This design comes from an exercise in tuning for small area on the open sky130 flow, not from production work.
At most, simulation tests tie the RTL to the original design; equivalence was not proved.
Some runs may be left out. An edit can pass the tests and still lose a function that they never use.
The RTL of runs 4 and 5 was laid out without a check of its function.
No activity file was given, so power comes from the tool's default toggle rates. The clock port is modelled as an ideal driver; clocking choices that lean on that would not hold on a real chip.

`flow/design.v`:
```
module multiplier
		#(parameter Data_Width = 8)
		(in_data0, in_data1, out_data);
		input [Data_Width-1:0] in_data0, in_data1;
		output [Data_Width*2-1:0] out_data;
		assign out_data = in_data0 * in_data1;
endmodule
module PEGroup
			#(
			parameter Data_Width = 8,
			parameter Para_Deg = 4)
			(clk, reset, load_old_output, data0, data1, result, old_output);
			input clk, reset, load_old_output;
			input [Para_Deg * Data_Width - 1:0] data0, data1;
			input [Para_Deg * Data_Width * 2 - 1:0] old_output;
			output [Para_Deg * Data_Width * 2 - 1:0] result;
			wire [Data_Width * 2 - 1:0] mul_result [0:Para_Deg-1];
			reg [Data_Width * 2 - 1:0] tmp_result [0:Para_Deg-1];
			genvar PE_index;
			generate
				for(PE_index = 0; PE_index < Para_Deg; PE_index = PE_index + 1) begin: PEs
					multiplier #(.Data_Width(Data_Width)) mul(.in_data0(data0[Data_Width * (PE_index+1) - 1:Data_Width * PE_index]), 
					.in_data1(data1[Data_Width * (PE_index+1) - 1:Data_Width * PE_index]), .out_data(mul_result[PE_index]));
				end
			endgenerate
			integer acc_index;
			always@(posedge clk) begin
				if(reset) begin
					for(acc_index = 0; acc_index < Para_Deg; acc_index = acc_index + 1) begin: clearRegs
						tmp_result[acc_index] <= 0;
					end					
				end
				else if(load_old_output)begin
					for(acc_index = 0; acc_index < Para_Deg; acc_index = acc_index + 1) begin: accumulateWithOutput
						tmp_result[acc_index] <= old_output[2 * Data_Width * acc_index +:2 * Data_Width] + mul_result[acc_index];
					end
				end
				else begin	
					for(acc_index = 0; acc_index < Para_Deg; acc_index = acc_index + 1) begin: accumulate
						tmp_result[acc_index] <= mul_result[acc_index];
					end
				end
			end
			genvar out_index;
				generate
				for(out_index = 0; out_index < Para_Deg; out_index = out_index + 1) begin: output_connection
					assign result[Data_Width * 2 * out_index +:2 * Data_Width] = tmp_result[out_index];
				end
			endgenerate
endmodule
module Dual_SRAM
		#(
		parameter Data_Width = 8,
		parameter Addr_Width = 4,
		parameter Ram_Depth = 1 << Addr_Width,
		parameter Para_Deg = 2)
		(clk, Mem_Clear, Chip_Select, En_Write, En_Read, Addr_Write, Addr_Read, Write_Data, Read_Data);
			input clk, Mem_Clear, Chip_Select, En_Write, En_Read;
			input [Addr_Width-1:0] Addr_Write, Addr_Read;
			input [Para_Deg * Data_Width-1:0] Write_Data;
			output [Para_Deg * Data_Width-1:0] Read_Data;
			reg [Para_Deg * Data_Width-1:0] Read_Data;
			reg [Data_Width-1:0] Mem_Data [0:Ram_Depth-1];
			integer Mem_Index;
			integer Write_Index;
			always@(posedge clk) begin
				if(Mem_Clear) begin
					for(Mem_Index = 0; Mem_Index < Ram_Depth;Mem_Index = Mem_Index + 1) begin: ClearMemory
						Mem_Data[Mem_Index] <= 0;
					end
				end
				else if(Chip_Select && En_Write) begin
					for(Write_Index = 0; Write_Index < Para_Deg; Write_Index = Write_Index + 1) begin: WriteParallel
						Mem_Data[Addr_Write + Write_Index] <= Write_Data[Write_Index * Data_Width +: Data_Width];
					end
				end
				else begin
					for(Mem_Index = 0; Mem_Index < Ram_Depth;Mem_Index = Mem_Index + 1) begin: MemoryNoWrite
						Mem_Data[Mem_Index] <= Mem_Data[Mem_Index];
					end					
				end
			end
			integer Read_Index;
			always@(posedge clk) begin
				if(!Mem_Clear && Chip_Select && En_Read) begin
					for(Read_Index = 0; Read_Index < Para_Deg; Read_Index = Read_Index + 1) begin: ReadParallel
						Read_Data[Read_Index * Data_Width +: Data_Width] <= Mem_Data[Addr_Read + Read_Index];
					end
				end
				else begin
					Read_Data <= 0;
				end
			end
endmodule
module MEMController
		#(	
			parameter Addr_Width = 4,
			parameter Ram_Depth = 1 << Addr_Width,
			parameter Nums_SRAM_In = 2,
			parameter Nums_SRAM_Out = 1,
			parameter Nums_SRAM = Nums_SRAM_In + Nums_SRAM_Out,
			parameter Nums_Data_in_bits = 4,
			parameter Nums_Data = 1 << Nums_Data_in_bits,
			parameter Nums_Pipeline_Stages = 4,
			parameter Pipeline_Tail = Nums_Pipeline_Stages - 1,
			parameter Total_Computation_Steps = Nums_Data + Pipeline_Tail,
			parameter Para_Deg = 1
		)
		(clk, Mem_reset, Comp_reset, Mem_Index_reset, load_from_file, Computing, write_to_file, loading_signal, computing_signal, write_to_file_signal,
		Mem_Clear, En_Chip_Select, En_Write, En_Read, Addr_Read, Addr_Write, 
		test, mem_index_test);
		input clk, Mem_reset, Comp_reset, Mem_Index_reset, load_from_file, Computing, write_to_file;
		output reg [Nums_SRAM - 1:0] Mem_Clear, En_Chip_Select, En_Write, En_Read;
		output reg [Nums_SRAM * Addr_Width - 1:0] Addr_Read , Addr_Write;
		reg [Nums_Data_in_bits:0] computation_step_counter;
		output reg loading_signal, computing_signal, write_to_file_signal;
		output [Nums_Data_in_bits:0] test;
		reg [Addr_Width:0] mem_index_counter;  
		output [Addr_Width:0] mem_index_test;
		assign mem_index_test = mem_index_counter;
		assign test = computation_step_counter;
		integer Ram_Index;
		integer Addr_Index;
		always@(posedge clk) begin
			for(Ram_Index = 0; Ram_Index < Nums_SRAM; Ram_Index = Ram_Index + 1) begin: MemReset
				Mem_Clear[Ram_Index] <= Mem_reset;
			end
		end
		always@(posedge clk) begin
			if(load_from_file) begin
				loading_signal <= 1;
			end
			else if (loading_signal)  begin
				if (mem_index_counter < Ram_Depth) begin
					loading_signal <= loading_signal;
				end
				else begin
					loading_signal <= 0;
				end
			end
			else begin
				loading_signal <= 0;
			end
			if(Computing) begin
				computing_signal <= 1;
			end
			else if (computing_signal) begin
				if (computation_step_counter < Total_Computation_Steps) begin
					computing_signal <= computing_signal;
				end
				else begin
					computing_signal <= 0;
				end
			end
			else begin
				computing_signal <= computing_signal;
			end
			if (write_to_file) begin
				write_to_file_signal <= 1;	
			end
			else if (write_to_file_signal) begin
				if(mem_index_counter < Ram_Depth + 1) begin
					write_to_file_signal <= write_to_file_signal;
				end
				else begin
					write_to_file_signal <= 0;
				end
			end
			else begin
				write_to_file_signal <= write_to_file_signal;
			end
		end
		always@(posedge clk) begin
			if(Mem_Index_reset) begin
				mem_index_counter <= 0;
			end
			else if(loading_signal) begin
				if (mem_index_counter < Ram_Depth) begin
					mem_index_counter <= mem_index_counter + Para_Deg; 
				end
				else begin
					mem_index_counter <= mem_index_counter;
				end
			end
			else if(write_to_file_signal) begin
				if (mem_index_counter < Ram_Depth + 1) begin
					mem_index_counter <= mem_index_counter + Para_Deg;
				end
				else begin
					mem_index_counter <= mem_index_counter;
				end
			end
			else begin
				mem_index_counter <= mem_index_counter;
			end			
		end
		always@(posedge clk) begin
			if(Comp_reset) begin
				computation_step_counter <= 0;
			end
			else if(computing_signal) begin
				if (computation_step_counter < Total_Computation_Steps) begin
					computation_step_counter <= computation_step_counter + Para_Deg;
				end
				else begin
					computation_step_counter <= computation_step_counter;
				end
			end
		end
		always @(posedge clk) begin
			if(loading_signal) begin
				if (mem_index_counter < Ram_Depth) begin
					for(Ram_Index = 0; Ram_Index < Nums_SRAM; Ram_Index = Ram_Index + 1) begin: MemSetLoadingSignals
						En_Chip_Select[Ram_Index] <= 1;
						En_Read[Ram_Index] <= 1;
						En_Write[Ram_Index] <= 1;
						Addr_Write[Ram_Index * Addr_Width +: Addr_Width] <= mem_index_counter;
						Addr_Read[Ram_Index * Addr_Width +: Addr_Width] <= mem_index_counter - 2;
					end
				end
				else begin
					for(Ram_Index = 0; Ram_Index < Nums_SRAM; Ram_Index = Ram_Index + 1) begin: MemSetNotLoadingSignals
						En_Chip_Select[Ram_Index] <= 0;
						En_Read[Ram_Index] <= 0;
						En_Write[Ram_Index] <= 0;
						Addr_Write[Ram_Index * Addr_Width +: Addr_Width] <= 0;
						Addr_Read[Ram_Index * Addr_Width +: Addr_Width] <= 0;
					end
				end				
			end
			else if(write_to_file_signal) begin
				if (mem_index_counter < Ram_Depth + 1) begin
					for(Ram_Index = Nums_SRAM_In; Ram_Index < Nums_SRAM; Ram_Index = Ram_Index + 1) begin: MemSetWritingSignals
						En_Chip_Select[Ram_Index] <= 1;
						En_Read[Ram_Index] <= 1;
						En_Write[Ram_Index] <= 0;
						Addr_Write[Ram_Index * Addr_Width +: Addr_Width] <= 0;
						Addr_Read[Ram_Index * Addr_Width +: Addr_Width] <= mem_index_counter;
					end
				end
				else begin
					for(Ram_Index = Nums_SRAM_In; Ram_Index < Nums_SRAM; Ram_Index = Ram_Index + 1) begin: MemSetNotWritingSignals
						En_Chip_Select[Ram_Index] <= 0;
						En_Read[Ram_Index] <= 0;
						En_Write[Ram_Index] <= 0;
						Addr_Write[Ram_Index * Addr_Width +: Addr_Width] <= 0;
						Addr_Read[Ram_Index * Addr_Width +: Addr_Width] <= 0;
					end
				end				
			end
			else if(computing_signal) begin
				if(computation_step_counter < Total_Computation_Steps) begin
					for(Ram_Index = 0; Ram_Index < Nums_SRAM; Ram_Index = Ram_Index + 1) begin: MemSetComputingSignalsAllSRAM
						En_Chip_Select[Ram_Index] <= 1;
						if(computation_step_counter < Total_Computation_Steps - Pipeline_Tail) begin
							En_Read[Ram_Index] <= 1;
							Addr_Read[Ram_Index * Addr_Width +: Addr_Width] <= computation_step_counter;
						end
						else begin
							En_Read <= 0;
							Addr_Read <= 0;
						end
					end
					for(Ram_Index = 0; Ram_Index < Nums_SRAM_In; Ram_Index = Ram_Index + 1) begin: MemSetComputingSignalsInputSRAM
						En_Write[Ram_Index] <= 0;
						Addr_Write[Ram_Index * Addr_Width +: Addr_Width] <= 0;
					end
					for(Ram_Index = Nums_SRAM_In; Ram_Index < Nums_SRAM; Ram_Index = Ram_Index + 1) begin: MemSetComputingSignalsOutputSRAM
						if(computation_step_counter > 1 && computation_step_counter < Total_Computation_Steps - 1) begin
							En_Write[Ram_Index] <= 1;
							Addr_Write[Ram_Index * Addr_Width +: Addr_Width] <= computation_step_counter - 2;
						end
						else begin
							En_Write[Ram_Index] <= 0;
							Addr_Write[Ram_Index * Addr_Width +: Addr_Width] <= 0;						
						end
					end				
				end
				else begin
					En_Chip_Select <= 0;
					En_Read <= 0;
					En_Write <= 0;
					Addr_Read <= 0;
					Addr_Write <= 0;
				end
			end
			else begin
				En_Chip_Select <= 0;
				En_Read <= 0;
				En_Write <= 0;
				Addr_Read <= 0;
				Addr_Write <= 0;
			end
		end
endmodule
module dotProduct
		#(
			parameter Addr_Width = 5,
			parameter Ram_Depth = 1 << Addr_Width,
			parameter Nums_SRAM_In = 2,
			parameter Nums_SRAM_Out = 1,
			parameter Nums_SRAM = Nums_SRAM_In + Nums_SRAM_Out,
			parameter Nums_Data_in_bits = 5,
			parameter Nums_Data = 1 << Nums_Data_in_bits,
			parameter Nums_Pipeline_Stages = 4,
			parameter Pipeline_Tail = Nums_Pipeline_Stages - 1,
			parameter Total_Computation_Steps = Nums_Data + Pipeline_Tail,
			parameter Para_Deg = 1,
			parameter Data_Width_In = 8,
			parameter Data_Width_Out = 16
		)
		(clk, Mem_reset, Comp_reset, Mem_Index_reset, Computing,
		PE_reset, load_old_output, load_from_file, write_to_file,
		input_data_from_file, output_data_from_file, output_data_to_file,
		result, state);
		input clk, Mem_reset, Comp_reset, Mem_Index_reset, Computing;
		input PE_reset, load_old_output, load_from_file, write_to_file;
		input [Nums_SRAM_In * Para_Deg * Data_Width_In - 1:0] input_data_from_file;
		input [Nums_SRAM_Out * Para_Deg * Data_Width_Out - 1:0] output_data_from_file;
		output [Nums_SRAM_Out * Para_Deg * Data_Width_Out - 1:0] output_data_to_file;
		output [Para_Deg * Data_Width_Out - 1:0] result;
		output [Nums_Data_in_bits:0] state;
		wire [Nums_SRAM - 1:0] memclear, cs, en_w, en_r;
		wire [Nums_SRAM * Addr_Width - 1:0] read_addr, write_addr;
		wire [Para_Deg * Data_Width_In - 1:0] data_in [0:Nums_SRAM_In-1];
		wire [Para_Deg * Data_Width_Out - 1:0] old_output;
		wire [Para_Deg * Data_Width_Out - 1:0] data_out [0:Nums_SRAM_Out-1];
		wire [Para_Deg * Data_Width_In - 1:0] write_in_data [0:Nums_SRAM_In-1];
		wire [Para_Deg * Data_Width_Out - 1:0] write_out_data [0:Nums_SRAM_Out-1];
		wire loading_signal, computing_signal, write_to_file_signal;
		MEMController #(.Addr_Width(Addr_Width), .Ram_Depth(Ram_Depth), .Nums_SRAM_In(Nums_SRAM_In), .Nums_SRAM_Out(Nums_SRAM_Out), .Nums_SRAM(Nums_SRAM),
		.Nums_Data_in_bits(Nums_Data_in_bits), .Nums_Data(Nums_Data), .Nums_Pipeline_Stages(Nums_Pipeline_Stages), .Pipeline_Tail(Pipeline_Tail),
		.Total_Computation_Steps(Total_Computation_Steps), .Para_Deg(Para_Deg))
		memcontroller (.clk(clk), .Mem_reset(Mem_reset), .Comp_reset(Comp_reset), .Mem_Index_reset(Mem_Index_reset), 
		.load_from_file(load_from_file), .Computing(Computing), .write_to_file(write_to_file), 
		.loading_signal(loading_signal), .computing_signal(computing_signal), .write_to_file_signal(write_to_file_signal),
		.Mem_Clear(memclear), .En_Chip_Select(cs), .En_Write(en_w), .En_Read(en_r), .Addr_Read(read_addr), .Addr_Write(write_addr),
		 .test(state), .mem_index_test());
		genvar SRAM_Index;
		genvar offset_Index;
		generate
			for(SRAM_Index = 0; SRAM_Index < Nums_SRAM_In; SRAM_Index = SRAM_Index + 1) begin: SRAMsINs
				Dual_SRAM #(.Data_Width(Data_Width_In), .Addr_Width(Addr_Width), .Ram_Depth(Ram_Depth), .Para_Deg(Para_Deg))
				srams_inputs (.clk(clk), .Mem_Clear(memclear[SRAM_Index]), .Chip_Select(cs[SRAM_Index]), .En_Write(en_w[SRAM_Index]),
				.En_Read(en_r[SRAM_Index]), .Addr_Write(write_addr[Addr_Width * SRAM_Index +: Addr_Width]), 
				.Addr_Read(read_addr[Addr_Width * SRAM_Index +: Addr_Width]), .Write_Data(write_in_data[SRAM_Index]), .Read_Data(data_in[SRAM_Index]));
				assign write_in_data[SRAM_Index] = loading_signal ? input_data_from_file[SRAM_Index * Para_Deg * Data_Width_In +: Para_Deg * Data_Width_In] : 0;
			end
			for(SRAM_Index = Nums_SRAM_In; SRAM_Index < Nums_SRAM; SRAM_Index = SRAM_Index + 1) begin: SRAMsOuts
				Dual_SRAM #(.Data_Width(Data_Width_Out), .Addr_Width(Addr_Width), .Ram_Depth(Ram_Depth), .Para_Deg(Para_Deg))
				srams_outputs (.clk(clk), .Mem_Clear(memclear[SRAM_Index]), .Chip_Select(cs[SRAM_Index]), .En_Write(en_w[SRAM_Index]), 
				.En_Read(en_r[SRAM_Index]), .Addr_Write(write_addr[Addr_Width * SRAM_Index +: Addr_Width]), 
				.Addr_Read(read_addr[Addr_Width * SRAM_Index +: Addr_Width]), .Write_Data(write_out_data[SRAM_Index-Nums_SRAM_In]), .Read_Data(old_output));
				assign write_out_data[SRAM_Index-Nums_SRAM_In] = loading_signal ? 
						output_data_from_file[(SRAM_Index-Nums_SRAM_In) * Para_Deg * Data_Width_Out +: Para_Deg * Data_Width_Out] : data_out[SRAM_Index-Nums_SRAM_In];
			end
		endgenerate
		assign output_data_to_file = old_output;
		PEGroup #(.Data_Width(Data_Width_In), .Para_Deg(Para_Deg))
		pegroups (.clk(clk), .reset(PE_reset), .load_old_output(load_old_output), .data0(data_in[0]), .data1(data_in[1]), .result(data_out[0]), .old_output(old_output));
		genvar result_index;
		generate
			for(SRAM_Index = 0; SRAM_Index < Nums_SRAM_Out; SRAM_Index = SRAM_Index + 1) begin : resultOutParallel
				for(result_index = 0; result_index < Para_Deg; result_index = result_index + 1) begin: resultParallel
					assign result[result_index * Data_Width_Out +: Data_Width_Out] = data_out[SRAM_Index][result_index * Data_Width_Out +: Data_Width_Out];
				end
			end	
		endgenerate
endmodule
```
`flow/run.sh`:
```
#!/bin/bash
# synth_recipe.tcl (not shown) runs the flow's synth.tcl, then flattens the netlist and writes it again
# the make line also repeats each setting of config.mk as NAME=value (left out here)
make -C /OpenROAD-flow-scripts/flow DESIGN_CONFIG=/design/flow/config.mk WORK_HOME=/design/flow/orfs CLKGATE_MAP_FILE= SYNTH_SCRIPT=/design/flow/synth_recipe.tcl finish
```
`flow/config.mk`:
```
export PLATFORM = sky130hd
export DESIGN_NAME = dotProduct
export DESIGN_NICKNAME = dotProduct
export VERILOG_FILES = /design/flow/design.v
export SDC_FILE = /design/flow/constraint.sdc
export NUM_CORES = 4
export LEC_CHECK = 0
export CAP_MARGIN = 20
export CORE_MARGIN = 2
export CORE_UTILIZATION = 40
export PLACE_DENSITY = 0.6
export SLEW_MARGIN = 20
```
`flow/constraint.sdc`:
```
create_clock -name core_clock -period 10.0 [get_ports {clk}]
set_input_delay 2.0000 -clock core_clock [delete_from_list [all_inputs] [get_ports {clk}]]
set_output_delay 2.0000 -clock core_clock [all_outputs]
set_load 0.01 [all_outputs]
```
==> summary.txt, run 1 <==
Run status
  – Status: finished clean

Finish
  – Sequential Area: 32,700 µm²
  – Clk cell area share: 6.34%
  – Post-layout util: 45.2%
  – Multi-input gate count: 2,027
  – Non-clk bufs: 131
  – Fraction of area in multi-input gates: 29.1%
  – Flip-flop and latch count: 1,114
  – Non-clk buf share: 2.17%
  – Seq/total area: 58.3%
  – Most frequent cells in the layout: nor2_1, edfxtp_1, mux4_2
  – Count of clock-net buffers in the final layout: 150
  – Layout cells sized above 1: 16.2%

Clock tree
  – Post-CTS Setup Inserts: 0
  – H-tree Lvls: 3
  – Clk Latency, worst-skew pair: 0.73 ns
  – Worst-path clk slew: 0.06 ns
  – Post-cts sizing count: 0
  – Clock tree buffer depth: 3

Worst setup path
  – CP Cell Sequence: and2_1 > fa_1 > fa_1 > fa_1 > inv_1 > fa_1 > inv_1 > ha_1 > o21a_1 > o21a_1 > a21oi_1 > o21ba_2 > xor2_1 > inv_1 > ha_1 > nand4_1 > o211ai_1 > mux2i_1 > or4_1 > mux2i_1
  – Critical Path Max Stage Delay: 0.54 ns
  – Crit path capture: pegroups.tmp_result[0][15]
  – Worst Setup SP: SRAMsINs[0].srams_inputs.Read_Data[2]
  – Crit Reg-Reg Startpoint: SRAMsINs[0].srams_inputs.Read_Data[2]
  – Slack of the worst reg-to-reg path: 3.87 ns
  – Worst Setup Path Type: reg2reg
  – Critical path's top delay family: adder cells
  – Critical path data required time: 10.59 ns

Yosys
  – Mapped Area: 50,200 µm²
  – Syn nets: 3,607
  – Mux cell area share after synthesis: 15.6%
  – Combinational family with the most area after synthesis: multiplexers
  – Synth Flop Type: edfxtp_1
  – Yosys top cell area share: 62.1%
  – XOR/XNOR Fraction of Synth Area: 0.524%
  – Largest area contributor in the netlist: edfxtp_1
  – Compound-Gate Fraction of Synth Area: 1.37%

Timing
  – RSZ-0062 raised after global routing: false
  – Highest clock rate: 163 MHz
  – Final period utilization: 61.3%
  – Tightest Pin Transition: 1.17 ns
  – Hold Violations, Final: 0

Floorplan
  – I/O Pins: 79
  – Die Area: 128,000 µm²

Power and ir drop
  – LEAKAGE: 0.0203 µW

Min path
  – Hold depth: 2
  – Worst hold path type: reg2reg
  – HP Start: memcontroller.mem_index_counter[0]

Global routing
  – GRT overflow: 0

Job
  – Max cap viols: 0

Placement
  – Placed Instances: 4,970
  – Routability cong.: 0.811

Detailed routing
  – Via density: 5.56
  – Antenna Nets Post-Route: 0
-- run 1: state kept, by name, summed over array words and instances (netlist names) --
name and count:
SRAMsINs.srams_inputs.Mem_Data 512, SRAMsINs.srams_inputs.Read_Data 16, SRAMsOuts.srams_outputs.Mem_Data 512, SRAMsOuts.srams_outputs.Read_Data 16, memcontroller.Addr_Read 10, memcontroller.Addr_Write 10
memcontroller.En_Chip_Select 2, memcontroller.En_Read 2, memcontroller.En_Write 2, memcontroller.Mem_Clear 1, memcontroller.computation_step_counter 6, memcontroller.computing_signal 1
memcontroller.loading_signal 1, memcontroller.mem_index_counter 6, memcontroller.write_to_file_signal 1, pegroups.tmp_result 16
-- run 1: cells in the mapped netlist, drive strengths merged, types with 2 or more instances --
master / number
nand4: 3
nor2: 1098
o21ai: 21
a21oi: 21
o41ai: 2
nor2b: 4
or3: 3
edfxtp: 1037
nand2b: 73
a31o: 2
mux2i: 58
nand3: 8
buf: 57
nand2: 121
a221o: 3
and3: 4
a21o: 13
nand3b: 3
o21a: 2
dfxtp: 77
nor3b: 10
and4: 2
ha: 61
and3b: 3
a31oi: 3
o211a: 3
xor2: 10
o211ai: 5
and2: 59
nor3: 19
xnor2: 20
mux4: 320
a211oi: 9
o21bai: 5
fa: 37
clkbuf: 209
o22ai: 3
or4b: 2
nor4: 3
or2: 2
inv: 60
-- run 1: worst register-to-register path, stage by stage (launching register included) --
cell and delay, ns:
dfxtp_1 0.48, and2_1 0.20, fa_1 0.46, fa_1 0.53, fa_1 0.54, inv_1 0.05, fa_1 0.53, inv_1 0.04
ha_1 0.33, o21a_1 0.22, o21a_1 0.17, a21oi_1 0.33, o21ba_2 0.22, xor2_1 0.19, inv_1 0.09, ha_1 0.34
nand4_1 0.14, o211ai_1 0.35, mux2i_1 0.12, or4_1 0.54, mux2i_1 0.13
-- run 1: layer usage --
layer / up-vias / global-route usage (%)
li1: 12600 / -
met5: - / 0
met4: 4 / 5.62
met3: 170 / 3.00
met2: 1115 / 33.6
met1: 15000 / 30.0
-- run 1: through the flow --
stage	hold WS [ns]	setup WS (ns)
detailed placement	0.563	3.91
global route	0.638	3.56
CTS	0.573	3.89
floorplan	0.496	4.38
finish	0.574	3.87
global placement	0.562	3.96
-- run 1: where the power goes --
part | switching, µW | total, µW | internal [µW]
Clock | 1830 | 4090 | 2260
Sequential | 152 | 5470 | 5310
Combinational | 814 | 1400 | 583
Total | 2790 | 11000 | 8160
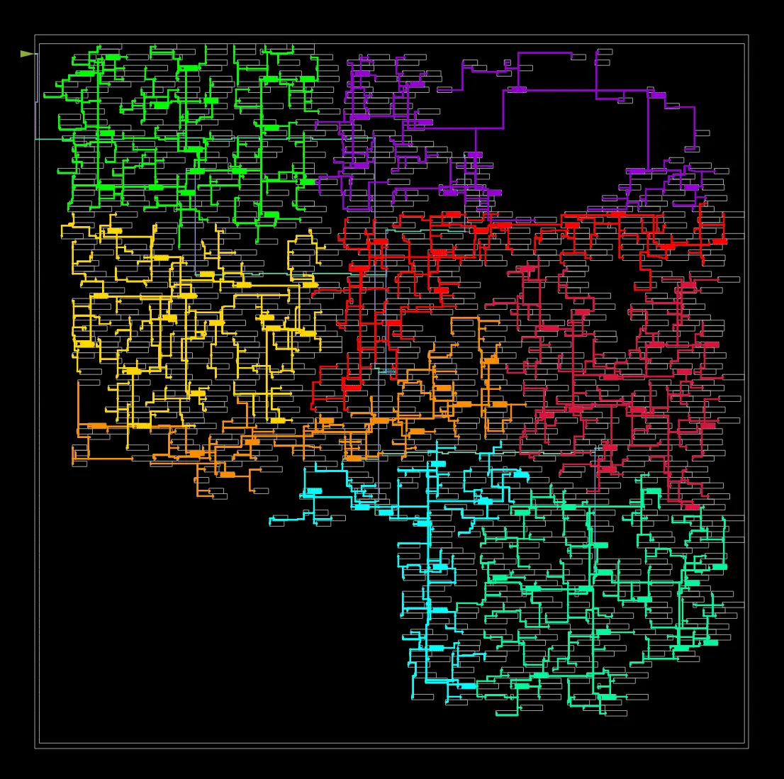
Figure 1: run 1, CTS result over the die.
clock sink total: 1,114
total CTS buffers: 115

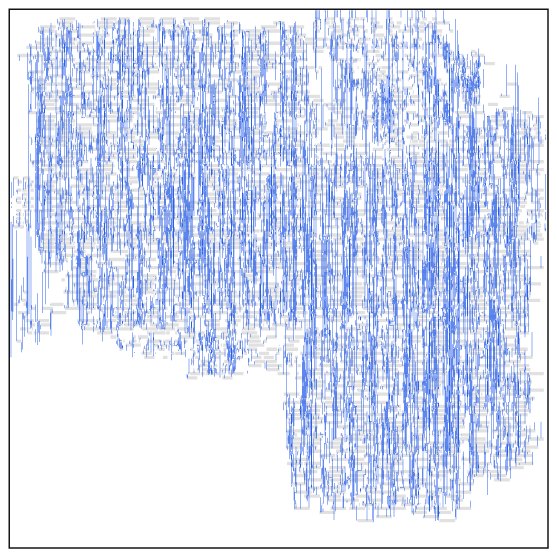
Figure 2: run 1, met2 routing.
Drawn at 1.5 px/µm.
- nets with wire on the layer: 2,987
- share of all routed wire: 48%
- main direction: vertical
- wire length on this layer: 64.4 mm

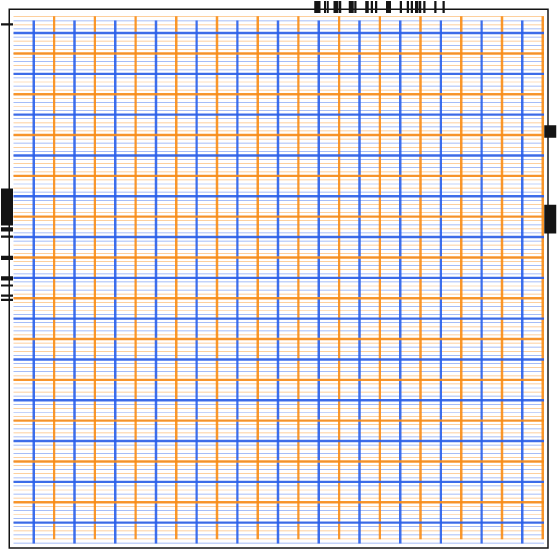
Figure 3: run 1, supply network.
Drawn at 1.5 px/µm. Pins as bars on the die edge.
- blue: VSS
- orange: VDD
- signal pins: 79
- met4 straps: 26
- met1 rails: 130
- rows: 129
- met5 straps: 25

Figure 4. Wire density map (run 1).
Drawn at 1 px/µm. 36 x 36 tiles, from dark purple (low) to yellow (high), scaled to the fullest tile. Values are wire area over tile area, all layers added.
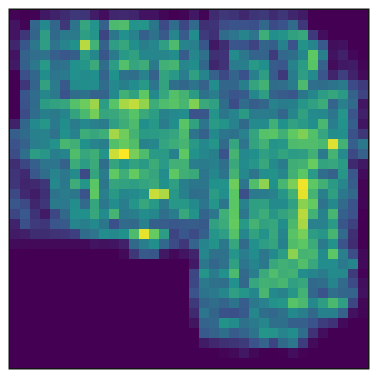

## Run 2: what changed since run 1
==> flow/design.v (replaced) <==
module multiplier
		#(parameter Data_Width = 8)
		(in_data0, in_data1, out_data);
		input [Data_Width-1:0] in_data0, in_data1;
		output [Data_Width*2-1:0] out_data;
		assign out_data = in_data0 * in_data1;
endmodule
module dotProduct
		(clk, Mem_reset, Comp_reset, Mem_Index_reset, Computing,
		PE_reset, load_old_output, load_from_file, write_to_file,
		input_data_from_file, output_data_from_file, output_data_to_file,
		result, state);
		input clk, Mem_reset, Comp_reset, Mem_Index_reset, Computing;
		input PE_reset, load_old_output, load_from_file, write_to_file;
		input [15:0] input_data_from_file;
		input [15:0] output_data_from_file;
		output [15:0] output_data_to_file;
		output [15:0] result;
		output [5:0] state;
		reg clr, ls, cs, ws;
		reg [5:0] mic, csc;
		wire mic_lt32 = ~mic[5];
		wire mic_lt33 = ~mic[5] | (mic[4:0] == 5'd0);
		wire csc_lt32 = ~csc[5];
		wire csc_lt35 = ~csc[5] | (csc[4:0] < 5'd3);
		always @(posedge clk) begin
			clr <= Mem_reset;
			ls <= load_from_file | (ls & mic_lt32);
			cs <= Computing | (cs & csc_lt35);
			ws <= write_to_file | (ws & mic_lt33);
			if (Mem_Index_reset)
				mic <= 6'd0;
			else if (ls ? mic_lt32 : (ws & mic_lt33))
				mic <= mic + 6'd1;
			if (Comp_reset)
				csc <= 6'd0;
			else if (cs & csc_lt35)
				csc <= csc + 6'd1;
		end
		assign state = csc;
		reg en_r_ab, en_w_ab, en_r_o, en_w_o;
		reg [4:0] ar_ab, ar_o, aw_o;
		always @(posedge clk) begin
			if (ls) begin
				en_r_ab <= mic_lt32;
				en_w_ab <= mic_lt32;
				ar_ab <= mic[4:0] - 5'd2;
				en_r_o <= mic_lt32;
				en_w_o <= mic_lt32;
				ar_o <= mic[4:0] - 5'd2;
				aw_o <= mic[4:0];
			end else if (ws) begin
				en_r_o <= mic_lt33;
				en_w_o <= 1'b0;
				ar_o <= mic[4:0];
			end else if (cs) begin
				en_r_ab <= csc_lt32 & csc_lt35;
				en_w_ab <= 1'b0;
				ar_ab <= csc[4:0];
				en_r_o <= csc_lt32 & csc_lt35;
				en_w_o <= csc_lt35 & (csc[5:1] != 5'd0) & (csc != 6'd34);
				ar_o <= csc[4:0];
				aw_o <= csc[4:0] - 5'd2;
			end else begin
				en_r_ab <= 1'b0;
				en_w_ab <= 1'b0;
				en_r_o <= 1'b0;
				en_w_o <= 1'b0;
			end
		end
		reg rd_ab, rd_o;
		reg [4:0] ard_ab, ard_o;
		always @(posedge clk) begin
			rd_ab <= en_r_ab;
			rd_o <= en_r_o;
			ard_ab <= ar_ab;
			ard_o <= ar_o;
		end
		wire [4:0] aw_ab = ar_ab + 5'd2;
		wire [15:0] wd_ab = clr ? 16'd0 : input_data_from_file;
		wire [15:0] wd_o = clr ? 16'd0 : (ls ? output_data_from_file : result);
		reg [15:0] mem_ab [0:31];
		reg [15:0] mem_o [0:31];
		genvar i;
		generate
			for (i = 0; i < 32; i = i + 1) begin : row
				always @(posedge clk) begin
					if (clr | (en_w_ab & (aw_ab == i)))
						mem_ab[i] <= wd_ab;
					if (clr | (en_w_o & (aw_o == i)))
						mem_o[i] <= wd_o;
				end
			end
		endgenerate
		reg [15:0] q_ab, q_o;
		integer k;
		always @* begin
			q_ab = 16'd0;
			q_o = 16'd0;
			for (k = 0; k < 32; k = k + 1) begin
				q_ab = q_ab | (mem_ab[k] & {16{rd_ab & (ard_ab == k)}});
				q_o = q_o | (mem_o[k] & {16{rd_o & (ard_o == k)}});
			end
		end
		assign output_data_to_file = q_o;
		wire [15:0] prod;
		multiplier #(.Data_Width(8)) mul (.in_data0(q_ab[7:0]), .in_data1(q_ab[15:8]), .out_data(prod));
		reg [15:0] acc;
		always @(posedge clk) begin
			if (PE_reset)
				acc <= 16'd0;
			else if (load_old_output)
				acc <= q_o + prod;
			else
				acc <= prod;
		end
		assign result = acc;
endmodule
--- a/flow/config.mk
+++ b/flow/config.mk
@@ -7,6 +7,7 @@
 export LEC_CHECK = 0
 export CAP_MARGIN = 20
 export CORE_MARGIN = 2
-export CORE_UTILIZATION = 40
-export PLACE_DENSITY = 0.6
+export CORE_UTILIZATION = 55
+export CTS_BUF_LIST = sky130_fd_sc_hd__clkbuf_4 sky130_fd_sc_hd__clkbuf_8
+export PLACE_DENSITY = 0.7
 export SLEW_MARGIN = 20
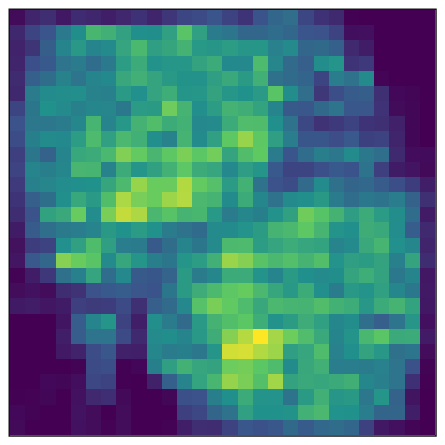
Figure 5: run 2, wire density map.
Drawn at 1.5 px/µm. 28 x 28 tiles, from dark purple (low) to yellow (high), scaled to the fullest tile. Values are wire area over tile area, all layers added.
- emptiest ninth of the die: bottom left
- tiles over half the peak: 37%
- mean over tiles: 0.30
- densest ninth of the die: middle

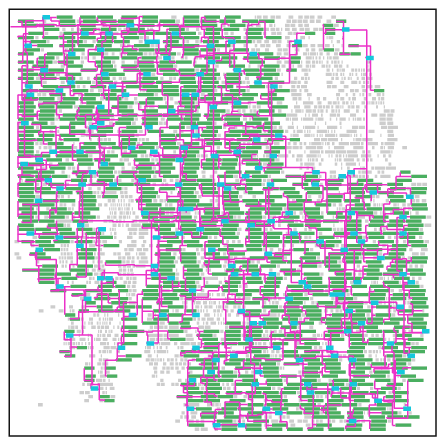
Figure 6: run 2, routed clock nets over the placement.
Drawn at 1.5 px/µm.
- green: flip-flops (count 1,086)
- magenta: clock wires (length 12,100 µm)
- cyan: clock-net drivers (count 168)
- routed clock nets: 169

==> run 2 against run 1 <==
Net effect:
- non-clock buffer count increased by 65
- still clean on timing, DRC and antenna
- setup slack got worse by 1.9 ns
- cell area decreased by 12%
- routed wire length increased by 1.0%
- register-to-register slack got worse by 1.9 ns
- largest cell class unchanged
- combinational power increased by 140%
- maximum frequency decreased by 24%
==> summary.txt, run 2 <==
Yosys
  – Mapped Area: 43,000 µm²
  – Synth Area in Simple Gates: 7.40%
  – Synth Flop Type: edfxtp_1
  – Yosys top cell area share: 72.6%
  – Adder-Cell Fraction of Synth Area: 3.53%
  – Syn nets: 2,808
  – Mux cell area share after synthesis: 0.632%
  – XOR/XNOR Fraction of Synth Area: 0.713%
  – Sequential fraction of the synthesis area: 74.8%
  – Number of flops mapped to enable cells by yosys: 1,040
  – Most frequent cells after synthesis: edfxtp_1, a22oi_1, nor2_1, nand4_1, nand2_1
  – Compound-Gate Fraction of Synth Area: 11.4%
  – Combinational family with the most area after synthesis: compound AO/OA/AOI/OAI gates
  – Largest area contributor in the netlist: edfxtp_1
  – Most numerous cell in the Yosys netlist: edfxtp_1

Detailed routing
  – Antenna Nets Post-Route: 0
  – Via density: 6.76
  – DRT Wirelength: 136,000 µm
  – DRT Pass-1 Iters: 8

Global routing
  – GRT overflow: 0

Clock tree
  – H-tree Lvls: 4
  – Worst-path clk slew: 0.07 ns
  – Total CTS buffers: 168
  – Clk Latency, worst-skew pair: 0.85 ns
  – Clock sink total: 1,086
  – Post-CTS Setup Inserts: 0
  – Clock tree buffer depth: 3
  – Post-cts sizing count: 0
  – Root buf cell: clkbuf_8

Placement
  – Routability cong.: 0.924

Worst setup path
  – Crit path capture: acc[15]
  – Critical path data required time: 10.70 ns
  – Worst Setup SP: ard_ab[1]
  – Most used cell, CP: fa_1
  – Critical path's top delay family: adder cells
  – Levels on crit path: 26
  – Worst Setup Path Type: reg2reg
  – Slack of the worst reg-to-reg path: 1.94 ns
  – Crit Reg-Reg Startpoint: ard_ab[1]
  – Critical Path Max Stage Delay: 0.81 ns

Power and ir drop
  – Power per cell area: 259 nW/µm²
  – LEAKAGE: 0.0181 µW

Timing
  – Tightest Pin Transition: 1.17 ns
  – RSZ-0062 raised after global routing: false
  – Final period utilization: 80.6%
  – Hold Violations, Final: 0
  – Highest clock rate: 124 MHz

Min path
  – Worst hold path type: reg2reg
  – Hold depth: 0

Floorplan
  – Die X: 284 µm
  – Die Area: 80,400 µm²
  – I/O Pins: 79

Job
  – Max cap viols: 0

Finish
  – Biggest regs: mem_ab (512), mem_o (512), acc (16)
  – Most common cell after layout, fill and taps aside: edfxtp_1
  – Layout cells sized above 1: 15.3%
  – Most frequent cells in the layout: edfxtp_1, a22oi_1, clkbuf_8
  – Post-layout util: 63.8%
  – Sequential Area: 32,200 µm²

Run status
  – Status: finished clean
==> run 2: where the power goes <==
group | total [µW] | leakage (µW) | internal, µW | switching (µW)
clock | 3810 | 0.00181 | 2010 | 1800
combinational | 3430 | 0.00524 | 1300 | 2120
sequential | 5560 | 0.0110 | 5420 | 142
==> run 2: routing by layer <==
layer	up-vias	part of all wire, %	global-route usage, %
li1	11300	-	-
met1	13700	35	45.2
met2	2380	46	52.2
met3	381	15	9.44
met4	4	4.1	13.2
met5	-	0.018	0
==> run 2: cell families (layout without fill, tap and decap cells) <==
kind of cell | Yosys count | in the layout
buffers and inverters | 174 | 568
AO/OA/AOI/OAI | 642 | 642
other | 0 | 1
AND/OR/NAND/NOR | 605 | 605
XOR/XNOR | 35 | 35
multiplexers | 27 | 27
flip-flops | 1086 | 1086
adder cells (fa/ha/maj) | 99 | 99
==> run 2: layout make-up <==
class / instances / area share [%]
repair buffers: 196 / 3.40
diodes: 1 / 0.00507
clock buffers: 224 / 5.56
clock inverters: 84 / 1.42
multi-input cells: 1408 / 21.4
well taps: 1040 / 2.63
flip-flops and latches: 1086 / 65.1
inverters: 64 / 0.486
==> run 2: worst min-delay path by stage <==
stage / end / slack [ns] / start
finish: rd_o / 0.34 / en_r_o
global route: rd_o / 0.34 / en_r_o
CTS: rd_o / 0.34 / en_r_o
detailed placement: rd_o / 0.32 / en_r_o
global placement: rd_o / 0.32 / en_r_o
floorplan: rd_o / 0.31 / en_r_o
==> run 2: metrics by stage <==
stage	setup WS, ns	instance area [µm²]	power [µW]	hold WS, ns	std cells
after floorplan	3.41	43000	7930	0.310	2668
after global placement	2.23	45800	8940	0.319	3792
after detailed placement	2.13	45800	9020	0.321	3793
after CTS	2.10	49300	12800	0.336	4101
after global routing	1.77	49400	13400	0.344	4103
final	1.94	49400	12800	0.336	4103
Figure 7. Met2 routing (run 2).
Drawn at 1.5 px/µm.
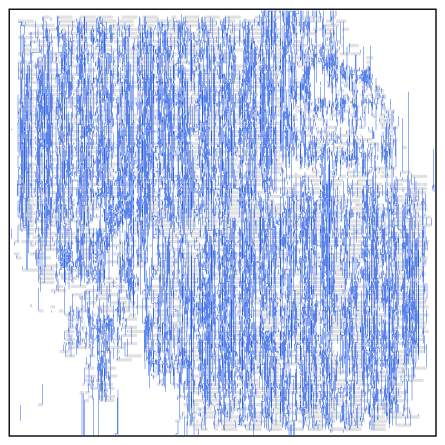

## Run 3: what changed since run 2
--- a/flow/config.mk
+++ b/flow/config.mk
@@ -7,7 +7,6 @@
 export LEC_CHECK = 0
 export CAP_MARGIN = 20
 export CORE_MARGIN = 2
-export CORE_UTILIZATION = 55
-export CTS_BUF_LIST = sky130_fd_sc_hd__clkbuf_4 sky130_fd_sc_hd__clkbuf_8
-export PLACE_DENSITY = 0.7
+export CORE_UTILIZATION = 40
+export PLACE_DENSITY = 0.6
 export SLEW_MARGIN = 20
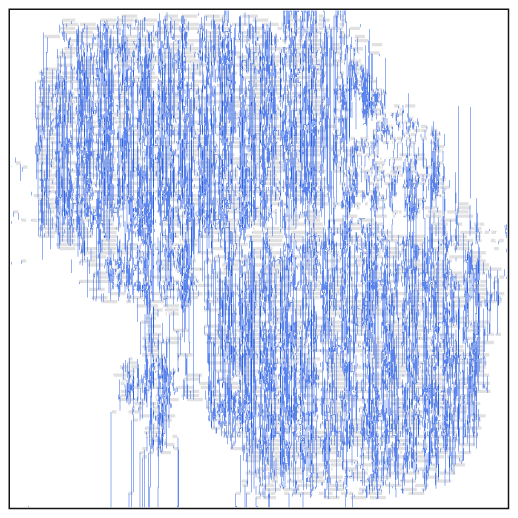
Figure 8: run 3, met2 routing.
Drawn at 1.5 px/µm.
- main direction: vertical
- wire length on this layer: 65.2 mm
- longest straight run: 131 µm

==> run 3 against run 2 <==
Net effect:
- die area increased by 37%
- sequential power about the same
- cell count increased by 5.8%
- critical path depth increased by 1
- critical path type unchanged
- worst hold slack got worse by 0.0042 ns
- highest routed layer is now met4
- maximum frequency increased by 1.1%
- sequential share of layout area decreased by 0.35 points
- core utilization decreased by 17 points
==> summary.txt, run 3 <==
Worst setup path
  – Worst Setup Path Type: reg2reg
  – Critical Path Max Stage Delay: 0.79 ns
  – Critical path data required time: 10.59 ns
  – Critical path's top delay family: adder cells
  – Most used cell, CP: fa_1

Clock tree
  – Total CTS buffers: 106
  – Clk Latency, worst-skew pair: 0.70 ns
  – Root buf cell: clkbuf_16
  – Clock sink total: 1,086
  – Clock tree buffer depth: 3
  – H-tree Lvls: 3

Floorplan
  – Die Area: 110,000 µm²
  – Die X: 332 µm

Timing
  – Final period utilization: 79.7%
  – RSZ-0062 raised after global routing: false
  – Highest clock rate: 125 MHz

Detailed routing
  – M1 WL: 52,200 µm
  – Antenna Nets Post-Route: 0
  – Max layer used: met4
  – Wire length on met2: 65,200 µm
  – DRT Wirelength: 139,000 µm
  – DRT Pass-1 Iters: 6

Yosys
  – XOR/XNOR Fraction of Synth Area: 0.713%
  – Number of flops mapped to enable cells by yosys: 1,040
  – Yosys top cell area share: 72.6%
  – Synth Flop Type: edfxtp_1
  – Sequential fraction of the synthesis area: 74.8%
  – Compound-Gate Fraction of Synth Area: 11.4%
  – Syn nets: 2,808
  – Adder-Cell Fraction of Synth Area: 3.53%
  – Most numerous cell in the Yosys netlist: edfxtp_1
  – Mapped Area: 43,000 µm²

Finish
  – Most common cell after layout, fill and taps aside: edfxtp_1
  – Layout cells sized above 1: 11.6%
  – Most frequent cells in the layout: edfxtp_1, a22oi_1, nor2_1
  – Sequential Area: 32,200 µm²
  – Post-route cell area: 49,700 µm²

Job
  – Max cap viols: 0

Placement
  – DP Area: 46,300 µm²

Power and ir drop
  – LEAKAGE: 0.0178 µW
  – Power per cell area: 259 nW/µm²
  – Clk pwr share: 29.6%
  – Net switching power figure: 4010 µW

Run status
  – Status: finished clean
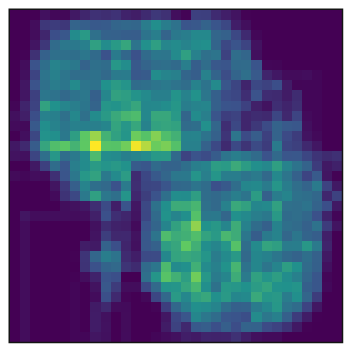
Figure 9: run 3, wire density map.
Drawn at 1 px/µm. 33 x 33 tiles, from dark purple (low) to yellow (high), scaled to the fullest tile. Values are wire area over tile area, all layers added.
- mean over tiles: 0.22
- densest ninth of the die: middle
- tiles over half the peak: 14%
- fullest tile: 0.82

[run 3: cell families (layout without fill, tap and decap cells)]
family | Yosys count | in the layout
adders and majority gates | 99 | 99
buffers and inverters | 174 | 445
muxes | 27 | 27
DFF | 1086 | 1086
and+or+nand+nor | 605 | 605
xor gates and xnor gates | 35 | 35
AOI/OAI and AO/OA | 642 | 642
[run 3: worst paths after layout]
check	slack [ns]	endpoint	cells past startpoint	from
worst min register to register	0.33	rd_o	0	en_r_o
worst max-delay path	2.03	acc[15]	27	ard_ab[3]
worst max register to register	2.03	acc[15]	27	ard_ab[3]
worst min-delay path	0.33	rd_o	0	en_r_o
[run 3: layout make-up]
class | instances | area share [%]
multi-input combinational | 1408 | 21.4
clock inverter | 53 | 0.882
timing repair buffer | 191 | 3.31
sequential | 1086 | 64.8
tap | 1403 | 3.53
inverter | 64 | 0.484
clock buffer | 137 | 5.66
[run 3: layer usage]
layer  global-route usage [%]  vias to the layer above
li1                         -                    11100
met4                     8.79                        0
met1                     33.1                    13700
met2                     40.1                     1745
met3                     5.93                      339
met5                        0                        -
[run 3: metrics by stage]
stage | hold WS [ns] | worst slack (ns) | cells | util [%] | total power, µW
2_1_floorplan | 0.310 | 3.41 | 2668 | - | 7930
3_3_place_gp | 0.326 | 2.04 | 4150 | 43.2 | 9080
3_5_place_dp | 0.323 | 2.05 | 4152 | 43.3 | 9100
4_1_cts | 0.333 | 2.03 | 4342 | 46.3 | 12900
5_1_grt | 0.361 | 1.64 | 4342 | 46.5 | 13400
6_report | 0.332 | 2.03 | 4342 | 46.5 | 12900
[run 3: power by group through the flow]
stage          clock [µW]  sequential, µW  combinational [µW]
3_3_place_gp            0            5640                3440
6_report             3810            5560                3490
3_5_place_dp            0            5650                3450
2_1_floorplan           0            5600                2330
5_1_grt              4000            5590                3860
4_1_cts              3830            5560                3490
Figure 10. Routed clock nets over the placement (run 3).
Drawn at 1.5 px/µm.
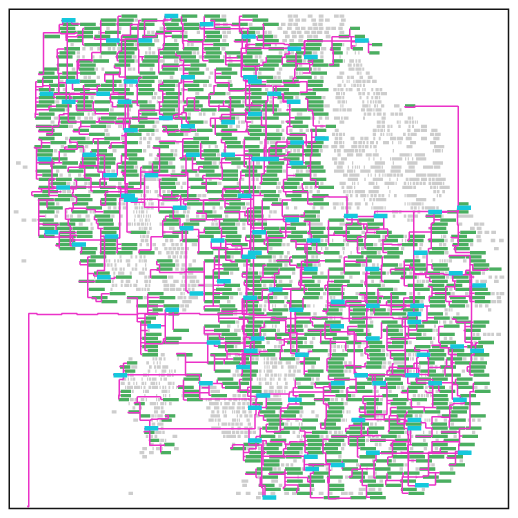

## Run 4: what changed since run 3
--- a/flow/design.v
+++ b/flow/design.v
@@ -76,7 +76,6 @@
 			ard_ab <= ar_ab;
 			ard_o <= ar_o;
 		end
-		wire [4:0] aw_ab = ar_ab + 5'd2;
 		wire [15:0] wd_ab = clr ? 16'd0 : input_data_from_file;
 		wire [15:0] wd_o = clr ? 16'd0 : (ls ? output_data_from_file : result);
 		reg [15:0] mem_ab [0:31];
@@ -85,7 +84,7 @@
 		generate
 			for (i = 0; i < 32; i = i + 1) begin : row
 				always @(posedge clk) begin
-					if (clr | (en_w_ab & (aw_ab == i)))
+					if (clr | (en_w_ab & (aw_o == i)))
 						mem_ab[i] <= wd_ab;
 					if (clr | (en_w_o & (aw_o == i)))
 						mem_o[i] <= wd_o;
@@ -109,10 +108,8 @@
 		always @(posedge clk) begin
 			if (PE_reset)
 				acc <= 16'd0;
-			else if (load_old_output)
-				acc <= q_o + prod;
 			else
-				acc <= prod;
+				acc <= prod + (q_o & {16{load_old_output}});
 		end
 		assign result = acc;
 endmodule
--- a/flow/config.mk
+++ b/flow/config.mk
@@ -5,8 +5,11 @@
 export SDC_FILE = /design/flow/constraint.sdc
 export NUM_CORES = 4
 export LEC_CHECK = 0
-export CAP_MARGIN = 20
+export CAP_MARGIN = 0
 export CORE_MARGIN = 2
 export CORE_UTILIZATION = 40
+export CTS_CLUSTER_DIAMETER = 150
+export CTS_CLUSTER_SIZE = 30
+export GPL_TIMING_DRIVEN = 0
 export PLACE_DENSITY = 0.6
-export SLEW_MARGIN = 20
+export SLEW_MARGIN = 0
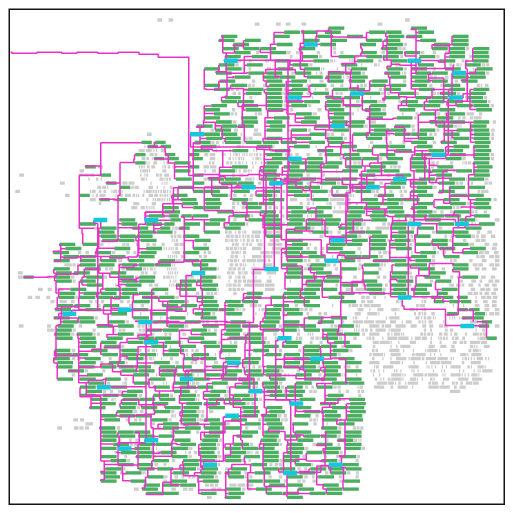
Figure 11: run 4, routed clock nets over the placement.
Drawn at 1.5 px/µm.
- green: flip-flops (count 1,086)
- magenta: clock wires (length 10,500 µm)
- cyan: clock-net drivers (count 42)
- routed clock nets: 43
- flops lie: widely spread

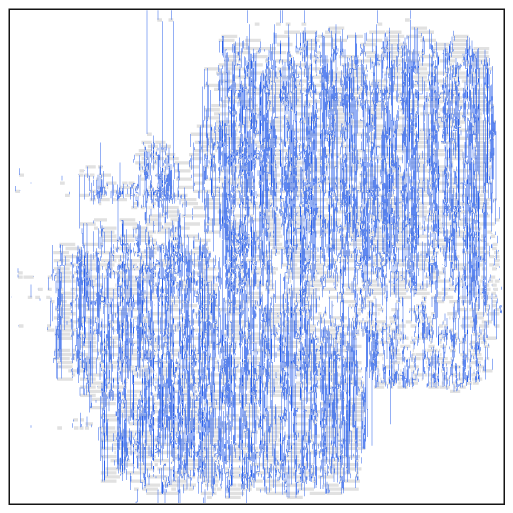
Figure 12: run 4, met2 routing.
Drawn at 1.5 px/µm.
- longest straight run: 98.4 µm
- main direction: vertical
- share of all routed wire: 46%
- wire length on this layer: 62.6 mm
- nets with wire on the layer: 2,448

==> run 4 against run 3 <==
Net effect:
- combinational power shrank 35%
- register-to-register slack better by 0.07 ns
- via count shrank 3.0%
- still clean on timing, DRC and antenna
- cell count shrank 5.1%
- sequential cell count unchanged
- synthesized cell count decreased by 4.2%
- critical path depth down 4
- area after synthesis is 1.7% lower
- die area is 1.7% lower
- critical endpoint is now acc[14]
- clock power down 43%
- sequential power decreased by 2%
- power shrank 23%
==> summary.txt, run 4 <==
Worst setup path
  – Worst R2R End: acc[14]
  – Critical path's top delay family: simple AND/OR/NAND/NOR gates
  – Slack of the worst reg-to-reg path: 2.09 ns
  – Critical Path Max Stage Delay: 1.07 ns
  – Depth of the worst register-to-register path: 23
  – Critical path data required time: 10.56 ns

Job
  – Max cap viols: 0

Detailed routing
  – Wire length on met2: 62,600 µm
  – Via density: 6.34
  – DRT Pass-1 Iters: 6
  – M1 WL: 53,000 µm
  – Antenna Nets Post-Route: 0

Yosys
  – Synth Flop Type: edfxtp_1
  – Number of flops mapped to enable cells by yosys: 1,040
  – Sequential fraction of the synthesis area: 76.1%
  – Syn nets: 2,691

Clock tree
  – Clock tree buffer depth: 3
  – Clock sink total: 1,086
  – H-tree Lvls: 2
  – Clk Latency, worst-skew pair: 0.67 ns

Floorplan
  – I/O Pins: 79
  – Die X: 329 µm

Timing
  – Final period utilization: 79.1%
  – Hold Violations, Final: 0

Finish
  – Post-route cell area: 46,700 µm²
  – Most frequent cells in the layout: edfxtp_1, a22oi_1, nor2_1
  – Post-layout util: 44.5%

Power and ir drop
  – LEAKAGE: 0.0160 µW
  – Design Power: 9900 µW

Min path
  – Hold Crit Endpoint: rd_o

Run status
  – Status: finished clean

Placement
  – DP Area: 45,500 µm²
## run 4: cell types whose count changed after synthesis, moves of 12 or more
cell and delta:
nor3_1 -16, a221oi_1 -36, ha_1 -17, fa_1 +13, nand4_1 +22, a22oi_1 +86
a22o_1 -40, nand3_1 -63, xnor2_1 -12, nand2_1 -13, inv_1 +21
## run 4: metrics by stage
step	hold WS, ns	std cells
floorplan	0.310	2555
global placement	0.317	4023
detailed placement	0.329	4047
CTS	0.354	4117
global route	0.357	4119
finish	0.351	4120
## run 4: where the power goes
group	switching (µW)	internal, µW	total [µW]
registers	108	5350	5460
logic	1440	826	2270
clock network	1360	811	2170
## run 4: layout make-up
type | instances | area [µm²]
antenna | 1 | 2.50
buffer | 103 | 400
clock buffer | 65 | 1140
clock inverter | 5 | 58.8
fill | 9102 | 58200
inverter | 85 | 319
multi-input combinational | 1281 | 9660
sequential | 1086 | 32200
tap | 1391 | 1740
timing repair buffer | 103 | 1250
## run 4: worst max-delay path by stage
stage | from | endpoint | slack (ns) | cells after the start
detailed placement | rd_o | acc[14] | 2.26 | 22
global placement | rd_ab | acc[14] | 2.32 | 23
finish | rd_ab | acc[14] | 2.09 | 23
floorplan | load_old_output | acc[14] | 3.76 | 17
CTS | rd_o | acc[14] | 2.24 | 22
global route | rd_ab | acc[14] | 1.76 | 23
## run 4: metal layers
| layer | vias up | global-route usage, % |
|---|---|---|
| met5 | - | 0 |
| met4 | 2 | 7.43 |
| met3 | 270 | 5.42 |
| met2 | 1890 | 39.0 |
| met1 | 13500 | 34.8 |
| li1 | 10500 | - |
## run 4: kinds of logic after synthesis
| group | Yosys count | share of synthesized area (%) |
|---|---|---|
| simple gates | 519 | 6.51 |
| buf+inv | 188 | 1.70 |
| fa+ha+maj | 95 | 3.70 |
| mux | 19 | 0.456 |
| xor+xnor | 21 | 0.435 |
| flops | 1086 | 76.1 |
| compound gates | 627 | 11.1 |
Figure 13. Wire density map (run 4).
Drawn at 1 px/µm. 33 x 33 tiles, from dark purple (low) to yellow (high), scaled to the fullest tile. Values are wire area over tile area, all layers added.
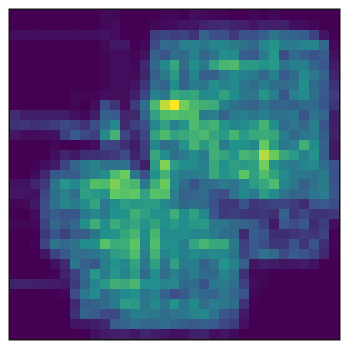

## Run 5: what changed since run 4
--- a/flow/config.mk
+++ b/flow/config.mk
@@ -7,9 +7,8 @@
 export LEC_CHECK = 0
 export CAP_MARGIN = 0
 export CORE_MARGIN = 2
-export CORE_UTILIZATION = 40
+export CORE_UTILIZATION = 60
 export CTS_CLUSTER_DIAMETER = 150
 export CTS_CLUSTER_SIZE = 30
-export GPL_TIMING_DRIVEN = 0
-export PLACE_DENSITY = 0.6
+export PLACE_DENSITY = 0.75
 export SLEW_MARGIN = 0
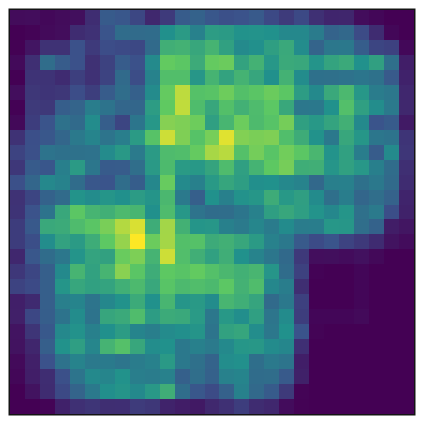
Figure 14: run 5, wire density map.
Drawn at 1.5 px/µm. 27 x 27 tiles, from dark purple (low) to yellow (high), scaled to the fullest tile. Values are wire area over tile area, all layers added.
- nearly empty tiles: 12%
- mean over tiles: 0.33
- fullest tile: 0.86
- emptiest ninth of the die: bottom right
- tiles over half the peak: 34%

==> run 5 against run 4 <==
Net effect:
- still clean
- clock skew up 0.0071 ns
- core utilization grew 22 points
- cell area down 1.1%
- first-iteration DRC count fell by 0.96%
- sequential cell count stayed put
- critical path depth is the same
- sequential share of layout area rose by 0.77 points
- critical path type unchanged
- largest cell class unchanged
- highest routed layer unchanged
==> summary.txt, run 5 <==
Run status
  – Status: finished clean

Worst setup path
  – Critical path data required time: 10.54 ns
  – Depth of the worst register-to-register path: 23
  – Critical Path Max Stage Delay: 0.87 ns
  – Worst Setup Path Type: reg2reg
  – Crit Reg-Reg Startpoint: rd_ab
  – Worst R2R End: acc[14]
  – Slack of the worst reg-to-reg path: 2.89 ns

Clock tree
  – Clock tree buffer depth: 3
  – Total CTS buffers: 42
  – Post-CTS Setup Inserts: 0
  – Clock sink total: 1,086
  – Clk Latency, worst-skew pair: 0.65 ns
  – Post-cts sizing count: 0

Detailed routing
  – Via density: 7.18
  – DRT Wirelength: 130,000 µm
  – Antenna Nets Post-Route: 0
  – DRT Pass-1 Iters: 6

Finish
  – Layout cells sized above 1: 8.60%
  – Area taken by multi-input logic gates: 9560 µm²
  – Sequential Area: 32,200 µm²
  – Biggest regs: mem_ab (512), mem_o (512), acc (16)
  – Most frequent cells in the layout: edfxtp_1, a22oi_1, nor2_1

Min path
  – Hold depth: 0

Timing
  – Final period utilization: 71.1%
  – Worst setup margin: 2.89 ns
  – Tightest Pin Transition: 1.32 ns
  – RSZ-0062 raised after global routing: false

Yosys
  – Number of flops mapped to enable cells by yosys: 1,040
  – Largest area contributor in the netlist: edfxtp_1
  – Syn nets: 2,691
  – Sequential fraction of the synthesis area: 76.1%
  – Most frequent cells after synthesis: edfxtp_1, a22oi_1, nor2_1, nand4_1, clkbuf_1
  – Most numerous cell in the Yosys netlist: edfxtp_1
  – Synth Flop Type: edfxtp_1
  – Mapped Area: 42,200 µm²
  – Yosys top cell area share: 73.9%

Floorplan
  – I/O Pins: 79
  – Die Area: 72,600 µm²
  – Die X: 269 µm

Global routing
  – GRT met3 Usage: 11.4%
  – Routing usage on met1: 48.3%
  – GRT overflow: 0

Placement
  – Routability cong.: 0.969
  – Pre-CTS setup slack: 2.70 ns

Power and ir drop
  – Power per cell area: 214 nW/µm²
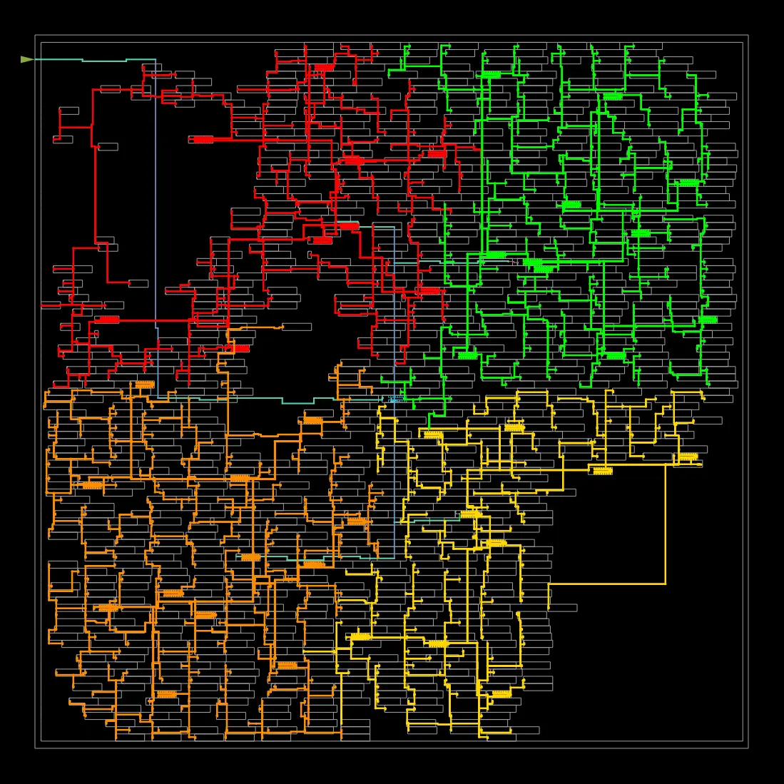
Figure 15: run 5, CTS result over the die.
flip-flop and latch count: 1,086
H-tree Lvls: 2
root buf cell: clkbuf_16

[run 5: through the flow]
| step | util, % | total power [µW] | std cells | hold WS [ns] | area [µm²] |
|---|---|---|---|---|---|
| 2_1_floorplan | - | 6940 | 2555 | 0.310 | 42200 |
| 3_3_place_gp | 64.3 | 7770 | 3602 | 0.331 | 45000 |
| 3_5_place_dp | 64.3 | 7830 | 3602 | 0.329 | 45000 |
| 4_1_cts | 66.1 | 9850 | 3671 | 0.354 | 46200 |
| 5_1_grt | 66.1 | 10300 | 3671 | 0.363 | 46200 |
| 6_report | 66.1 | 9880 | 3675 | 0.353 | 46200 |
[run 5: worst max-delay path by stage]
stage / from / end
final: rd_ab / acc[14]
after floorplan: load_old_output / acc[14]
after global routing: rd_ab / acc[14]
after global placement: load_old_output / acc[14]
after CTS: rd_ab / acc[14]
after detailed placement: load_old_output / acc[14]
[run 5: cells by family after synthesis]
group / Yosys count / synth area share [%]
DFF: 1086 / 76.1
AOI/OAI and AO/OA: 627 / 11.1
and+or+nand+nor: 519 / 6.51
buffers and inverters: 188 / 1.70
adders and majority gates: 95 / 3.70
xor gates and xnor gates: 21 / 0.435
muxes: 19 / 0.456
[run 5: layer usage]
| layer | share of wire [%] | up-vias | wire [µm] |
|---|---|---|---|
| li1 | - | 10500 | - |
| met1 | 33 | 12900 | 43400 |
| met2 | 44 | 2494 | 57000 |
| met3 | 17 | 479 | 22200 |
| met4 | 5.6 | 2 | 7260 |
| met5 | 0.0085 | - | 11 |
[run 5: where the power goes]
part	switching (µW)	internal, µW	leakage (µW)
registers	116	5350	0.0110
clock network	1310	825	0.000582
logic	1450	832	0.00474
[run 5: final cells by class]
cell class	instances	share of cell area (%)
Multi-Input combinational cell	1281	20.7
Clock buffer	66	2.51
Inverter	85	0.690
Timing Repair Buffer	210	3.83
Antenna cell	4	0.0217
Tap cell	940	2.54
Clock inverter	3	0.135
Sequential cell	1086	69.6
[run 5: worst max-delay path, delay by kind of cell, from the launching register on]
family | cells | cell delay, ns
flip-flops | 1 | 0.47
buffers and inverters | 4 | 0.50
multiplexers | 1 | 0.38
adder cells (fa/ha/maj) | 5 | 2.06
AND/OR/NAND/NOR | 7 | 2.16
AO/OA/AOI/OAI | 6 | 1.42
Figure 16. Supply network (run 5).
Drawn at 2 px/µm. Pins as bars on the die edge.
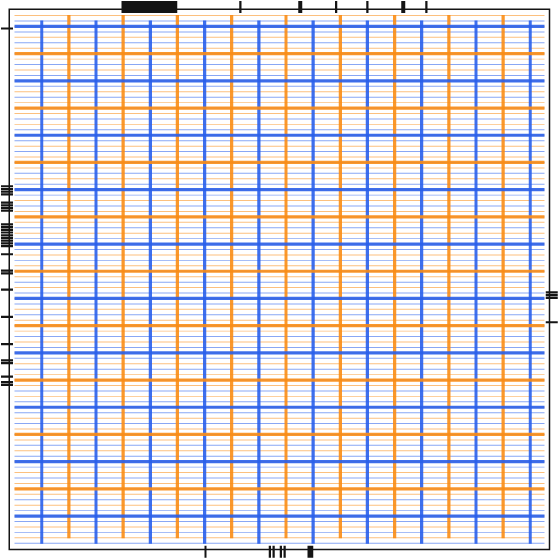

--- run 6 (changed files replaced; the others as in run 5) ---
removed: flow/run.sh
==> flow/design.v <==
module multiplier (pp_n, c_n, out_n);
  input [63:0] pp_n;
  input [15:0] c_n;
  output [15:0] out_n;
  wire t1, t2, t3, t4, t5, t6, t7, t8, t9, t10, t11, t12;
  wire t13, t14, t15, t16, t17, t18, t19, t20, t21, t22, t23, t24;
  wire t25, t26, t27, t28, t29, t30, t31, t32, t33, t34, t35, t36;
  wire t37, t38, t39, t40, t41, t42, t43, t44, t45, t46, t47, t48;
  wire t49, t50, t51, t52, t53, t54, t55, t56, t57, t58, t59, t60;
  wire t61, t62, t63, t64, t65, t66, t67, t68, t69, t70, t71, t72;
  wire t73, t74, t75, t76, t77, t78, t79, t80, t81, t82, t83, t84;
  wire t85, t86, t87, t88, t89, t90, t91, t92, t93, t94, t95, t96;
  wire t97, t98, t99, t100, t101, t102, t103, t104, t105, t106, t107, t108;
  wire t109, t110, t111, t112, t113, t114, t115, t116, t117, t118, t119, t120;
  wire t121, t122, t123, t124, t125, t126, t127, t128, t129, t130, t131, t132;
  wire t133, t134, t135, t136, t137, t138, t139, t140, t141, t142, t143;
  add_half_s hs2 (.a(pp_n[5]), .b(pp_n[12]), .s(t1));
  add_half_c hc2 (.a(pp_n[5]), .b(pp_n[12]), .co(t2));
  add_full fa4 (.a(pp_n[6]), .b(pp_n[13]), .c(pp_n[20]), .s(t3), .co(t4));
  add_half_s hs6 (.a(pp_n[27]), .b(pp_n[34]), .s(t5));
  add_half_c hc6 (.a(pp_n[27]), .b(pp_n[34]), .co(t6));
  add_full fa8 (.a(pp_n[7]), .b(pp_n[14]), .c(pp_n[21]), .s(t7), .co(t8));
  add_full fa10 (.a(pp_n[28]), .b(pp_n[35]), .c(pp_n[42]), .s(t9), .co(t10));
  add_half_s hs12 (.a(pp_n[49]), .b(pp_n[56]), .s(t11));
  add_half_c hc12 (.a(pp_n[49]), .b(pp_n[56]), .co(t12));
  add_full fa14 (.a(pp_n[15]), .b(pp_n[22]), .c(pp_n[29]), .s(t13), .co(t14));
  add_full fa16 (.a(pp_n[36]), .b(pp_n[43]), .c(pp_n[50]), .s(t15), .co(t16));
  add_half_s hs18 (.a(pp_n[57]), .b(c_n[8]), .s(t17));
  add_half_c hc18 (.a(pp_n[57]), .b(c_n[8]), .co(t18));
  add_full fa20 (.a(pp_n[23]), .b(pp_n[30]), .c(pp_n[37]), .s(t19), .co(t20));
  add_full fa22 (.a(pp_n[44]), .b(pp_n[51]), .c(pp_n[58]), .s(t21), .co(t22));
  add_full fa24 (.a(pp_n[31]), .b(pp_n[38]), .c(pp_n[45]), .s(t23), .co(t24));
  add_half_s hs26 (.a(pp_n[3]), .b(pp_n[10]), .s(t25));
  add_half_c hc26 (.a(pp_n[3]), .b(pp_n[10]), .co(t26));
  add_full fa28 (.a(pp_n[4]), .b(pp_n[11]), .c(pp_n[18]), .s(t27), .co(t28));
  add_half_s hs30 (.a(pp_n[25]), .b(pp_n[32]), .s(t29));
  add_half_c hc30 (.a(pp_n[25]), .b(pp_n[32]), .co(t30));
  add_full fa32 (.a(pp_n[19]), .b(pp_n[26]), .c(pp_n[33]), .s(t31), .co(t32));
  add_full fa34 (.a(pp_n[40]), .b(c_n[5]), .c(t1), .s(t33), .co(t34));
  add_full fa36 (.a(pp_n[41]), .b(pp_n[48]), .c(c_n[6]), .s(t35), .co(t36));
  add_full fa38 (.a(t3), .b(t5), .c(t2), .s(t37), .co(t38));
  add_full fa40 (.a(c_n[7]), .b(t7), .c(t9), .s(t39), .co(t40));
  add_full fa42 (.a(t11), .b(t4), .c(t6), .s(t41), .co(t42));
  add_full fa44 (.a(t13), .b(t15), .c(t17), .s(t43), .co(t44));
  add_full fa46 (.a(t8), .b(t10), .c(t12), .s(t45), .co(t46));
  add_full fa48 (.a(c_n[9]), .b(t19), .c(t21), .s(t47), .co(t48));
  add_full fa50 (.a(t14), .b(t16), .c(t18), .s(t49), .co(t50));
  add_full fa52 (.a(pp_n[52]), .b(pp_n[59]), .c(c_n[10]), .s(t51), .co(t52));
  add_full fa54 (.a(t23), .b(t20), .c(t22), .s(t53), .co(t54));
  add_full fa56 (.a(pp_n[39]), .b(pp_n[46]), .c(pp_n[53]), .s(t55), .co(t56));
  add_full fa58 (.a(pp_n[60]), .b(c_n[11]), .c(t24), .s(t57), .co(t58));
  add_full fa60 (.a(pp_n[47]), .b(pp_n[54]), .c(pp_n[61]), .s(t59), .co(t60));
  add_half_s hs62 (.a(pp_n[2]), .b(pp_n[9]), .s(t61));
  add_half_c hc62 (.a(pp_n[2]), .b(pp_n[9]), .co(t62));
  add_full fa64 (.a(pp_n[17]), .b(pp_n[24]), .c(c_n[3]), .s(t63), .co(t64));
  add_full fa66 (.a(c_n[4]), .b(t27), .c(t29), .s(t65), .co(t66));
  add_full fa68 (.a(t31), .b(t33), .c(t28), .s(t67), .co(t68));
  add_full fa70 (.a(t35), .b(t37), .c(t32), .s(t69), .co(t70));
  add_full fa72 (.a(t39), .b(t41), .c(t36), .s(t71), .co(t72));
  add_full fa74 (.a(t43), .b(t45), .c(t40), .s(t73), .co(t74));
  add_full fa76 (.a(t47), .b(t49), .c(t44), .s(t75), .co(t76));
  add_full fa78 (.a(t51), .b(t53), .c(t48), .s(t77), .co(t78));
  add_full fa80 (.a(t55), .b(t57), .c(t52), .s(t79), .co(t80));
  add_full fa82 (.a(c_n[12]), .b(t59), .c(t56), .s(t81), .co(t82));
  add_full fa84 (.a(pp_n[55]), .b(pp_n[62]), .c(c_n[13]), .s(t83), .co(t84));
  add_half_s hs86 (.a(pp_n[1]), .b(pp_n[8]), .s(t85));
  add_half_c hc86 (.a(pp_n[1]), .b(pp_n[8]), .co(t86));
  add_full fa88 (.a(pp_n[16]), .b(c_n[2]), .c(t61), .s(t87), .co(t88));
  add_full fa90 (.a(t25), .b(t63), .c(t62), .s(t89), .co(t90));
  add_full fa92 (.a(t26), .b(t65), .c(t64), .s(t91), .co(t92));
  add_full fa94 (.a(t30), .b(t67), .c(t66), .s(t93), .co(t94));
  add_full fa96 (.a(t34), .b(t69), .c(t68), .s(t95), .co(t96));
  add_full fa98 (.a(t38), .b(t71), .c(t70), .s(t97), .co(t98));
  add_full fa100 (.a(t42), .b(t73), .c(t72), .s(t99), .co(t100));
  add_full fa102 (.a(t46), .b(t75), .c(t74), .s(t101), .co(t102));
  add_full fa104 (.a(t50), .b(t77), .c(t76), .s(t103), .co(t104));
  add_full fa106 (.a(t54), .b(t79), .c(t78), .s(t105), .co(t106));
  add_full fa108 (.a(t58), .b(t81), .c(t80), .s(t107), .co(t108));
  add_full fa110 (.a(t60), .b(t83), .c(t82), .s(t109), .co(t110));
  add_full fa112 (.a(pp_n[63]), .b(c_n[14]), .c(t84), .s(t111), .co(t112));
  add_half_s hs114 (.a(pp_n[0]), .b(c_n[0]), .s(t113));
  add_half_c hc114 (.a(pp_n[0]), .b(c_n[0]), .co(t114));
  add_full fa116 (.a(c_n[1]), .b(t85), .c(t114), .s(t115), .co(t116));
  add_full fa118 (.a(t87), .b(t86), .c(t116), .s(t117), .co(t118));
  add_full fa120 (.a(t89), .b(t88), .c(t118), .s(t119), .co(t120));
  add_full fa122 (.a(t91), .b(t90), .c(t120), .s(t121), .co(t122));
  add_full fa124 (.a(t93), .b(t92), .c(t122), .s(t123), .co(t124));
  add_full fa126 (.a(t95), .b(t94), .c(t124), .s(t125), .co(t126));
  add_full fa128 (.a(t97), .b(t96), .c(t126), .s(t127), .co(t128));
  add_full fa130 (.a(t99), .b(t98), .c(t128), .s(t129), .co(t130));
  add_full fa132 (.a(t101), .b(t100), .c(t130), .s(t131), .co(t132));
  add_full fa134 (.a(t103), .b(t102), .c(t132), .s(t133), .co(t134));
  add_full fa136 (.a(t105), .b(t104), .c(t134), .s(t135), .co(t136));
  add_full fa138 (.a(t107), .b(t106), .c(t136), .s(t137), .co(t138));
  add_full fa140 (.a(t109), .b(t108), .c(t138), .s(t139), .co(t140));
  add_full fa142 (.a(t111), .b(t110), .c(t140), .s(t141), .co(t142));
  assign t143 = c_n[15] ^ t112 ^ t142;
  assign out_n = {t143, t141, t139, t137, t135, t133, t131, t129, t127, t125, t123, t121, t119, t117, t115, t113};
endmodule
module add_full (a, b, c, s, co);
  input a, b, c;
  output s, co;
  assign s = a ^ b ^ c;
  assign co = (a & b) | (a & c) | (b & c);
endmodule
module add_half_s (a, b, s);
  input a, b;
  output s;
  assign s = ~(a ^ b);
endmodule
module add_half_c (a, b, co);
  input a, b;
  output co;
  assign co = a | b;
endmodule
module PEGroup (a, b, old_output, load_old_output, pp_n, c_n);
		input [7:0] a, b;
		input [15:0] old_output;
		input load_old_output;
		output [63:0] pp_n;
		output [15:0] c_n;
		genvar i, j;
		generate
			for (i = 0; i < 8; i = i + 1) begin : row
				for (j = 0; j < 8; j = j + 1) begin : col
					assign pp_n[8*i+j] = ~(a[i] & b[j]);
				end
			end
		endgenerate
		assign c_n = ~(old_output & {16{load_old_output}});
endmodule
module Dual_SRAM (sel, data, q);
		input [31:0] sel;
		input [32*16-1:0] data;
		output [15:0] q;
		genvar b, g;
		generate
			for (b = 0; b < 16; b = b + 1) begin : bits
				wire [10:0] t;
				for (g = 0; g < 10; g = g + 1) begin : grp
					aoi222 u (.a1(data[(3*g)*16+b]), .a2(sel[3*g]), .b1(data[(3*g+1)*16+b]), .b2(sel[3*g+1]),
						.c1(data[(3*g+2)*16+b]), .c2(sel[3*g+2]), .y(t[g]));
				end
				aoi22 u10 (.a1(data[30*16+b]), .a2(sel[30]), .b1(data[31*16+b]), .b2(sel[31]), .y(t[10]));
				nand11 u11 (.t(t), .q(q[b]));
			end
		endgenerate
endmodule
module aoi222 (a1, a2, b1, b2, c1, c2, y);
		input a1, a2, b1, b2, c1, c2;
		output y;
		assign y = ~((a1 & a2) | (b1 & b2) | (c1 & c2));
endmodule
module aoi22 (a1, a2, b1, b2, y);
		input a1, a2, b1, b2;
		output y;
		assign y = ~((a1 & a2) | (b1 & b2));
endmodule
module nand11 (t, q);
		input [10:0] t;
		output q;
		assign q = ~&t;
endmodule
module MEMController (aw, en_ab, en_o, clr, we_ab, we_o);
		input [4:0] aw;
		input en_ab, en_o, clr;
		output [31:0] we_ab, we_o;
		wire [3:0] hi_ab_n, hi_o_n;
		wire [7:0] lo_n;
		wire clr_n = ~clr;
		genvar g, j;
		generate
			for (g = 0; g < 4; g = g + 1) begin : hi
				assign hi_ab_n[g] = ~(en_ab & (aw[4:3] == g));
				assign hi_o_n[g] = ~(en_o & (aw[4:3] == g));
			end
			for (j = 0; j < 8; j = j + 1) begin : lo
				assign lo_n[j] = ~(aw[2:0] == j);
			end
			for (g = 0; g < 4; g = g + 1) begin : row_hi
				for (j = 0; j < 8; j = j + 1) begin : row_lo
					oai21 u_ab (.a1(hi_ab_n[g]), .a2(lo_n[j]), .b1(clr_n), .y(we_ab[8*g+j]));
					oai21 u_o (.a1(hi_o_n[g]), .a2(lo_n[j]), .b1(clr_n), .y(we_o[8*g+j]));
				end
			end
		endgenerate
endmodule
module oai21 (a1, a2, b1, y);
		input a1, a2, b1;
		output y;
		assign y = ~((a1 | a2) & b1);
endmodule
module ao22 (a1, a2, b1, b2, y);
		input a1, a2, b1, b2;
		output y;
		assign y = (a1 & a2) | (b1 & b2);
endmodule
module dotProduct
		(clk, Mem_reset, Comp_reset, Mem_Index_reset, Computing,
		PE_reset, load_old_output, load_from_file, write_to_file,
		input_data_from_file, output_data_from_file, output_data_to_file,
		result, state);
		input clk, Mem_reset, Comp_reset, Mem_Index_reset, Computing;
		input PE_reset, load_old_output, load_from_file, write_to_file;
		input [15:0] input_data_from_file;
		input [15:0] output_data_from_file;
		output [15:0] output_data_to_file;
		output [15:0] result;
		output [5:0] state;
		reg clr, ls, cs, ws;
		reg [5:0] mic, csc;
		wire mic_lt32 = ~mic[5];
		wire mic_lt33 = ~mic[5] | (mic[4:0] == 5'd0);
		wire csc_lt32 = ~csc[5];
		wire csc_lt35 = ~csc[5] | (csc[4:0] < 5'd3);
		always @(posedge clk) begin
			clr <= Mem_reset;
			ls <= load_from_file | (ls & mic_lt32);
			cs <= Computing | (cs & csc_lt35);
			ws <= write_to_file | (ws & mic_lt33);
			if (Mem_Index_reset)
				mic <= 6'd0;
			else if (ls ? mic_lt32 : (ws & mic_lt33))
				mic <= mic + 6'd1;
			if (Comp_reset)
				csc <= 6'd0;
			else if (cs & csc_lt35)
				csc <= csc + 6'd1;
		end
		assign state = csc;
		reg en_r_ab, en_w_ab, en_r_o, en_w_o;
		reg [4:0] ar_ab, ar_o, aw_o;
		always @(posedge clk) begin
			if (ls) begin
				en_r_ab <= mic_lt32;
				en_w_ab <= mic_lt32;
				ar_ab <= mic[4:0] - 5'd2;
				en_r_o <= mic_lt32;
				en_w_o <= mic_lt32;
				ar_o <= mic[4:0] - 5'd2;
				aw_o <= mic[4:0];
			end else if (ws) begin
				en_r_o <= mic_lt33;
				en_w_o <= 1'b0;
				ar_o <= mic[4:0];
			end else if (cs) begin
				en_r_ab <= csc_lt32 & csc_lt35;
				en_w_ab <= 1'b0;
				ar_ab <= csc[4:0];
				en_r_o <= csc_lt32 & csc_lt35;
				en_w_o <= csc_lt35 & (csc[5:1] != 5'd0) & (csc != 6'd34);
				ar_o <= csc[4:0];
				aw_o <= csc[4:0] - 5'd2;
			end else begin
				en_r_ab <= 1'b0;
				en_w_ab <= 1'b0;
				en_r_o <= 1'b0;
				en_w_o <= 1'b0;
			end
		end
		reg rd_ab, rd_o;
		reg [4:0] ard_ab, ard_o;
		always @(posedge clk) begin
			rd_ab <= en_r_ab;
			rd_o <= en_r_o;
			ard_ab <= ar_ab;
			ard_o <= ar_o;
		end
		reg [15:0] acc;
		wire [31:0] we_ab, we_o;
		MEMController wr_en (.aw(aw_o), .en_ab(en_w_ab), .en_o(en_w_o), .clr(clr), .we_ab(we_ab), .we_o(we_o));
		wire [15:0] wd_ab = clr ? 16'd0 : input_data_from_file;
		wire [15:0] wd_o;
		wire wd_file = ls & ~clr;
		wire wd_acc = ~ls & ~clr;
		genvar i;
		generate
			for (i = 0; i < 16; i = i + 1) begin : wdo
				ao22 u (.a1(wd_file), .a2(output_data_from_file[i]), .b1(wd_acc), .b2(acc[i]), .y(wd_o[i]));
			end
		endgenerate
		reg [15:0] mem_ab [0:31];
		reg [15:0] mem_o [0:31];
		generate
			for (i = 0; i < 32; i = i + 1) begin : row
				always @(posedge clk) begin
					if (we_ab[i])
						mem_ab[i] <= wd_ab;
					if (we_o[i])
						mem_o[i] <= wd_o;
				end
			end
		endgenerate
		wire [15:0] q_ab, q_o;
		wire [32*16-1:0] flat_ab, flat_o;
		wire [31:0] sel_ab, sel_o;
		generate
			for (i = 0; i < 32; i = i + 1) begin : rsel
				assign flat_ab[i*16 +: 16] = mem_ab[i];
				assign flat_o[i*16 +: 16] = mem_o[i];
				assign sel_ab[i] = rd_ab & (ard_ab == i);
				assign sel_o[i] = rd_o & (ard_o == i);
			end
		endgenerate
		Dual_SRAM rd_mux_ab (.sel(sel_ab), .data(flat_ab), .q(q_ab));
		Dual_SRAM rd_mux_o (.sel(sel_o), .data(flat_o), .q(q_o));
		assign output_data_to_file = q_o;
		wire [63:0] pp_n;
		wire [15:0] c_n, mac_n;
		PEGroup pe (.a(q_ab[7:0]), .b(q_ab[15:8]), .old_output(q_o), .load_old_output(load_old_output),
			.pp_n(pp_n), .c_n(c_n));
		multiplier mul (.pp_n(pp_n), .c_n(c_n), .out_n(mac_n));
		always @(posedge clk) begin
			if (PE_reset)
				acc <= 16'd0;
			else
				acc <= ~mac_n;
		end
		assign result = acc;
endmodule
==> flow/flow/run.sh <==
#!/bin/bash
set -euo pipefail
bash standard.sh \
  "BUFFER_PORTS_ARGS=-buffer_cell sky130_fd_sc_hd__buf_1" \
  "CTS_ARGS=-sink_clustering_enable -repair_clock_nets -sink_clustering_size 25 -sink_clustering_max_diameter 80 -dont_use_dummy_load" \
  finish > standard_make.log 2>&1
==> flow/standard.sh <==
#!/bin/bash
# synth_recipe.tcl (not shown) runs the flow's synth.tcl, then flattens the netlist and writes it again
# the make line also repeats each setting of config.mk as NAME=value (left out here)
make -C /OpenROAD-flow-scripts/flow DESIGN_CONFIG=/design/flow/config.mk WORK_HOME=/design/flow/orfs CLKGATE_MAP_FILE= SYNTH_SCRIPT=/design/flow/synth_recipe.tcl "${@:-finish}"
==> flow/config.mk <==
export PLATFORM = sky130hd
export DESIGN_NAME = dotProduct
export DESIGN_NICKNAME = dotProduct
export VERILOG_FILES = /design/flow/design.v
export SDC_FILE = /design/flow/constraint.sdc
export NUM_CORES = 4
export LEC_CHECK = 0
export CAP_MARGIN = 10
export CORE_MARGIN = 2
export CORE_UTILIZATION = 40
export CTS_CLUSTER_DIAMETER = 80
export CTS_CLUSTER_SIZE = 25
export GPL_TIMING_DRIVEN = 1
export PLACE_DENSITY = 0.75
export SLEW_MARGIN = 10
export SYNTH_HIERARCHICAL = 1
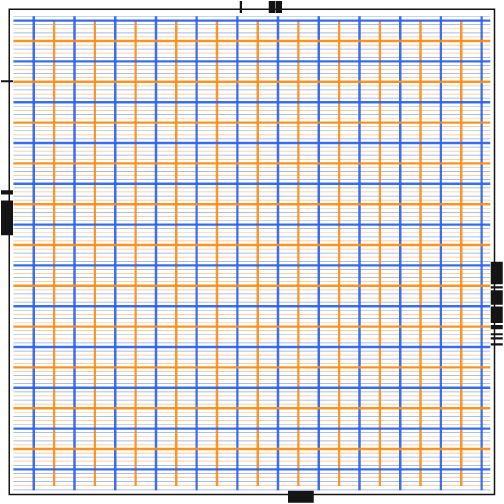
Figure 17: run 6, supply network.
Drawn at 1.5 px/µm. Pins as bars on the die edge.
- orange: VDD
- blue: VSS
- met1 rails: 117
- signal pins: 79
- met4 straps: 23
- rows: 116

==> run 6 against run 5 <==
Net effect:
- non-clock buffer count grew 12
- global-route usage decreased by 16 points
- die area is 43% higher
- worst hold slack worse by 0.0081 ns
- cell count rose by 0.93%
- clock-buffer cell count shrank 16
- register-to-register slack got worse by 2.1 ns
- synthesized cell count fell by 16%
- sequential cell count did not move
- critical path type unchanged
- largest power group unchanged
- highest routed layer is now met4
==> summary.txt, run 6 <==
Floorplan
  – I/O Pins: 79
  – Die Area: 104,000 µm²
  – Die X: 323 µm

Worst setup path
  – Critical path data required time: 10.51 ns

Global routing
  – GRT overflow: 0

Clock tree
  – Post-CTS Setup Inserts: 0
  – Post-cts sizing count: 0
  – Root buf cell: clkbuf_16
  – Clock sink total: 1,086
  – Total CTS buffers: 50
  – Worst-path clk slew: 0.10 ns
  – H-tree Lvls: 2
  – Clk Latency, worst-skew pair: 0.67 ns

Min path
  – Hold depth: 0

Yosys
  – Most frequent cells after synthesis: edfxtp_1, a222oi_1, nand2_1, nor2_1, nand4_1
  – Synth Area in Simple Gates: 5.27%
  – Most numerous cell in the Yosys netlist: edfxtp_1
  – Yosys top cell area share: 76.9%
  – Mux cell area share after synthesis: 0.225%
  – Adder-Cell Fraction of Synth Area: 3.33%
  – Sequential fraction of the synthesis area: 79.2%
  – Synth Flop Type: edfxtp_1
  – Compound-Gate Fraction of Synth Area: 10.7%
  – Combinational family with the most area after synthesis: compound AO/OA/AOI/OAI gates
  – Number of flops mapped to enable cells by yosys: 1,040
  – XOR/XNOR Fraction of Synth Area: 0.339%
  – Largest area contributor in the netlist: edfxtp_1
  – Syn nets: 2,249

Power and ir drop
  – Highest-power group: sequential cells
  – Clock-net power: 2170 µW
  – Clk pwr share: 22.6%
  – Net switching power figure: 2670 µW
  – LEAKAGE: 0.0147 µW
  – Seq pwr: 5500 µW
  – Logic pwr share: 20.1%
  – Sequential Power Share: 57.3%
  – Power Internal: 6940 µW

Finish
  – Most common cell after layout, fill and taps aside: edfxtp_1
  – Diodes inserted: 0
  – Post-route cell area: 44,700 µm²
  – Layout cells sized above 1: 11.3%
  – Layout Cells excl Fill: 3,709
  – Post-layout util: 44.5%
  – Biggest regs: mem_ab (512), mem_o (512), acc (16)

Placement
  – Placed Instances: 3,659
  – Routability cong.: 0.949
  – DP Area: 43,400 µm²

Run status
  – Status: finished clean

Timing
  – Final period utilization: 91.9%
  – Highest clock rate: 109 MHz
  – Hold Violations, Final: 0
  – Tightest Pin Transition: 1.30 ns

Job
  – Max cap viols: 0

Detailed routing
  – Via density: 6.30
  – Antenna Nets Post-Route: 0
  – DRT Pass-1 Iters: 14
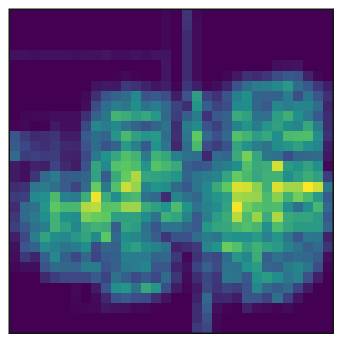
Figure 18: run 6, wire density map.
Drawn at 1 px/µm. 32 x 32 tiles, from dark purple (low) to yellow (high), scaled to the fullest tile. Values are wire area over tile area, all layers added.
- mean over tiles: 0.17
- fullest tile: 0.68
- emptiest ninth of the die: top left
- densest ninth of the die: right middle
- tiles over half the peak: 19%
- nearly empty tiles: 30%

-- run 6: final cells by class --
class / count / area (µm²)
fillers: 8369 / 55600
flip-flops and latches: 1086 / 32200
multi-input cells: 979 / 8150
well taps: 1357 / 1700
repair buffers: 222 / 1370
clock buffers: 50 / 1250
inverters: 15 / 56.3
-- run 6: worst paths after layout --
path	endpoint	slack [ns]	start
min	rd_o	0.34	en_r_o
max	acc[15]	0.81	rd_ab
max reg2reg	acc[15]	0.81	rd_ab
min reg2reg	rd_o	0.34	en_r_o
-- run 6: worst max-delay path, stage by stage (launching register included) --
cell and delay (ns):
dfxtp_1 0.41, nor2b_1 0.30, nand3_1 0.20, nor2_1 0.89, a222oi_1 0.29, nand4_1 0.21, or3_1 0.34, nand2_1 0.14
fa_1 0.58, fa_1 0.44, fa_1 0.51, fa_1 0.46, fa_1 0.40, fa_1 0.41, fa_1 0.40, fa_1 0.40
fa_1 0.43, fa_1 0.42, fa_1 0.40, fa_1 0.39, fa_1 0.39, fa_1 0.39, xor3_1 0.23, nor2_1 0.07
-- run 6: per-module statistics from Yosys, one instance, submodules excluded, excerpt --
module	flops+latches	area [µm²]	cells	copies in the design
aoi22	0	12.5	1	32
MEMController	0	121	17	1
PEGroup	0	407	98	1
add_half_c	0	6.26	1	9
multiplier	0	144	17	1
nand11	0	23.8	4	32
add_half_s	0	8.76	1	9
ao22	0	8.76	1	16
dotProduct	1086	33700	1365	1
aoi222	0	10.0	1	320
-- run 6: kinds of logic (layout without fill, tap and decap cells) --
kind of cell / count (synthesis) / in the layout
compound gates: 468 / 468
xor+xnor: 14 / 14
fa+ha+maj: 71 / 71
buf+inv: 72 / 287
flops: 1086 / 1086
mux: 8 / 8
simple gates: 418 / 418
-- run 6: per-stage QoR --
stage | hold WS (ns) | worst slack (ns) | power [µW]
final | 0.345 | 0.814 | 9610
after global placement | 0.320 | 1.08 | 7450
after global routing | 0.357 | 0.421 | 9960
after detailed placement | 0.328 | 0.893 | 7510
after CTS | 0.350 | 0.908 | 9610
after floorplan | 0.310 | 1.54 | 7020
-- run 6: routing by layer --
| metal | track usage (%) | part of all wire, % |
|---|---|---|
| met1 | 26.5 | 37 |
| met2 | 32.3 | 47 |
| met3 | 3.99 | 12 |
| met4 | 6.61 | 3.5 |
| met5 | 0 | 0 |
Figure 19. CTS result over the die (run 6).
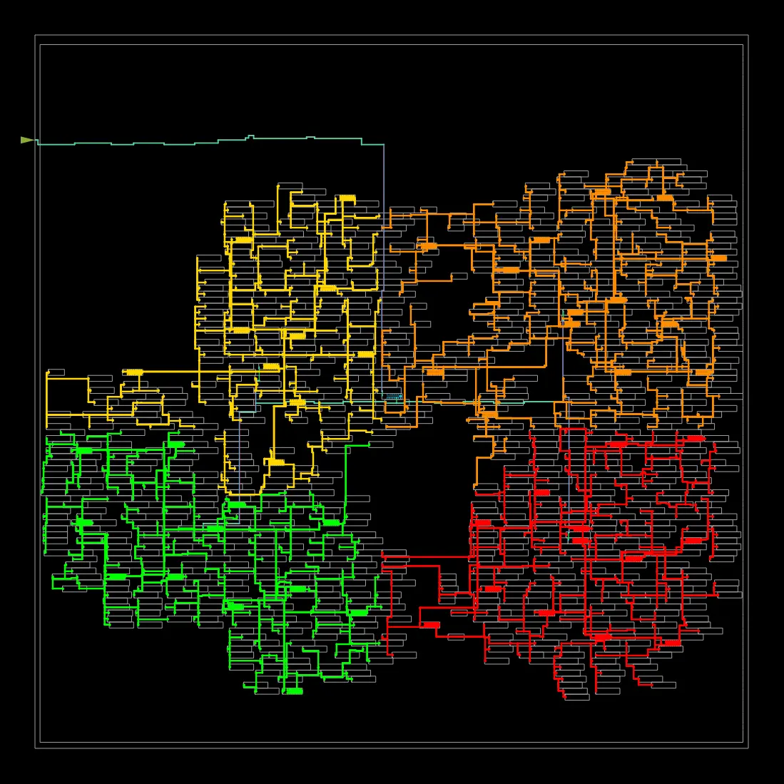

## Run 7: what changed since run 6
==> flow/flow/run.sh (replaced) <==
#!/bin/bash
set -euo pipefail
bash standard.sh \
  "BUFFER_PORTS_ARGS=-buffer_cell sky130_fd_sc_hd__buf_1" \
  "CTS_ARGS=-sink_clustering_enable -repair_clock_nets -sink_clustering_size 30 -sink_clustering_max_diameter 80 -dont_use_dummy_load" \
  finish > standard_make.log 2>&1
--- a/flow/config.mk
+++ b/flow/config.mk
@@ -9,7 +9,7 @@
 export CORE_MARGIN = 2
 export CORE_UTILIZATION = 40
 export CTS_CLUSTER_DIAMETER = 80
-export CTS_CLUSTER_SIZE = 25
+export CTS_CLUSTER_SIZE = 30
 export GPL_TIMING_DRIVEN = 1
 export PLACE_DENSITY = 0.75
 export SLEW_MARGIN = 10
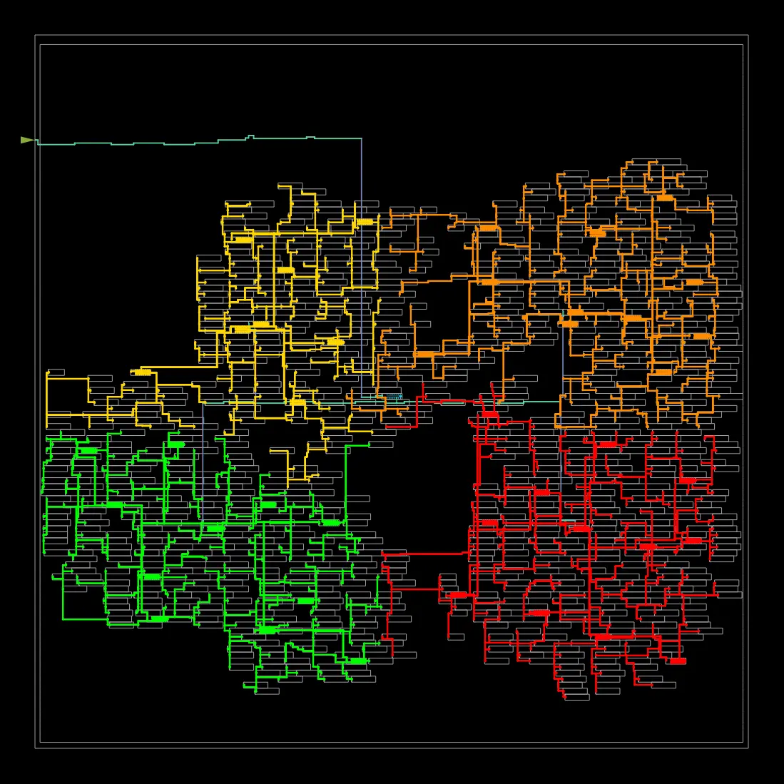
Figure 20: run 7, CTS result over the die.
total CTS buffers: 43
clock sink total: 1,086

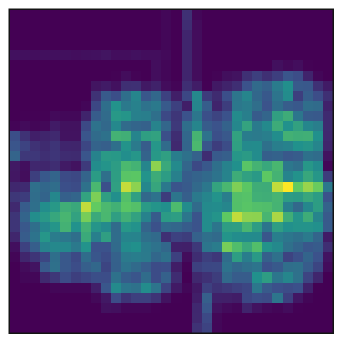
Figure 21: run 7, wire density map.
Drawn at 1 px/µm. 32 x 32 tiles, from dark purple (low) to yellow (high), scaled to the fullest tile. Values are wire area over tile area, all layers added.
- mean over tiles: 0.17
- tiles over half the peak: 15%
- fullest tile: 0.74
- emptiest ninth of the die: top left
- nearly empty tiles: 32%
- densest ninth of the die: right middle

==> run 7 against run 6 <==
Net effect:
- die area unchanged
- clock skew increased by 0.0082 ns
- worst hold slack better by 0.0030 ns
==> summary.txt, run 7 <==
Run status
  – Status: finished clean

Global routing
  – GRT overflow: 0
  – Global-route track usage on met2: 32.4%
  – GRT met3 Usage: 3.52%
  – Routing usage on met1: 26.5%

Min path
  – Worst hold path type: reg2reg
  – HP Start: en_r_o

Power and ir drop
  – Net switching power figure: 2620 µW
  – Power Internal: 6830 µW
  – Design Power: 9450 µW
  – Logic pwr share: 20.5%
  – LEAKAGE: 0.0146 µW

Yosys
  – Mapped Area: 40,600 µm²
  – Syn nets: 2,249
  – Most numerous cell in the Yosys netlist: edfxtp_1
  – Yosys top cell area share: 76.9%

Detailed routing
  – Antenna Nets Post-Route: 0
  – DRT Pass-1 Iters: 14
  – Via density: 6.29

Clock tree
  – Post-cts sizing count: 0

Floorplan
  – Die X: 323 µm

Placement
  – Placed Instances: 3,659
  – DP Area: 43,400 µm²
  – Pre-CTS setup slack: 0.893 ns
  – Routability cong.: 0.949

Finish
  – Layout cells sized above 1: 11.0%
  – Area taken by multi-input logic gates: 8150 µm²
  – FILL cells: 8,395

Timing
  – RSZ-0062 raised after global routing: false
  – Worst setup margin: 0.767 ns

Worst setup path
  – Worst Setup SP: rd_ab
  – Critical path data required time: 10.50 ns
run 7: cell count changes in the layout (fill, tap and decap cells not counted):
cell and change:
clkbuf_16 -7
run 7: cells by family (layout without fill, tap and decap cells):
family	Yosys count	in the layout	share of synthesized area, %
flops	1086	1086	79.2
compound gates	468	468	10.7
simple gates	418	418	5.27
buf+inv	72	280	0.934
fa+ha+maj	71	71	3.33
xor+xnor	14	14	0.339
mux	8	8	0.225
run 7: layer usage:
metal / vias to the layer above / share of wire [%]
met3: 178 / 12
met5: - / 0.026
met4: 4 / 3.5
li1: 9627 / -
met2: 1699 / 48
met1: 11800 / 37
run 7: per-module statistics from Yosys (local to each module, per instance), excerpt:
module | cell area (µm²) | flops+latches
add_full | 20.0 | 0
aoi222 | 10.0 | 0
multiplier | 144 | 0
dotProduct | 33700 | 1086
PEGroup | 407 | 0
oai21 | 5.00 | 0
add_half_c | 6.26 | 0
add_half_s | 8.76 | 0
ao22 | 8.76 | 0
nand11 | 23.8 | 0
aoi22 | 12.5 | 0
run 7: worst paths after layout:
path,end,cells after the start
hold / removal,rd_o,0
setup / recovery,acc[15],24
setup reg to reg,acc[15],24
hold reg to reg,rd_o,0
run 7: critical path, stage by stage (launching register included):
cell      delay (ns)
dfxtp_1         0.42
nor2b_1         0.31
nand3_1         0.21
nor2_1          0.92
a222oi_1        0.28
nand4_1         0.24
or3_1           0.32
nand2_1         0.13
xnor2_1         0.24
fa_1            0.49
fa_1            0.45
fa_1            0.38
fa_1            0.40
fa_1            0.40
fa_1            0.41
fa_1            0.40
fa_1            0.40
fa_1            0.43
fa_1            0.42
fa_1            0.40
fa_1            0.39
fa_1            0.39
fa_1            0.39
xor3_1          0.23
nor2_1          0.07
run 7: final cells by class:
type / instances / share of cell area, %
sequential: 1086 / 72.2
multi-input combinational: 979 / 18.3
tap: 1357 / 3.82
timing repair buffer: 222 / 3.09
clock buffer: 43 / 2.42
inverter: 15 / 0.127
run 7: power groups by stage:
stage	logic, µW	registers (µW)	clock network, µW
detailed placement	1910	5610	0
global placement	1870	5580	0
floorplan	1460	5560	0
CTS	1920	5500	2040
finish	1930	5500	2010
global route	2110	5530	2170
Figure 22. Routed clock nets over the placement (run 7).
Drawn at 1.5 px/µm.
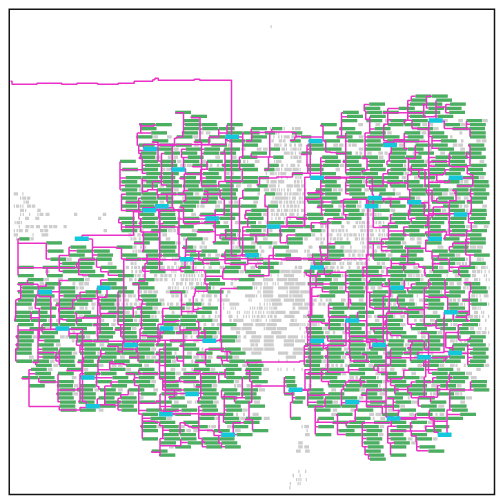

## Run 8: what changed since run 7
--- a/flow/config.mk
+++ b/flow/config.mk
@@ -11,6 +11,6 @@
 export CTS_CLUSTER_DIAMETER = 80
 export CTS_CLUSTER_SIZE = 30
 export GPL_TIMING_DRIVEN = 1
-export PLACE_DENSITY = 0.75
+export PLACE_DENSITY = 0.8
 export SLEW_MARGIN = 10
 export SYNTH_HIERARCHICAL = 1
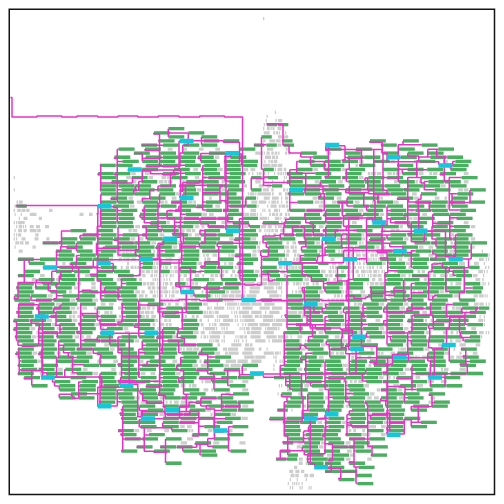
Figure 23: run 8, routed clock nets over the placement.
Drawn at 1.5 px/µm.
- magenta: clock wires (length 9,450 µm)
- cyan: clock-net drivers (count 43)
- green: flip-flops (count 1,086)
- routed clock nets: 44

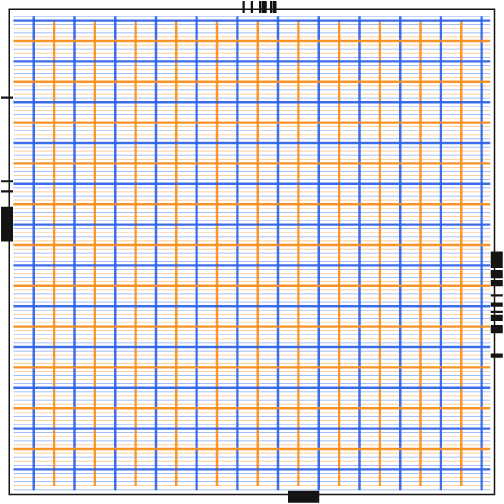
Figure 24: run 8, supply network.
Drawn at 1.5 px/µm. Pins as bars on the die edge.
- blue: VSS
- orange: VDD
- rows: 116
- met4 straps: 23
- met5 straps: 23
- signal pins: 79

==> run 8 against run 7 <==
Net effect:
- still clean
- combinational power fell by 3%
- die area is the same
- worst hold slack lost 0.036 ns
- core utilization about the same
- clock skew decreased by 0.0054 ns
- critical endpoint unchanged
- largest power group unchanged
==> summary.txt, run 8 <==
Yosys
  – Combinational family with the most area after synthesis: compound AO/OA/AOI/OAI gates
  – Adder-Cell Fraction of Synth Area: 3.33%
  – XOR/XNOR Fraction of Synth Area: 0.339%
  – Most frequent cells after synthesis: edfxtp_1, a222oi_1, nand2_1, nor2_1, nand4_1
  – Mapped Area: 40,600 µm²
  – Synth Flop Type: edfxtp_1
  – Syn nets: 2,249
  – Most numerous cell in the Yosys netlist: edfxtp_1

Power and ir drop
  – Power Internal: 6770 µW
  – Sequential Power Share: 58.6%
  – Clk pwr share: 21.5%
  – Design Power: 9400 µW
  – Net switching power figure: 2630 µW

Timing
  – RSZ-0062 raised after global routing: false
  – Hold Violations, Final: 0
  – Final period utilization: 92.5%
  – Tightest Pin Transition: 1.30 ns

Run status
  – Status: finished clean

Global routing
  – GRT overflow: 0

Finish
  – Post-route cell area: 44,500 µm²
  – Area taken by multi-input logic gates: 8200 µm²
  – Most frequent cells in the layout: edfxtp_1, a222oi_1, buf_4
  – Sequential Area: 32,200 µm²

Clock tree
  – Clk Latency, worst-skew pair: 0.64 ns
  – Worst-path clk slew: 0.12 ns
  – Clock sink total: 1,086
  – Post-cts sizing count: 0
  – Clock tree buffer depth: 3
  – Root buf cell: clkbuf_16

Worst setup path
  – Most used cell, CP: fa_1
  – Critical path data required time: 10.49 ns
  – Slack of the worst reg-to-reg path: 0.75 ns
  – Crit Reg-Reg Startpoint: rd_ab
  – Worst R2R End: acc[15]
  – Depth of the worst register-to-register path: 23

Placement
  – Placed Instances: 3,647
  – Routability cong.: 0.958

Floorplan
  – I/O Pins: 79
  – Die X: 323 µm

Min path
  – Worst hold path type: reg2reg
  – Hold depth: 0

Detailed routing
  – Antenna Nets Post-Route: 0
  – Via density: 6.26
## run 8: metal layers
layer  global-route usage (%)  vias up  wire length, µm
met1                     25.6    11600            36100
met3                     4.75      184            14200
met2                     30.3     1753            47200
met5                        0        -                8
met4                     6.47        2             3510
li1                         -     9609                -
## run 8: Yosys stat by module, one instance, submodules excluded, a selection
module	cell area [µm²]	cells	copies in the design
add_full	20.0	1	62
dotProduct	33700	1365	1
nand11	23.8	4	32
PEGroup	407	98	1
add_half_s	8.76	1	9
oai21	5.00	1	64
add_half_c	6.26	1	9
ao22	8.76	1	16
aoi22	12.5	1	32
multiplier	144	17	1
aoi222	10.0	1	320
## run 8: final cells by class
type                    count  share of cell area, %
multi-input cells         979                   18.4
diodes                      1                0.00563
well taps                1357                   3.82
repair buffers            211                   2.92
clock buffers              43                   2.42
inverters                  15                  0.127
flip-flops and latches   1086                   72.3
## run 8: cells by family after synthesis
logic type | count (synthesis)
AOI/OAI and AO/OA | 468
muxes | 8
buffers and inverters | 72
DFF | 1086
adders and majority gates | 71
xor gates and xnor gates | 14
and+or+nand+nor | 418
## run 8: through the flow
step	util [%]	setup WS [ns]	hold WS, ns
CTS	44.3	0.873	0.321
detailed placement	43.2	0.912	0.327
floorplan	-	1.54	0.310
global placement	43.2	1.05	0.319
global route	44.3	0.324	0.323
finish	44.3	0.747	0.311
## run 8: worst max-delay path, delay by kind of cell (launching register included)
kind | cells | cell delay, ns
flops | 1 | 0.41
compound gates | 1 | 0.31
fa+ha+maj | 14 | 5.96
simple gates | 7 | 2.23
xor+xnor | 1 | 0.21
## run 8: power groups by stage
stage	Clock, µW	Combinational, µW	Sequential (µW)
finish	2020	1870	5510
global route	2170	2050	5540
CTS	2030	1850	5510
detailed placement	0	1850	5610
global placement	0	1800	5590
floorplan	0	1460	5560
## run 8: worst max path at each step
stage                          from      end  slack [ns]  depth (start not counted)
after floorplan           ard_ab[1]  acc[15]        1.54                         25
after global placement        rd_ab  acc[15]        1.05                         23
after detailed placement      rd_ab  acc[15]        0.91                         23
after CTS                     rd_ab  acc[15]        0.87                         23
after global routing          rd_ab  acc[15]        0.32                         24
final                         rd_ab  acc[15]        0.75                         23
Figure 25. Met2 routing (run 8).
Drawn at 1.5 px/µm.
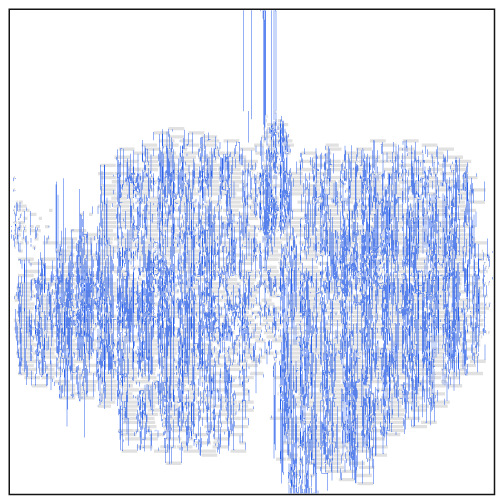

## Run 9: what changed since run 8
==> flow/run.sh (new file) <==
#!/bin/bash
# synth_recipe.tcl (not shown) runs the flow's synth.tcl, then flattens the netlist and writes it again
# the make line also repeats each setting of config.mk as NAME=value (left out here)
make -C /OpenROAD-flow-scripts/flow DESIGN_CONFIG=/design/flow/config.mk WORK_HOME=/design/flow/orfs CLKGATE_MAP_FILE= SYNTH_SCRIPT=/design/flow/synth_recipe.tcl finish
--- a/flow/config.mk
+++ b/flow/config.mk
@@ -11,6 +11,6 @@
 export CTS_CLUSTER_DIAMETER = 80
 export CTS_CLUSTER_SIZE = 30
 export GPL_TIMING_DRIVEN = 1
-export PLACE_DENSITY = 0.8
+export PLACE_DENSITY = 0.7
 export SLEW_MARGIN = 10
 export SYNTH_HIERARCHICAL = 1
removed: flow/flow/run.sh
removed: flow/standard.sh
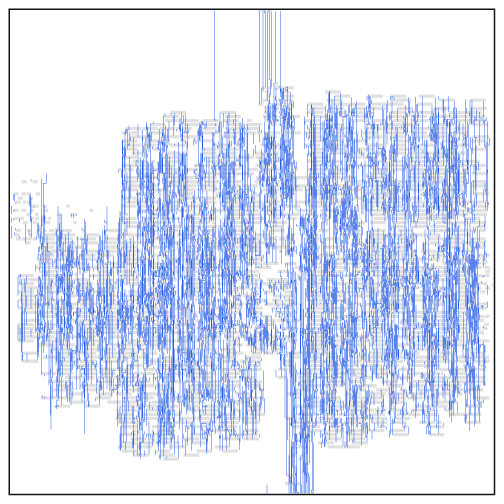
Figure 26: run 9, met2 routing.
Drawn at 1.5 px/µm.
- longest straight run: 128 µm
- share of all routed wire: 48%
- main direction: vertical
- wire length on this layer: 50.2 mm

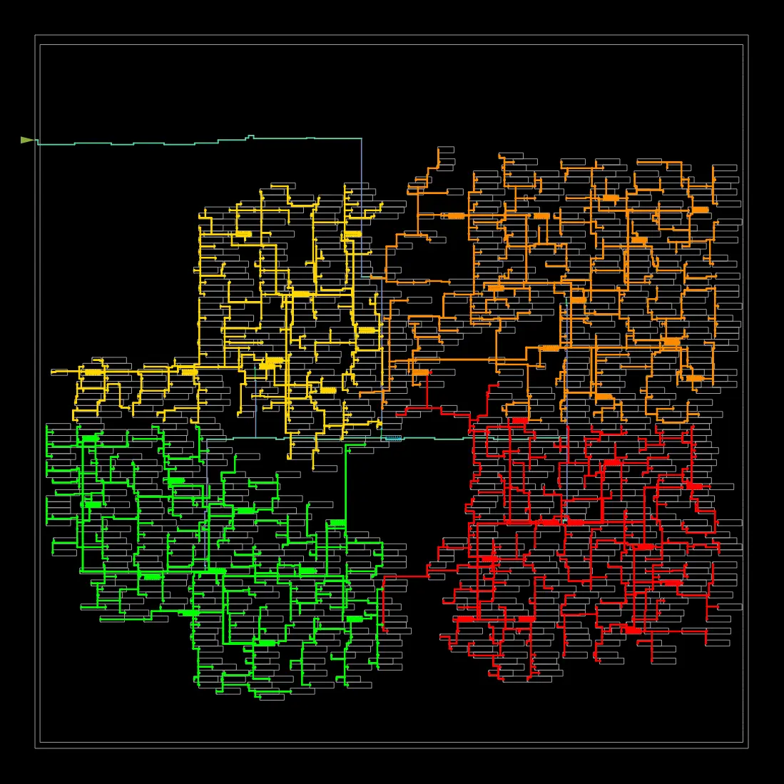
Figure 27: run 9, CTS result over the die.
total CTS buffers: 44

==> run 9 against run 8 <==
Net effect:
- still clean on timing, DRC and antenna
- via count is essentially flat
- setup slack gained 0.024 ns
- routed wire length grew 4.0%
- synthesized cell count is the same
- clock-buffer cell count grew 21
- non-clock buffer count grew 6
- clock power grew 9%
- die area is the same
- sequential share of layout area shrank 1.2 points
- critical path type unchanged
- largest cell class unchanged
- highest routed layer unchanged
==> summary.txt, run 9 <==
Run status
  – Status: finished clean

Yosys
  – Most numerous cell in the Yosys netlist: edfxtp_1
  – Mapped Area: 40,600 µm²
  – Yosys top cell area share: 76.9%
  – Largest area contributor in the netlist: edfxtp_1
  – Sequential fraction of the synthesis area: 79.2%
  – Number of flops mapped to enable cells by yosys: 1,040
  – Synth area leaders: edfxtp_1, a222oi_1, fa_1, dfxtp_1, nand4_1
  – Most frequent cells after synthesis: edfxtp_1, a222oi_1, nand2_1, nor2_1, nand4_1
  – Synth Flop Type: edfxtp_1

Min path
  – Hold depth: 0
  – Worst hold path type: reg2reg
  – Hold Crit Endpoint: rd_o
  – HP Start: en_r_o

Worst setup path
  – Worst R2R End: acc[15]
  – Worst Setup Path Type: reg2reg
  – Critical Path Max Stage Delay: 1.01 ns
  – Crit-path slowest cell: nor2_1
  – Crit path buffers/inverters: 0
  – Most used cell, CP: fa_1
  – CP Cell Sequence: nor2b_1 > nand3b_1 > nor2_1 > a222oi_1 > nand4_1 > or3_1 > nand2_1 > fa_1 > fa_1 > fa_1 > fa_1 > fa_1 > fa_1 > fa_1 > fa_1 > fa_1 > fa_1 > fa_1 > fa_1 > fa_1 > fa_1 > xor3_1 > nor2_1
  – Slack of the worst reg-to-reg path: 0.77 ns
  – Depth of the worst register-to-register path: 23
  – Critical path's top delay family: adder cells
  – Critical path data required time: 10.51 ns
  – Crit Reg-Reg Startpoint: rd_ab

Timing
  – Tightest Pin Transition: 1.28 ns
  – Hold Violations, Final: 0
  – RSZ-0062 raised after global routing: false
  – Highest clock rate: 108 MHz
  – Final hold slack: 0.345 ns
  – Final period utilization: 92.3%

Job
  – Max cap viols: 0

Finish
  – Biggest regs: mem_ab (512), mem_o (512), acc (16)
  – Most frequent cells in the layout: edfxtp_1, a222oi_1, buf_4
  – Most common cell after layout, fill and taps aside: edfxtp_1
  – Post-route cell area: 45,200 µm²
  – Diodes inserted: 0

Floorplan
  – Die Area: 104,000 µm²
  – Die X: 323 µm

Power and ir drop
  – LEAKAGE: 0.0149 µW
  – Power per cell area: 214 nW/µm²

Clock tree
  – Root buf cell: clkbuf_16
  – Clk Latency, worst-skew pair: 0.64 ns
  – Post-cts sizing count: 0
  – Clock tree buffer depth: 3
  – Post-CTS Setup Inserts: 0
  – Clock sink total: 1,086
  – Worst-path clk slew: 0.11 ns

Placement
  – DP Area: 43,900 µm²
  – Routability cong.: 0.931

Detailed routing
  – Via density: 6.20
  – Antenna Nets Post-Route: 0
  – DRT Wirelength: 105,000 µm
  – DRT Pass-1 Iters: 14

Global routing
  – GRT met3 Usage: 4.73%
  – GRT overflow: 0
run 9: cell type report:
class,count,area (µm²)
Clock inverter,12,121
Timing Repair Buffer,217,1830
Sequential cell,1086,32200
Clock buffer,64,1220
Fill cell,8368,55100
Inverter,15,56.3
Multi-Input combinational cell,979,8160
Tap cell,1357,1700
run 9: cell families (layout without fill, tap and decap cells):
kind of cell,Yosys count,after routing,share of synthesized area (%)
AOI/OAI and AO/OA,468,468,10.7
xor gates and xnor gates,14,14,0.339
adders and majority gates,71,71,3.33
buffers and inverters,72,308,0.934
DFF,1086,1086,79.2
muxes,8,8,0.225
and+or+nand+nor,418,418,5.27
run 9: modules after synthesis, one instance, submodules excluded, a selection:
module         area (µm²)  flops+latches
aoi22                12.5              0
add_half_s           8.76              0
add_full             20.0              0
oai21                5.00              0
dotProduct          33700           1086
MEMController         121              0
PEGroup               407              0
run 9: worst max path at each step:
stage,from,to,slack [ns],cells after the start
2_1_floorplan,ard_ab[1],acc[15],1.54,25
3_3_place_gp,load_old_output,acc[15],0.99,19
3_5_place_dp,rd_ab,acc[15],0.76,23
4_1_cts,rd_ab,acc[15],0.77,23
5_1_grt,rd_ab,acc[15],0.46,24
6_report,rd_ab,acc[15],0.77,23
run 9: stage by stage:
stage	util [%]	power, µW	cells	worst slack [ns]
2_1_floorplan	-	7020	2137	1.54
3_3_place_gp	43.7	7500	3653	0.986
3_5_place_dp	43.7	7560	3653	0.755
4_1_cts	45.1	9700	3729	0.767
5_1_grt	45.1	10100	3730	0.458
6_report	45.1	9690	3730	0.770
run 9: report_power, final:
group	internal, µW	switching, µW	leakage, µW
Clock	883	1320	0.000644
Sequential	5370	139	0.0109
Combinational	736	1250	0.00336
Total	6980	2710	0.0149
run 9: worst reg2reg max path: stages, from the launching register on:
cell      delay (ns)
dfxtp_1         0.42
nor2b_1         0.29
nand3b_1        0.21
nor2_1          1.01
a222oi_1        0.26
nand4_1         0.30
or3_1           0.30
nand2_1         0.13
fa_1            0.52
fa_1            0.52
fa_1            0.47
fa_1            0.42
fa_1            0.40
fa_1            0.43
fa_1            0.41
fa_1            0.41
fa_1            0.40
fa_1            0.39
fa_1            0.39
fa_1            0.39
fa_1            0.40
fa_1            0.39
xor3_1          0.21
nor2_1          0.05
run 9: metal layers:
metal / share of wire [%] / vias up
met5: 0.012 / -
li1: - / 9656
met2: 48 / 1516
met1: 36 / 11700
met3: 12 / 225
met4: 4.1 / 2

## Gallery

Supply network.
Drawn at 1.5 px/µm. Pins as bars on the die edge.
panel A
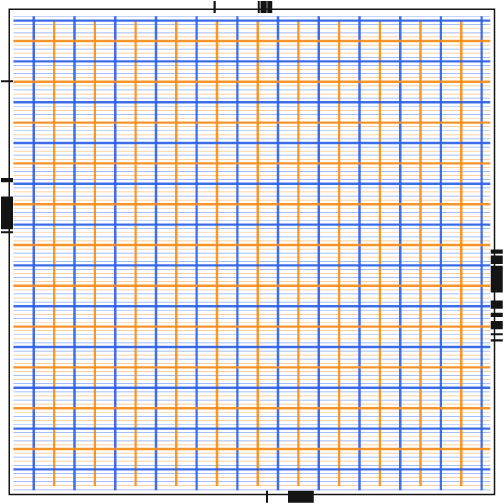
panel B
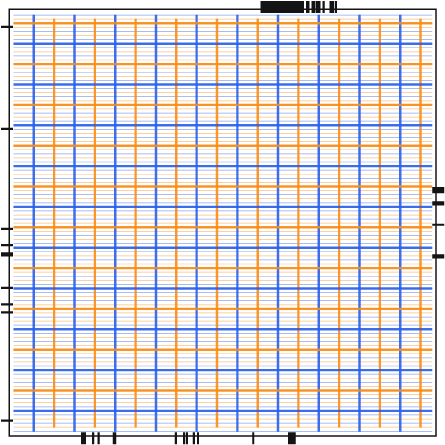
- panel A = run 9
- panel B = run 2
Of these, largest die: panel A

Key to panel A:
- blue: VSS
- orange: VDD
- met4 straps: 23
- met1 rails: 117
- signal pins: 79
- rows: 116
- met5 straps: 23


==> layout pictures side by side <==
CTS result over the die.
picture 1
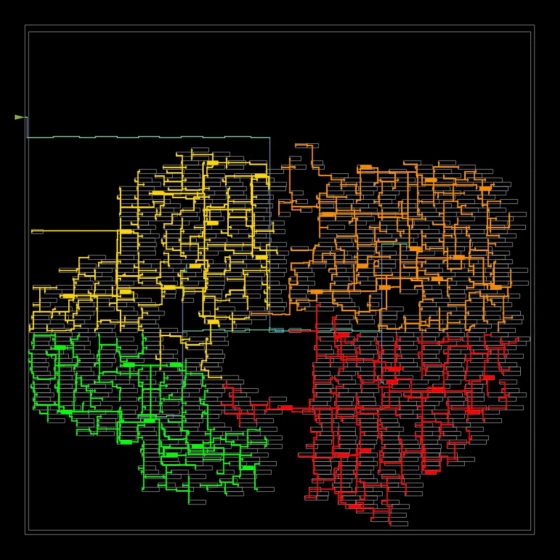
picture 2
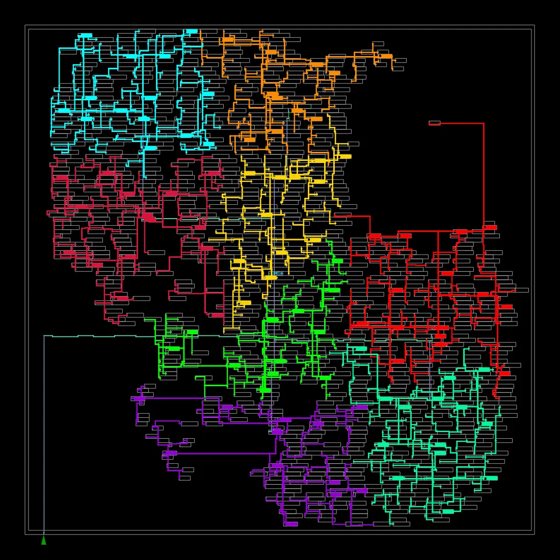
picture 3
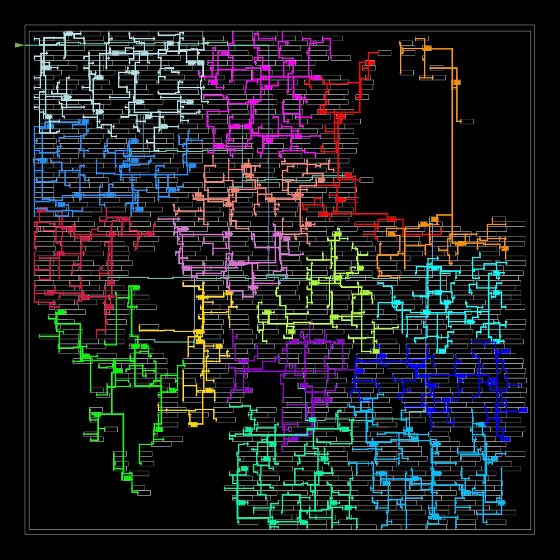
picture 4
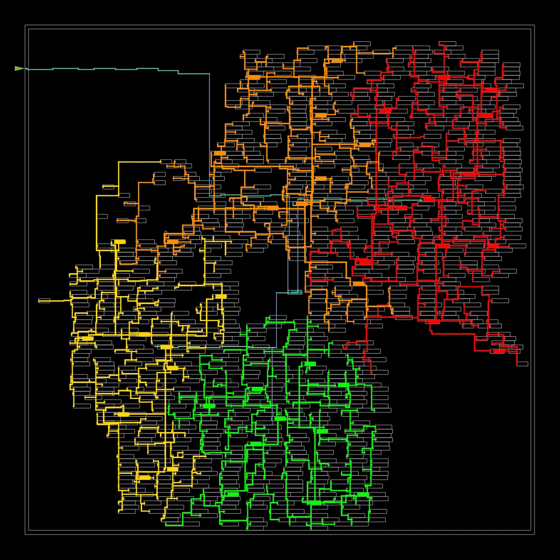
Run 3 is picture 2.
Run 8 is picture 1.
Run 2 is picture 3.
Run 4 is picture 4.

[afterwards: timing with drivers on the ports]
How much do the figures lean on ideal ports? The routed layouts below were timed once more, with nothing changed but the port constraints.
Step 1: set_driving_cell puts a clkbuf_16 on clk and a buf_2 on each other input, an assumption about the parent block.
Step 2 also shifts input and output timing later by t, the mid clock arrival at the registers, as if the neighbouring blocks saw the same clock.
Slacks: ideal ports / drivers / drivers and shift; pairs: ideal ports / drivers.
run | t, ns | setup WS [ns] | worst data-port slew with drivers (ns)
run 1 | 0.774 | 3.867 / 3.867 / 3.867 | 0.12
run 2 | 0.889 | 1.936 / 1.936 / 1.936 | 0.05
run 3 | 0.748 | 2.026 / 2.026 / 2.026 | 0.05
run 4 | 0.715 | 2.091 / 2.091 / 2.091 | 0.06
run 5 | 0.696 | 2.889 / 2.889 / 2.712 | 0.04
run 6 | 0.696 | 0.814 / 0.813 / 0.813 | 0.07
run 7 | 0.677 | 0.767 / 0.767 / 0.767 | 0.07
run 8 | 0.670 | 0.747 / 0.746 / 0.746 | 0.09
run 9 | 0.696 | 0.770 / 0.770 / 0.770 | 0.14
After both steps setup and hold are still met in every run listed. For run 5, which loses most, drivers alone change the setup slack by 0.000 ns; drivers and shift together by -0.177 ns.
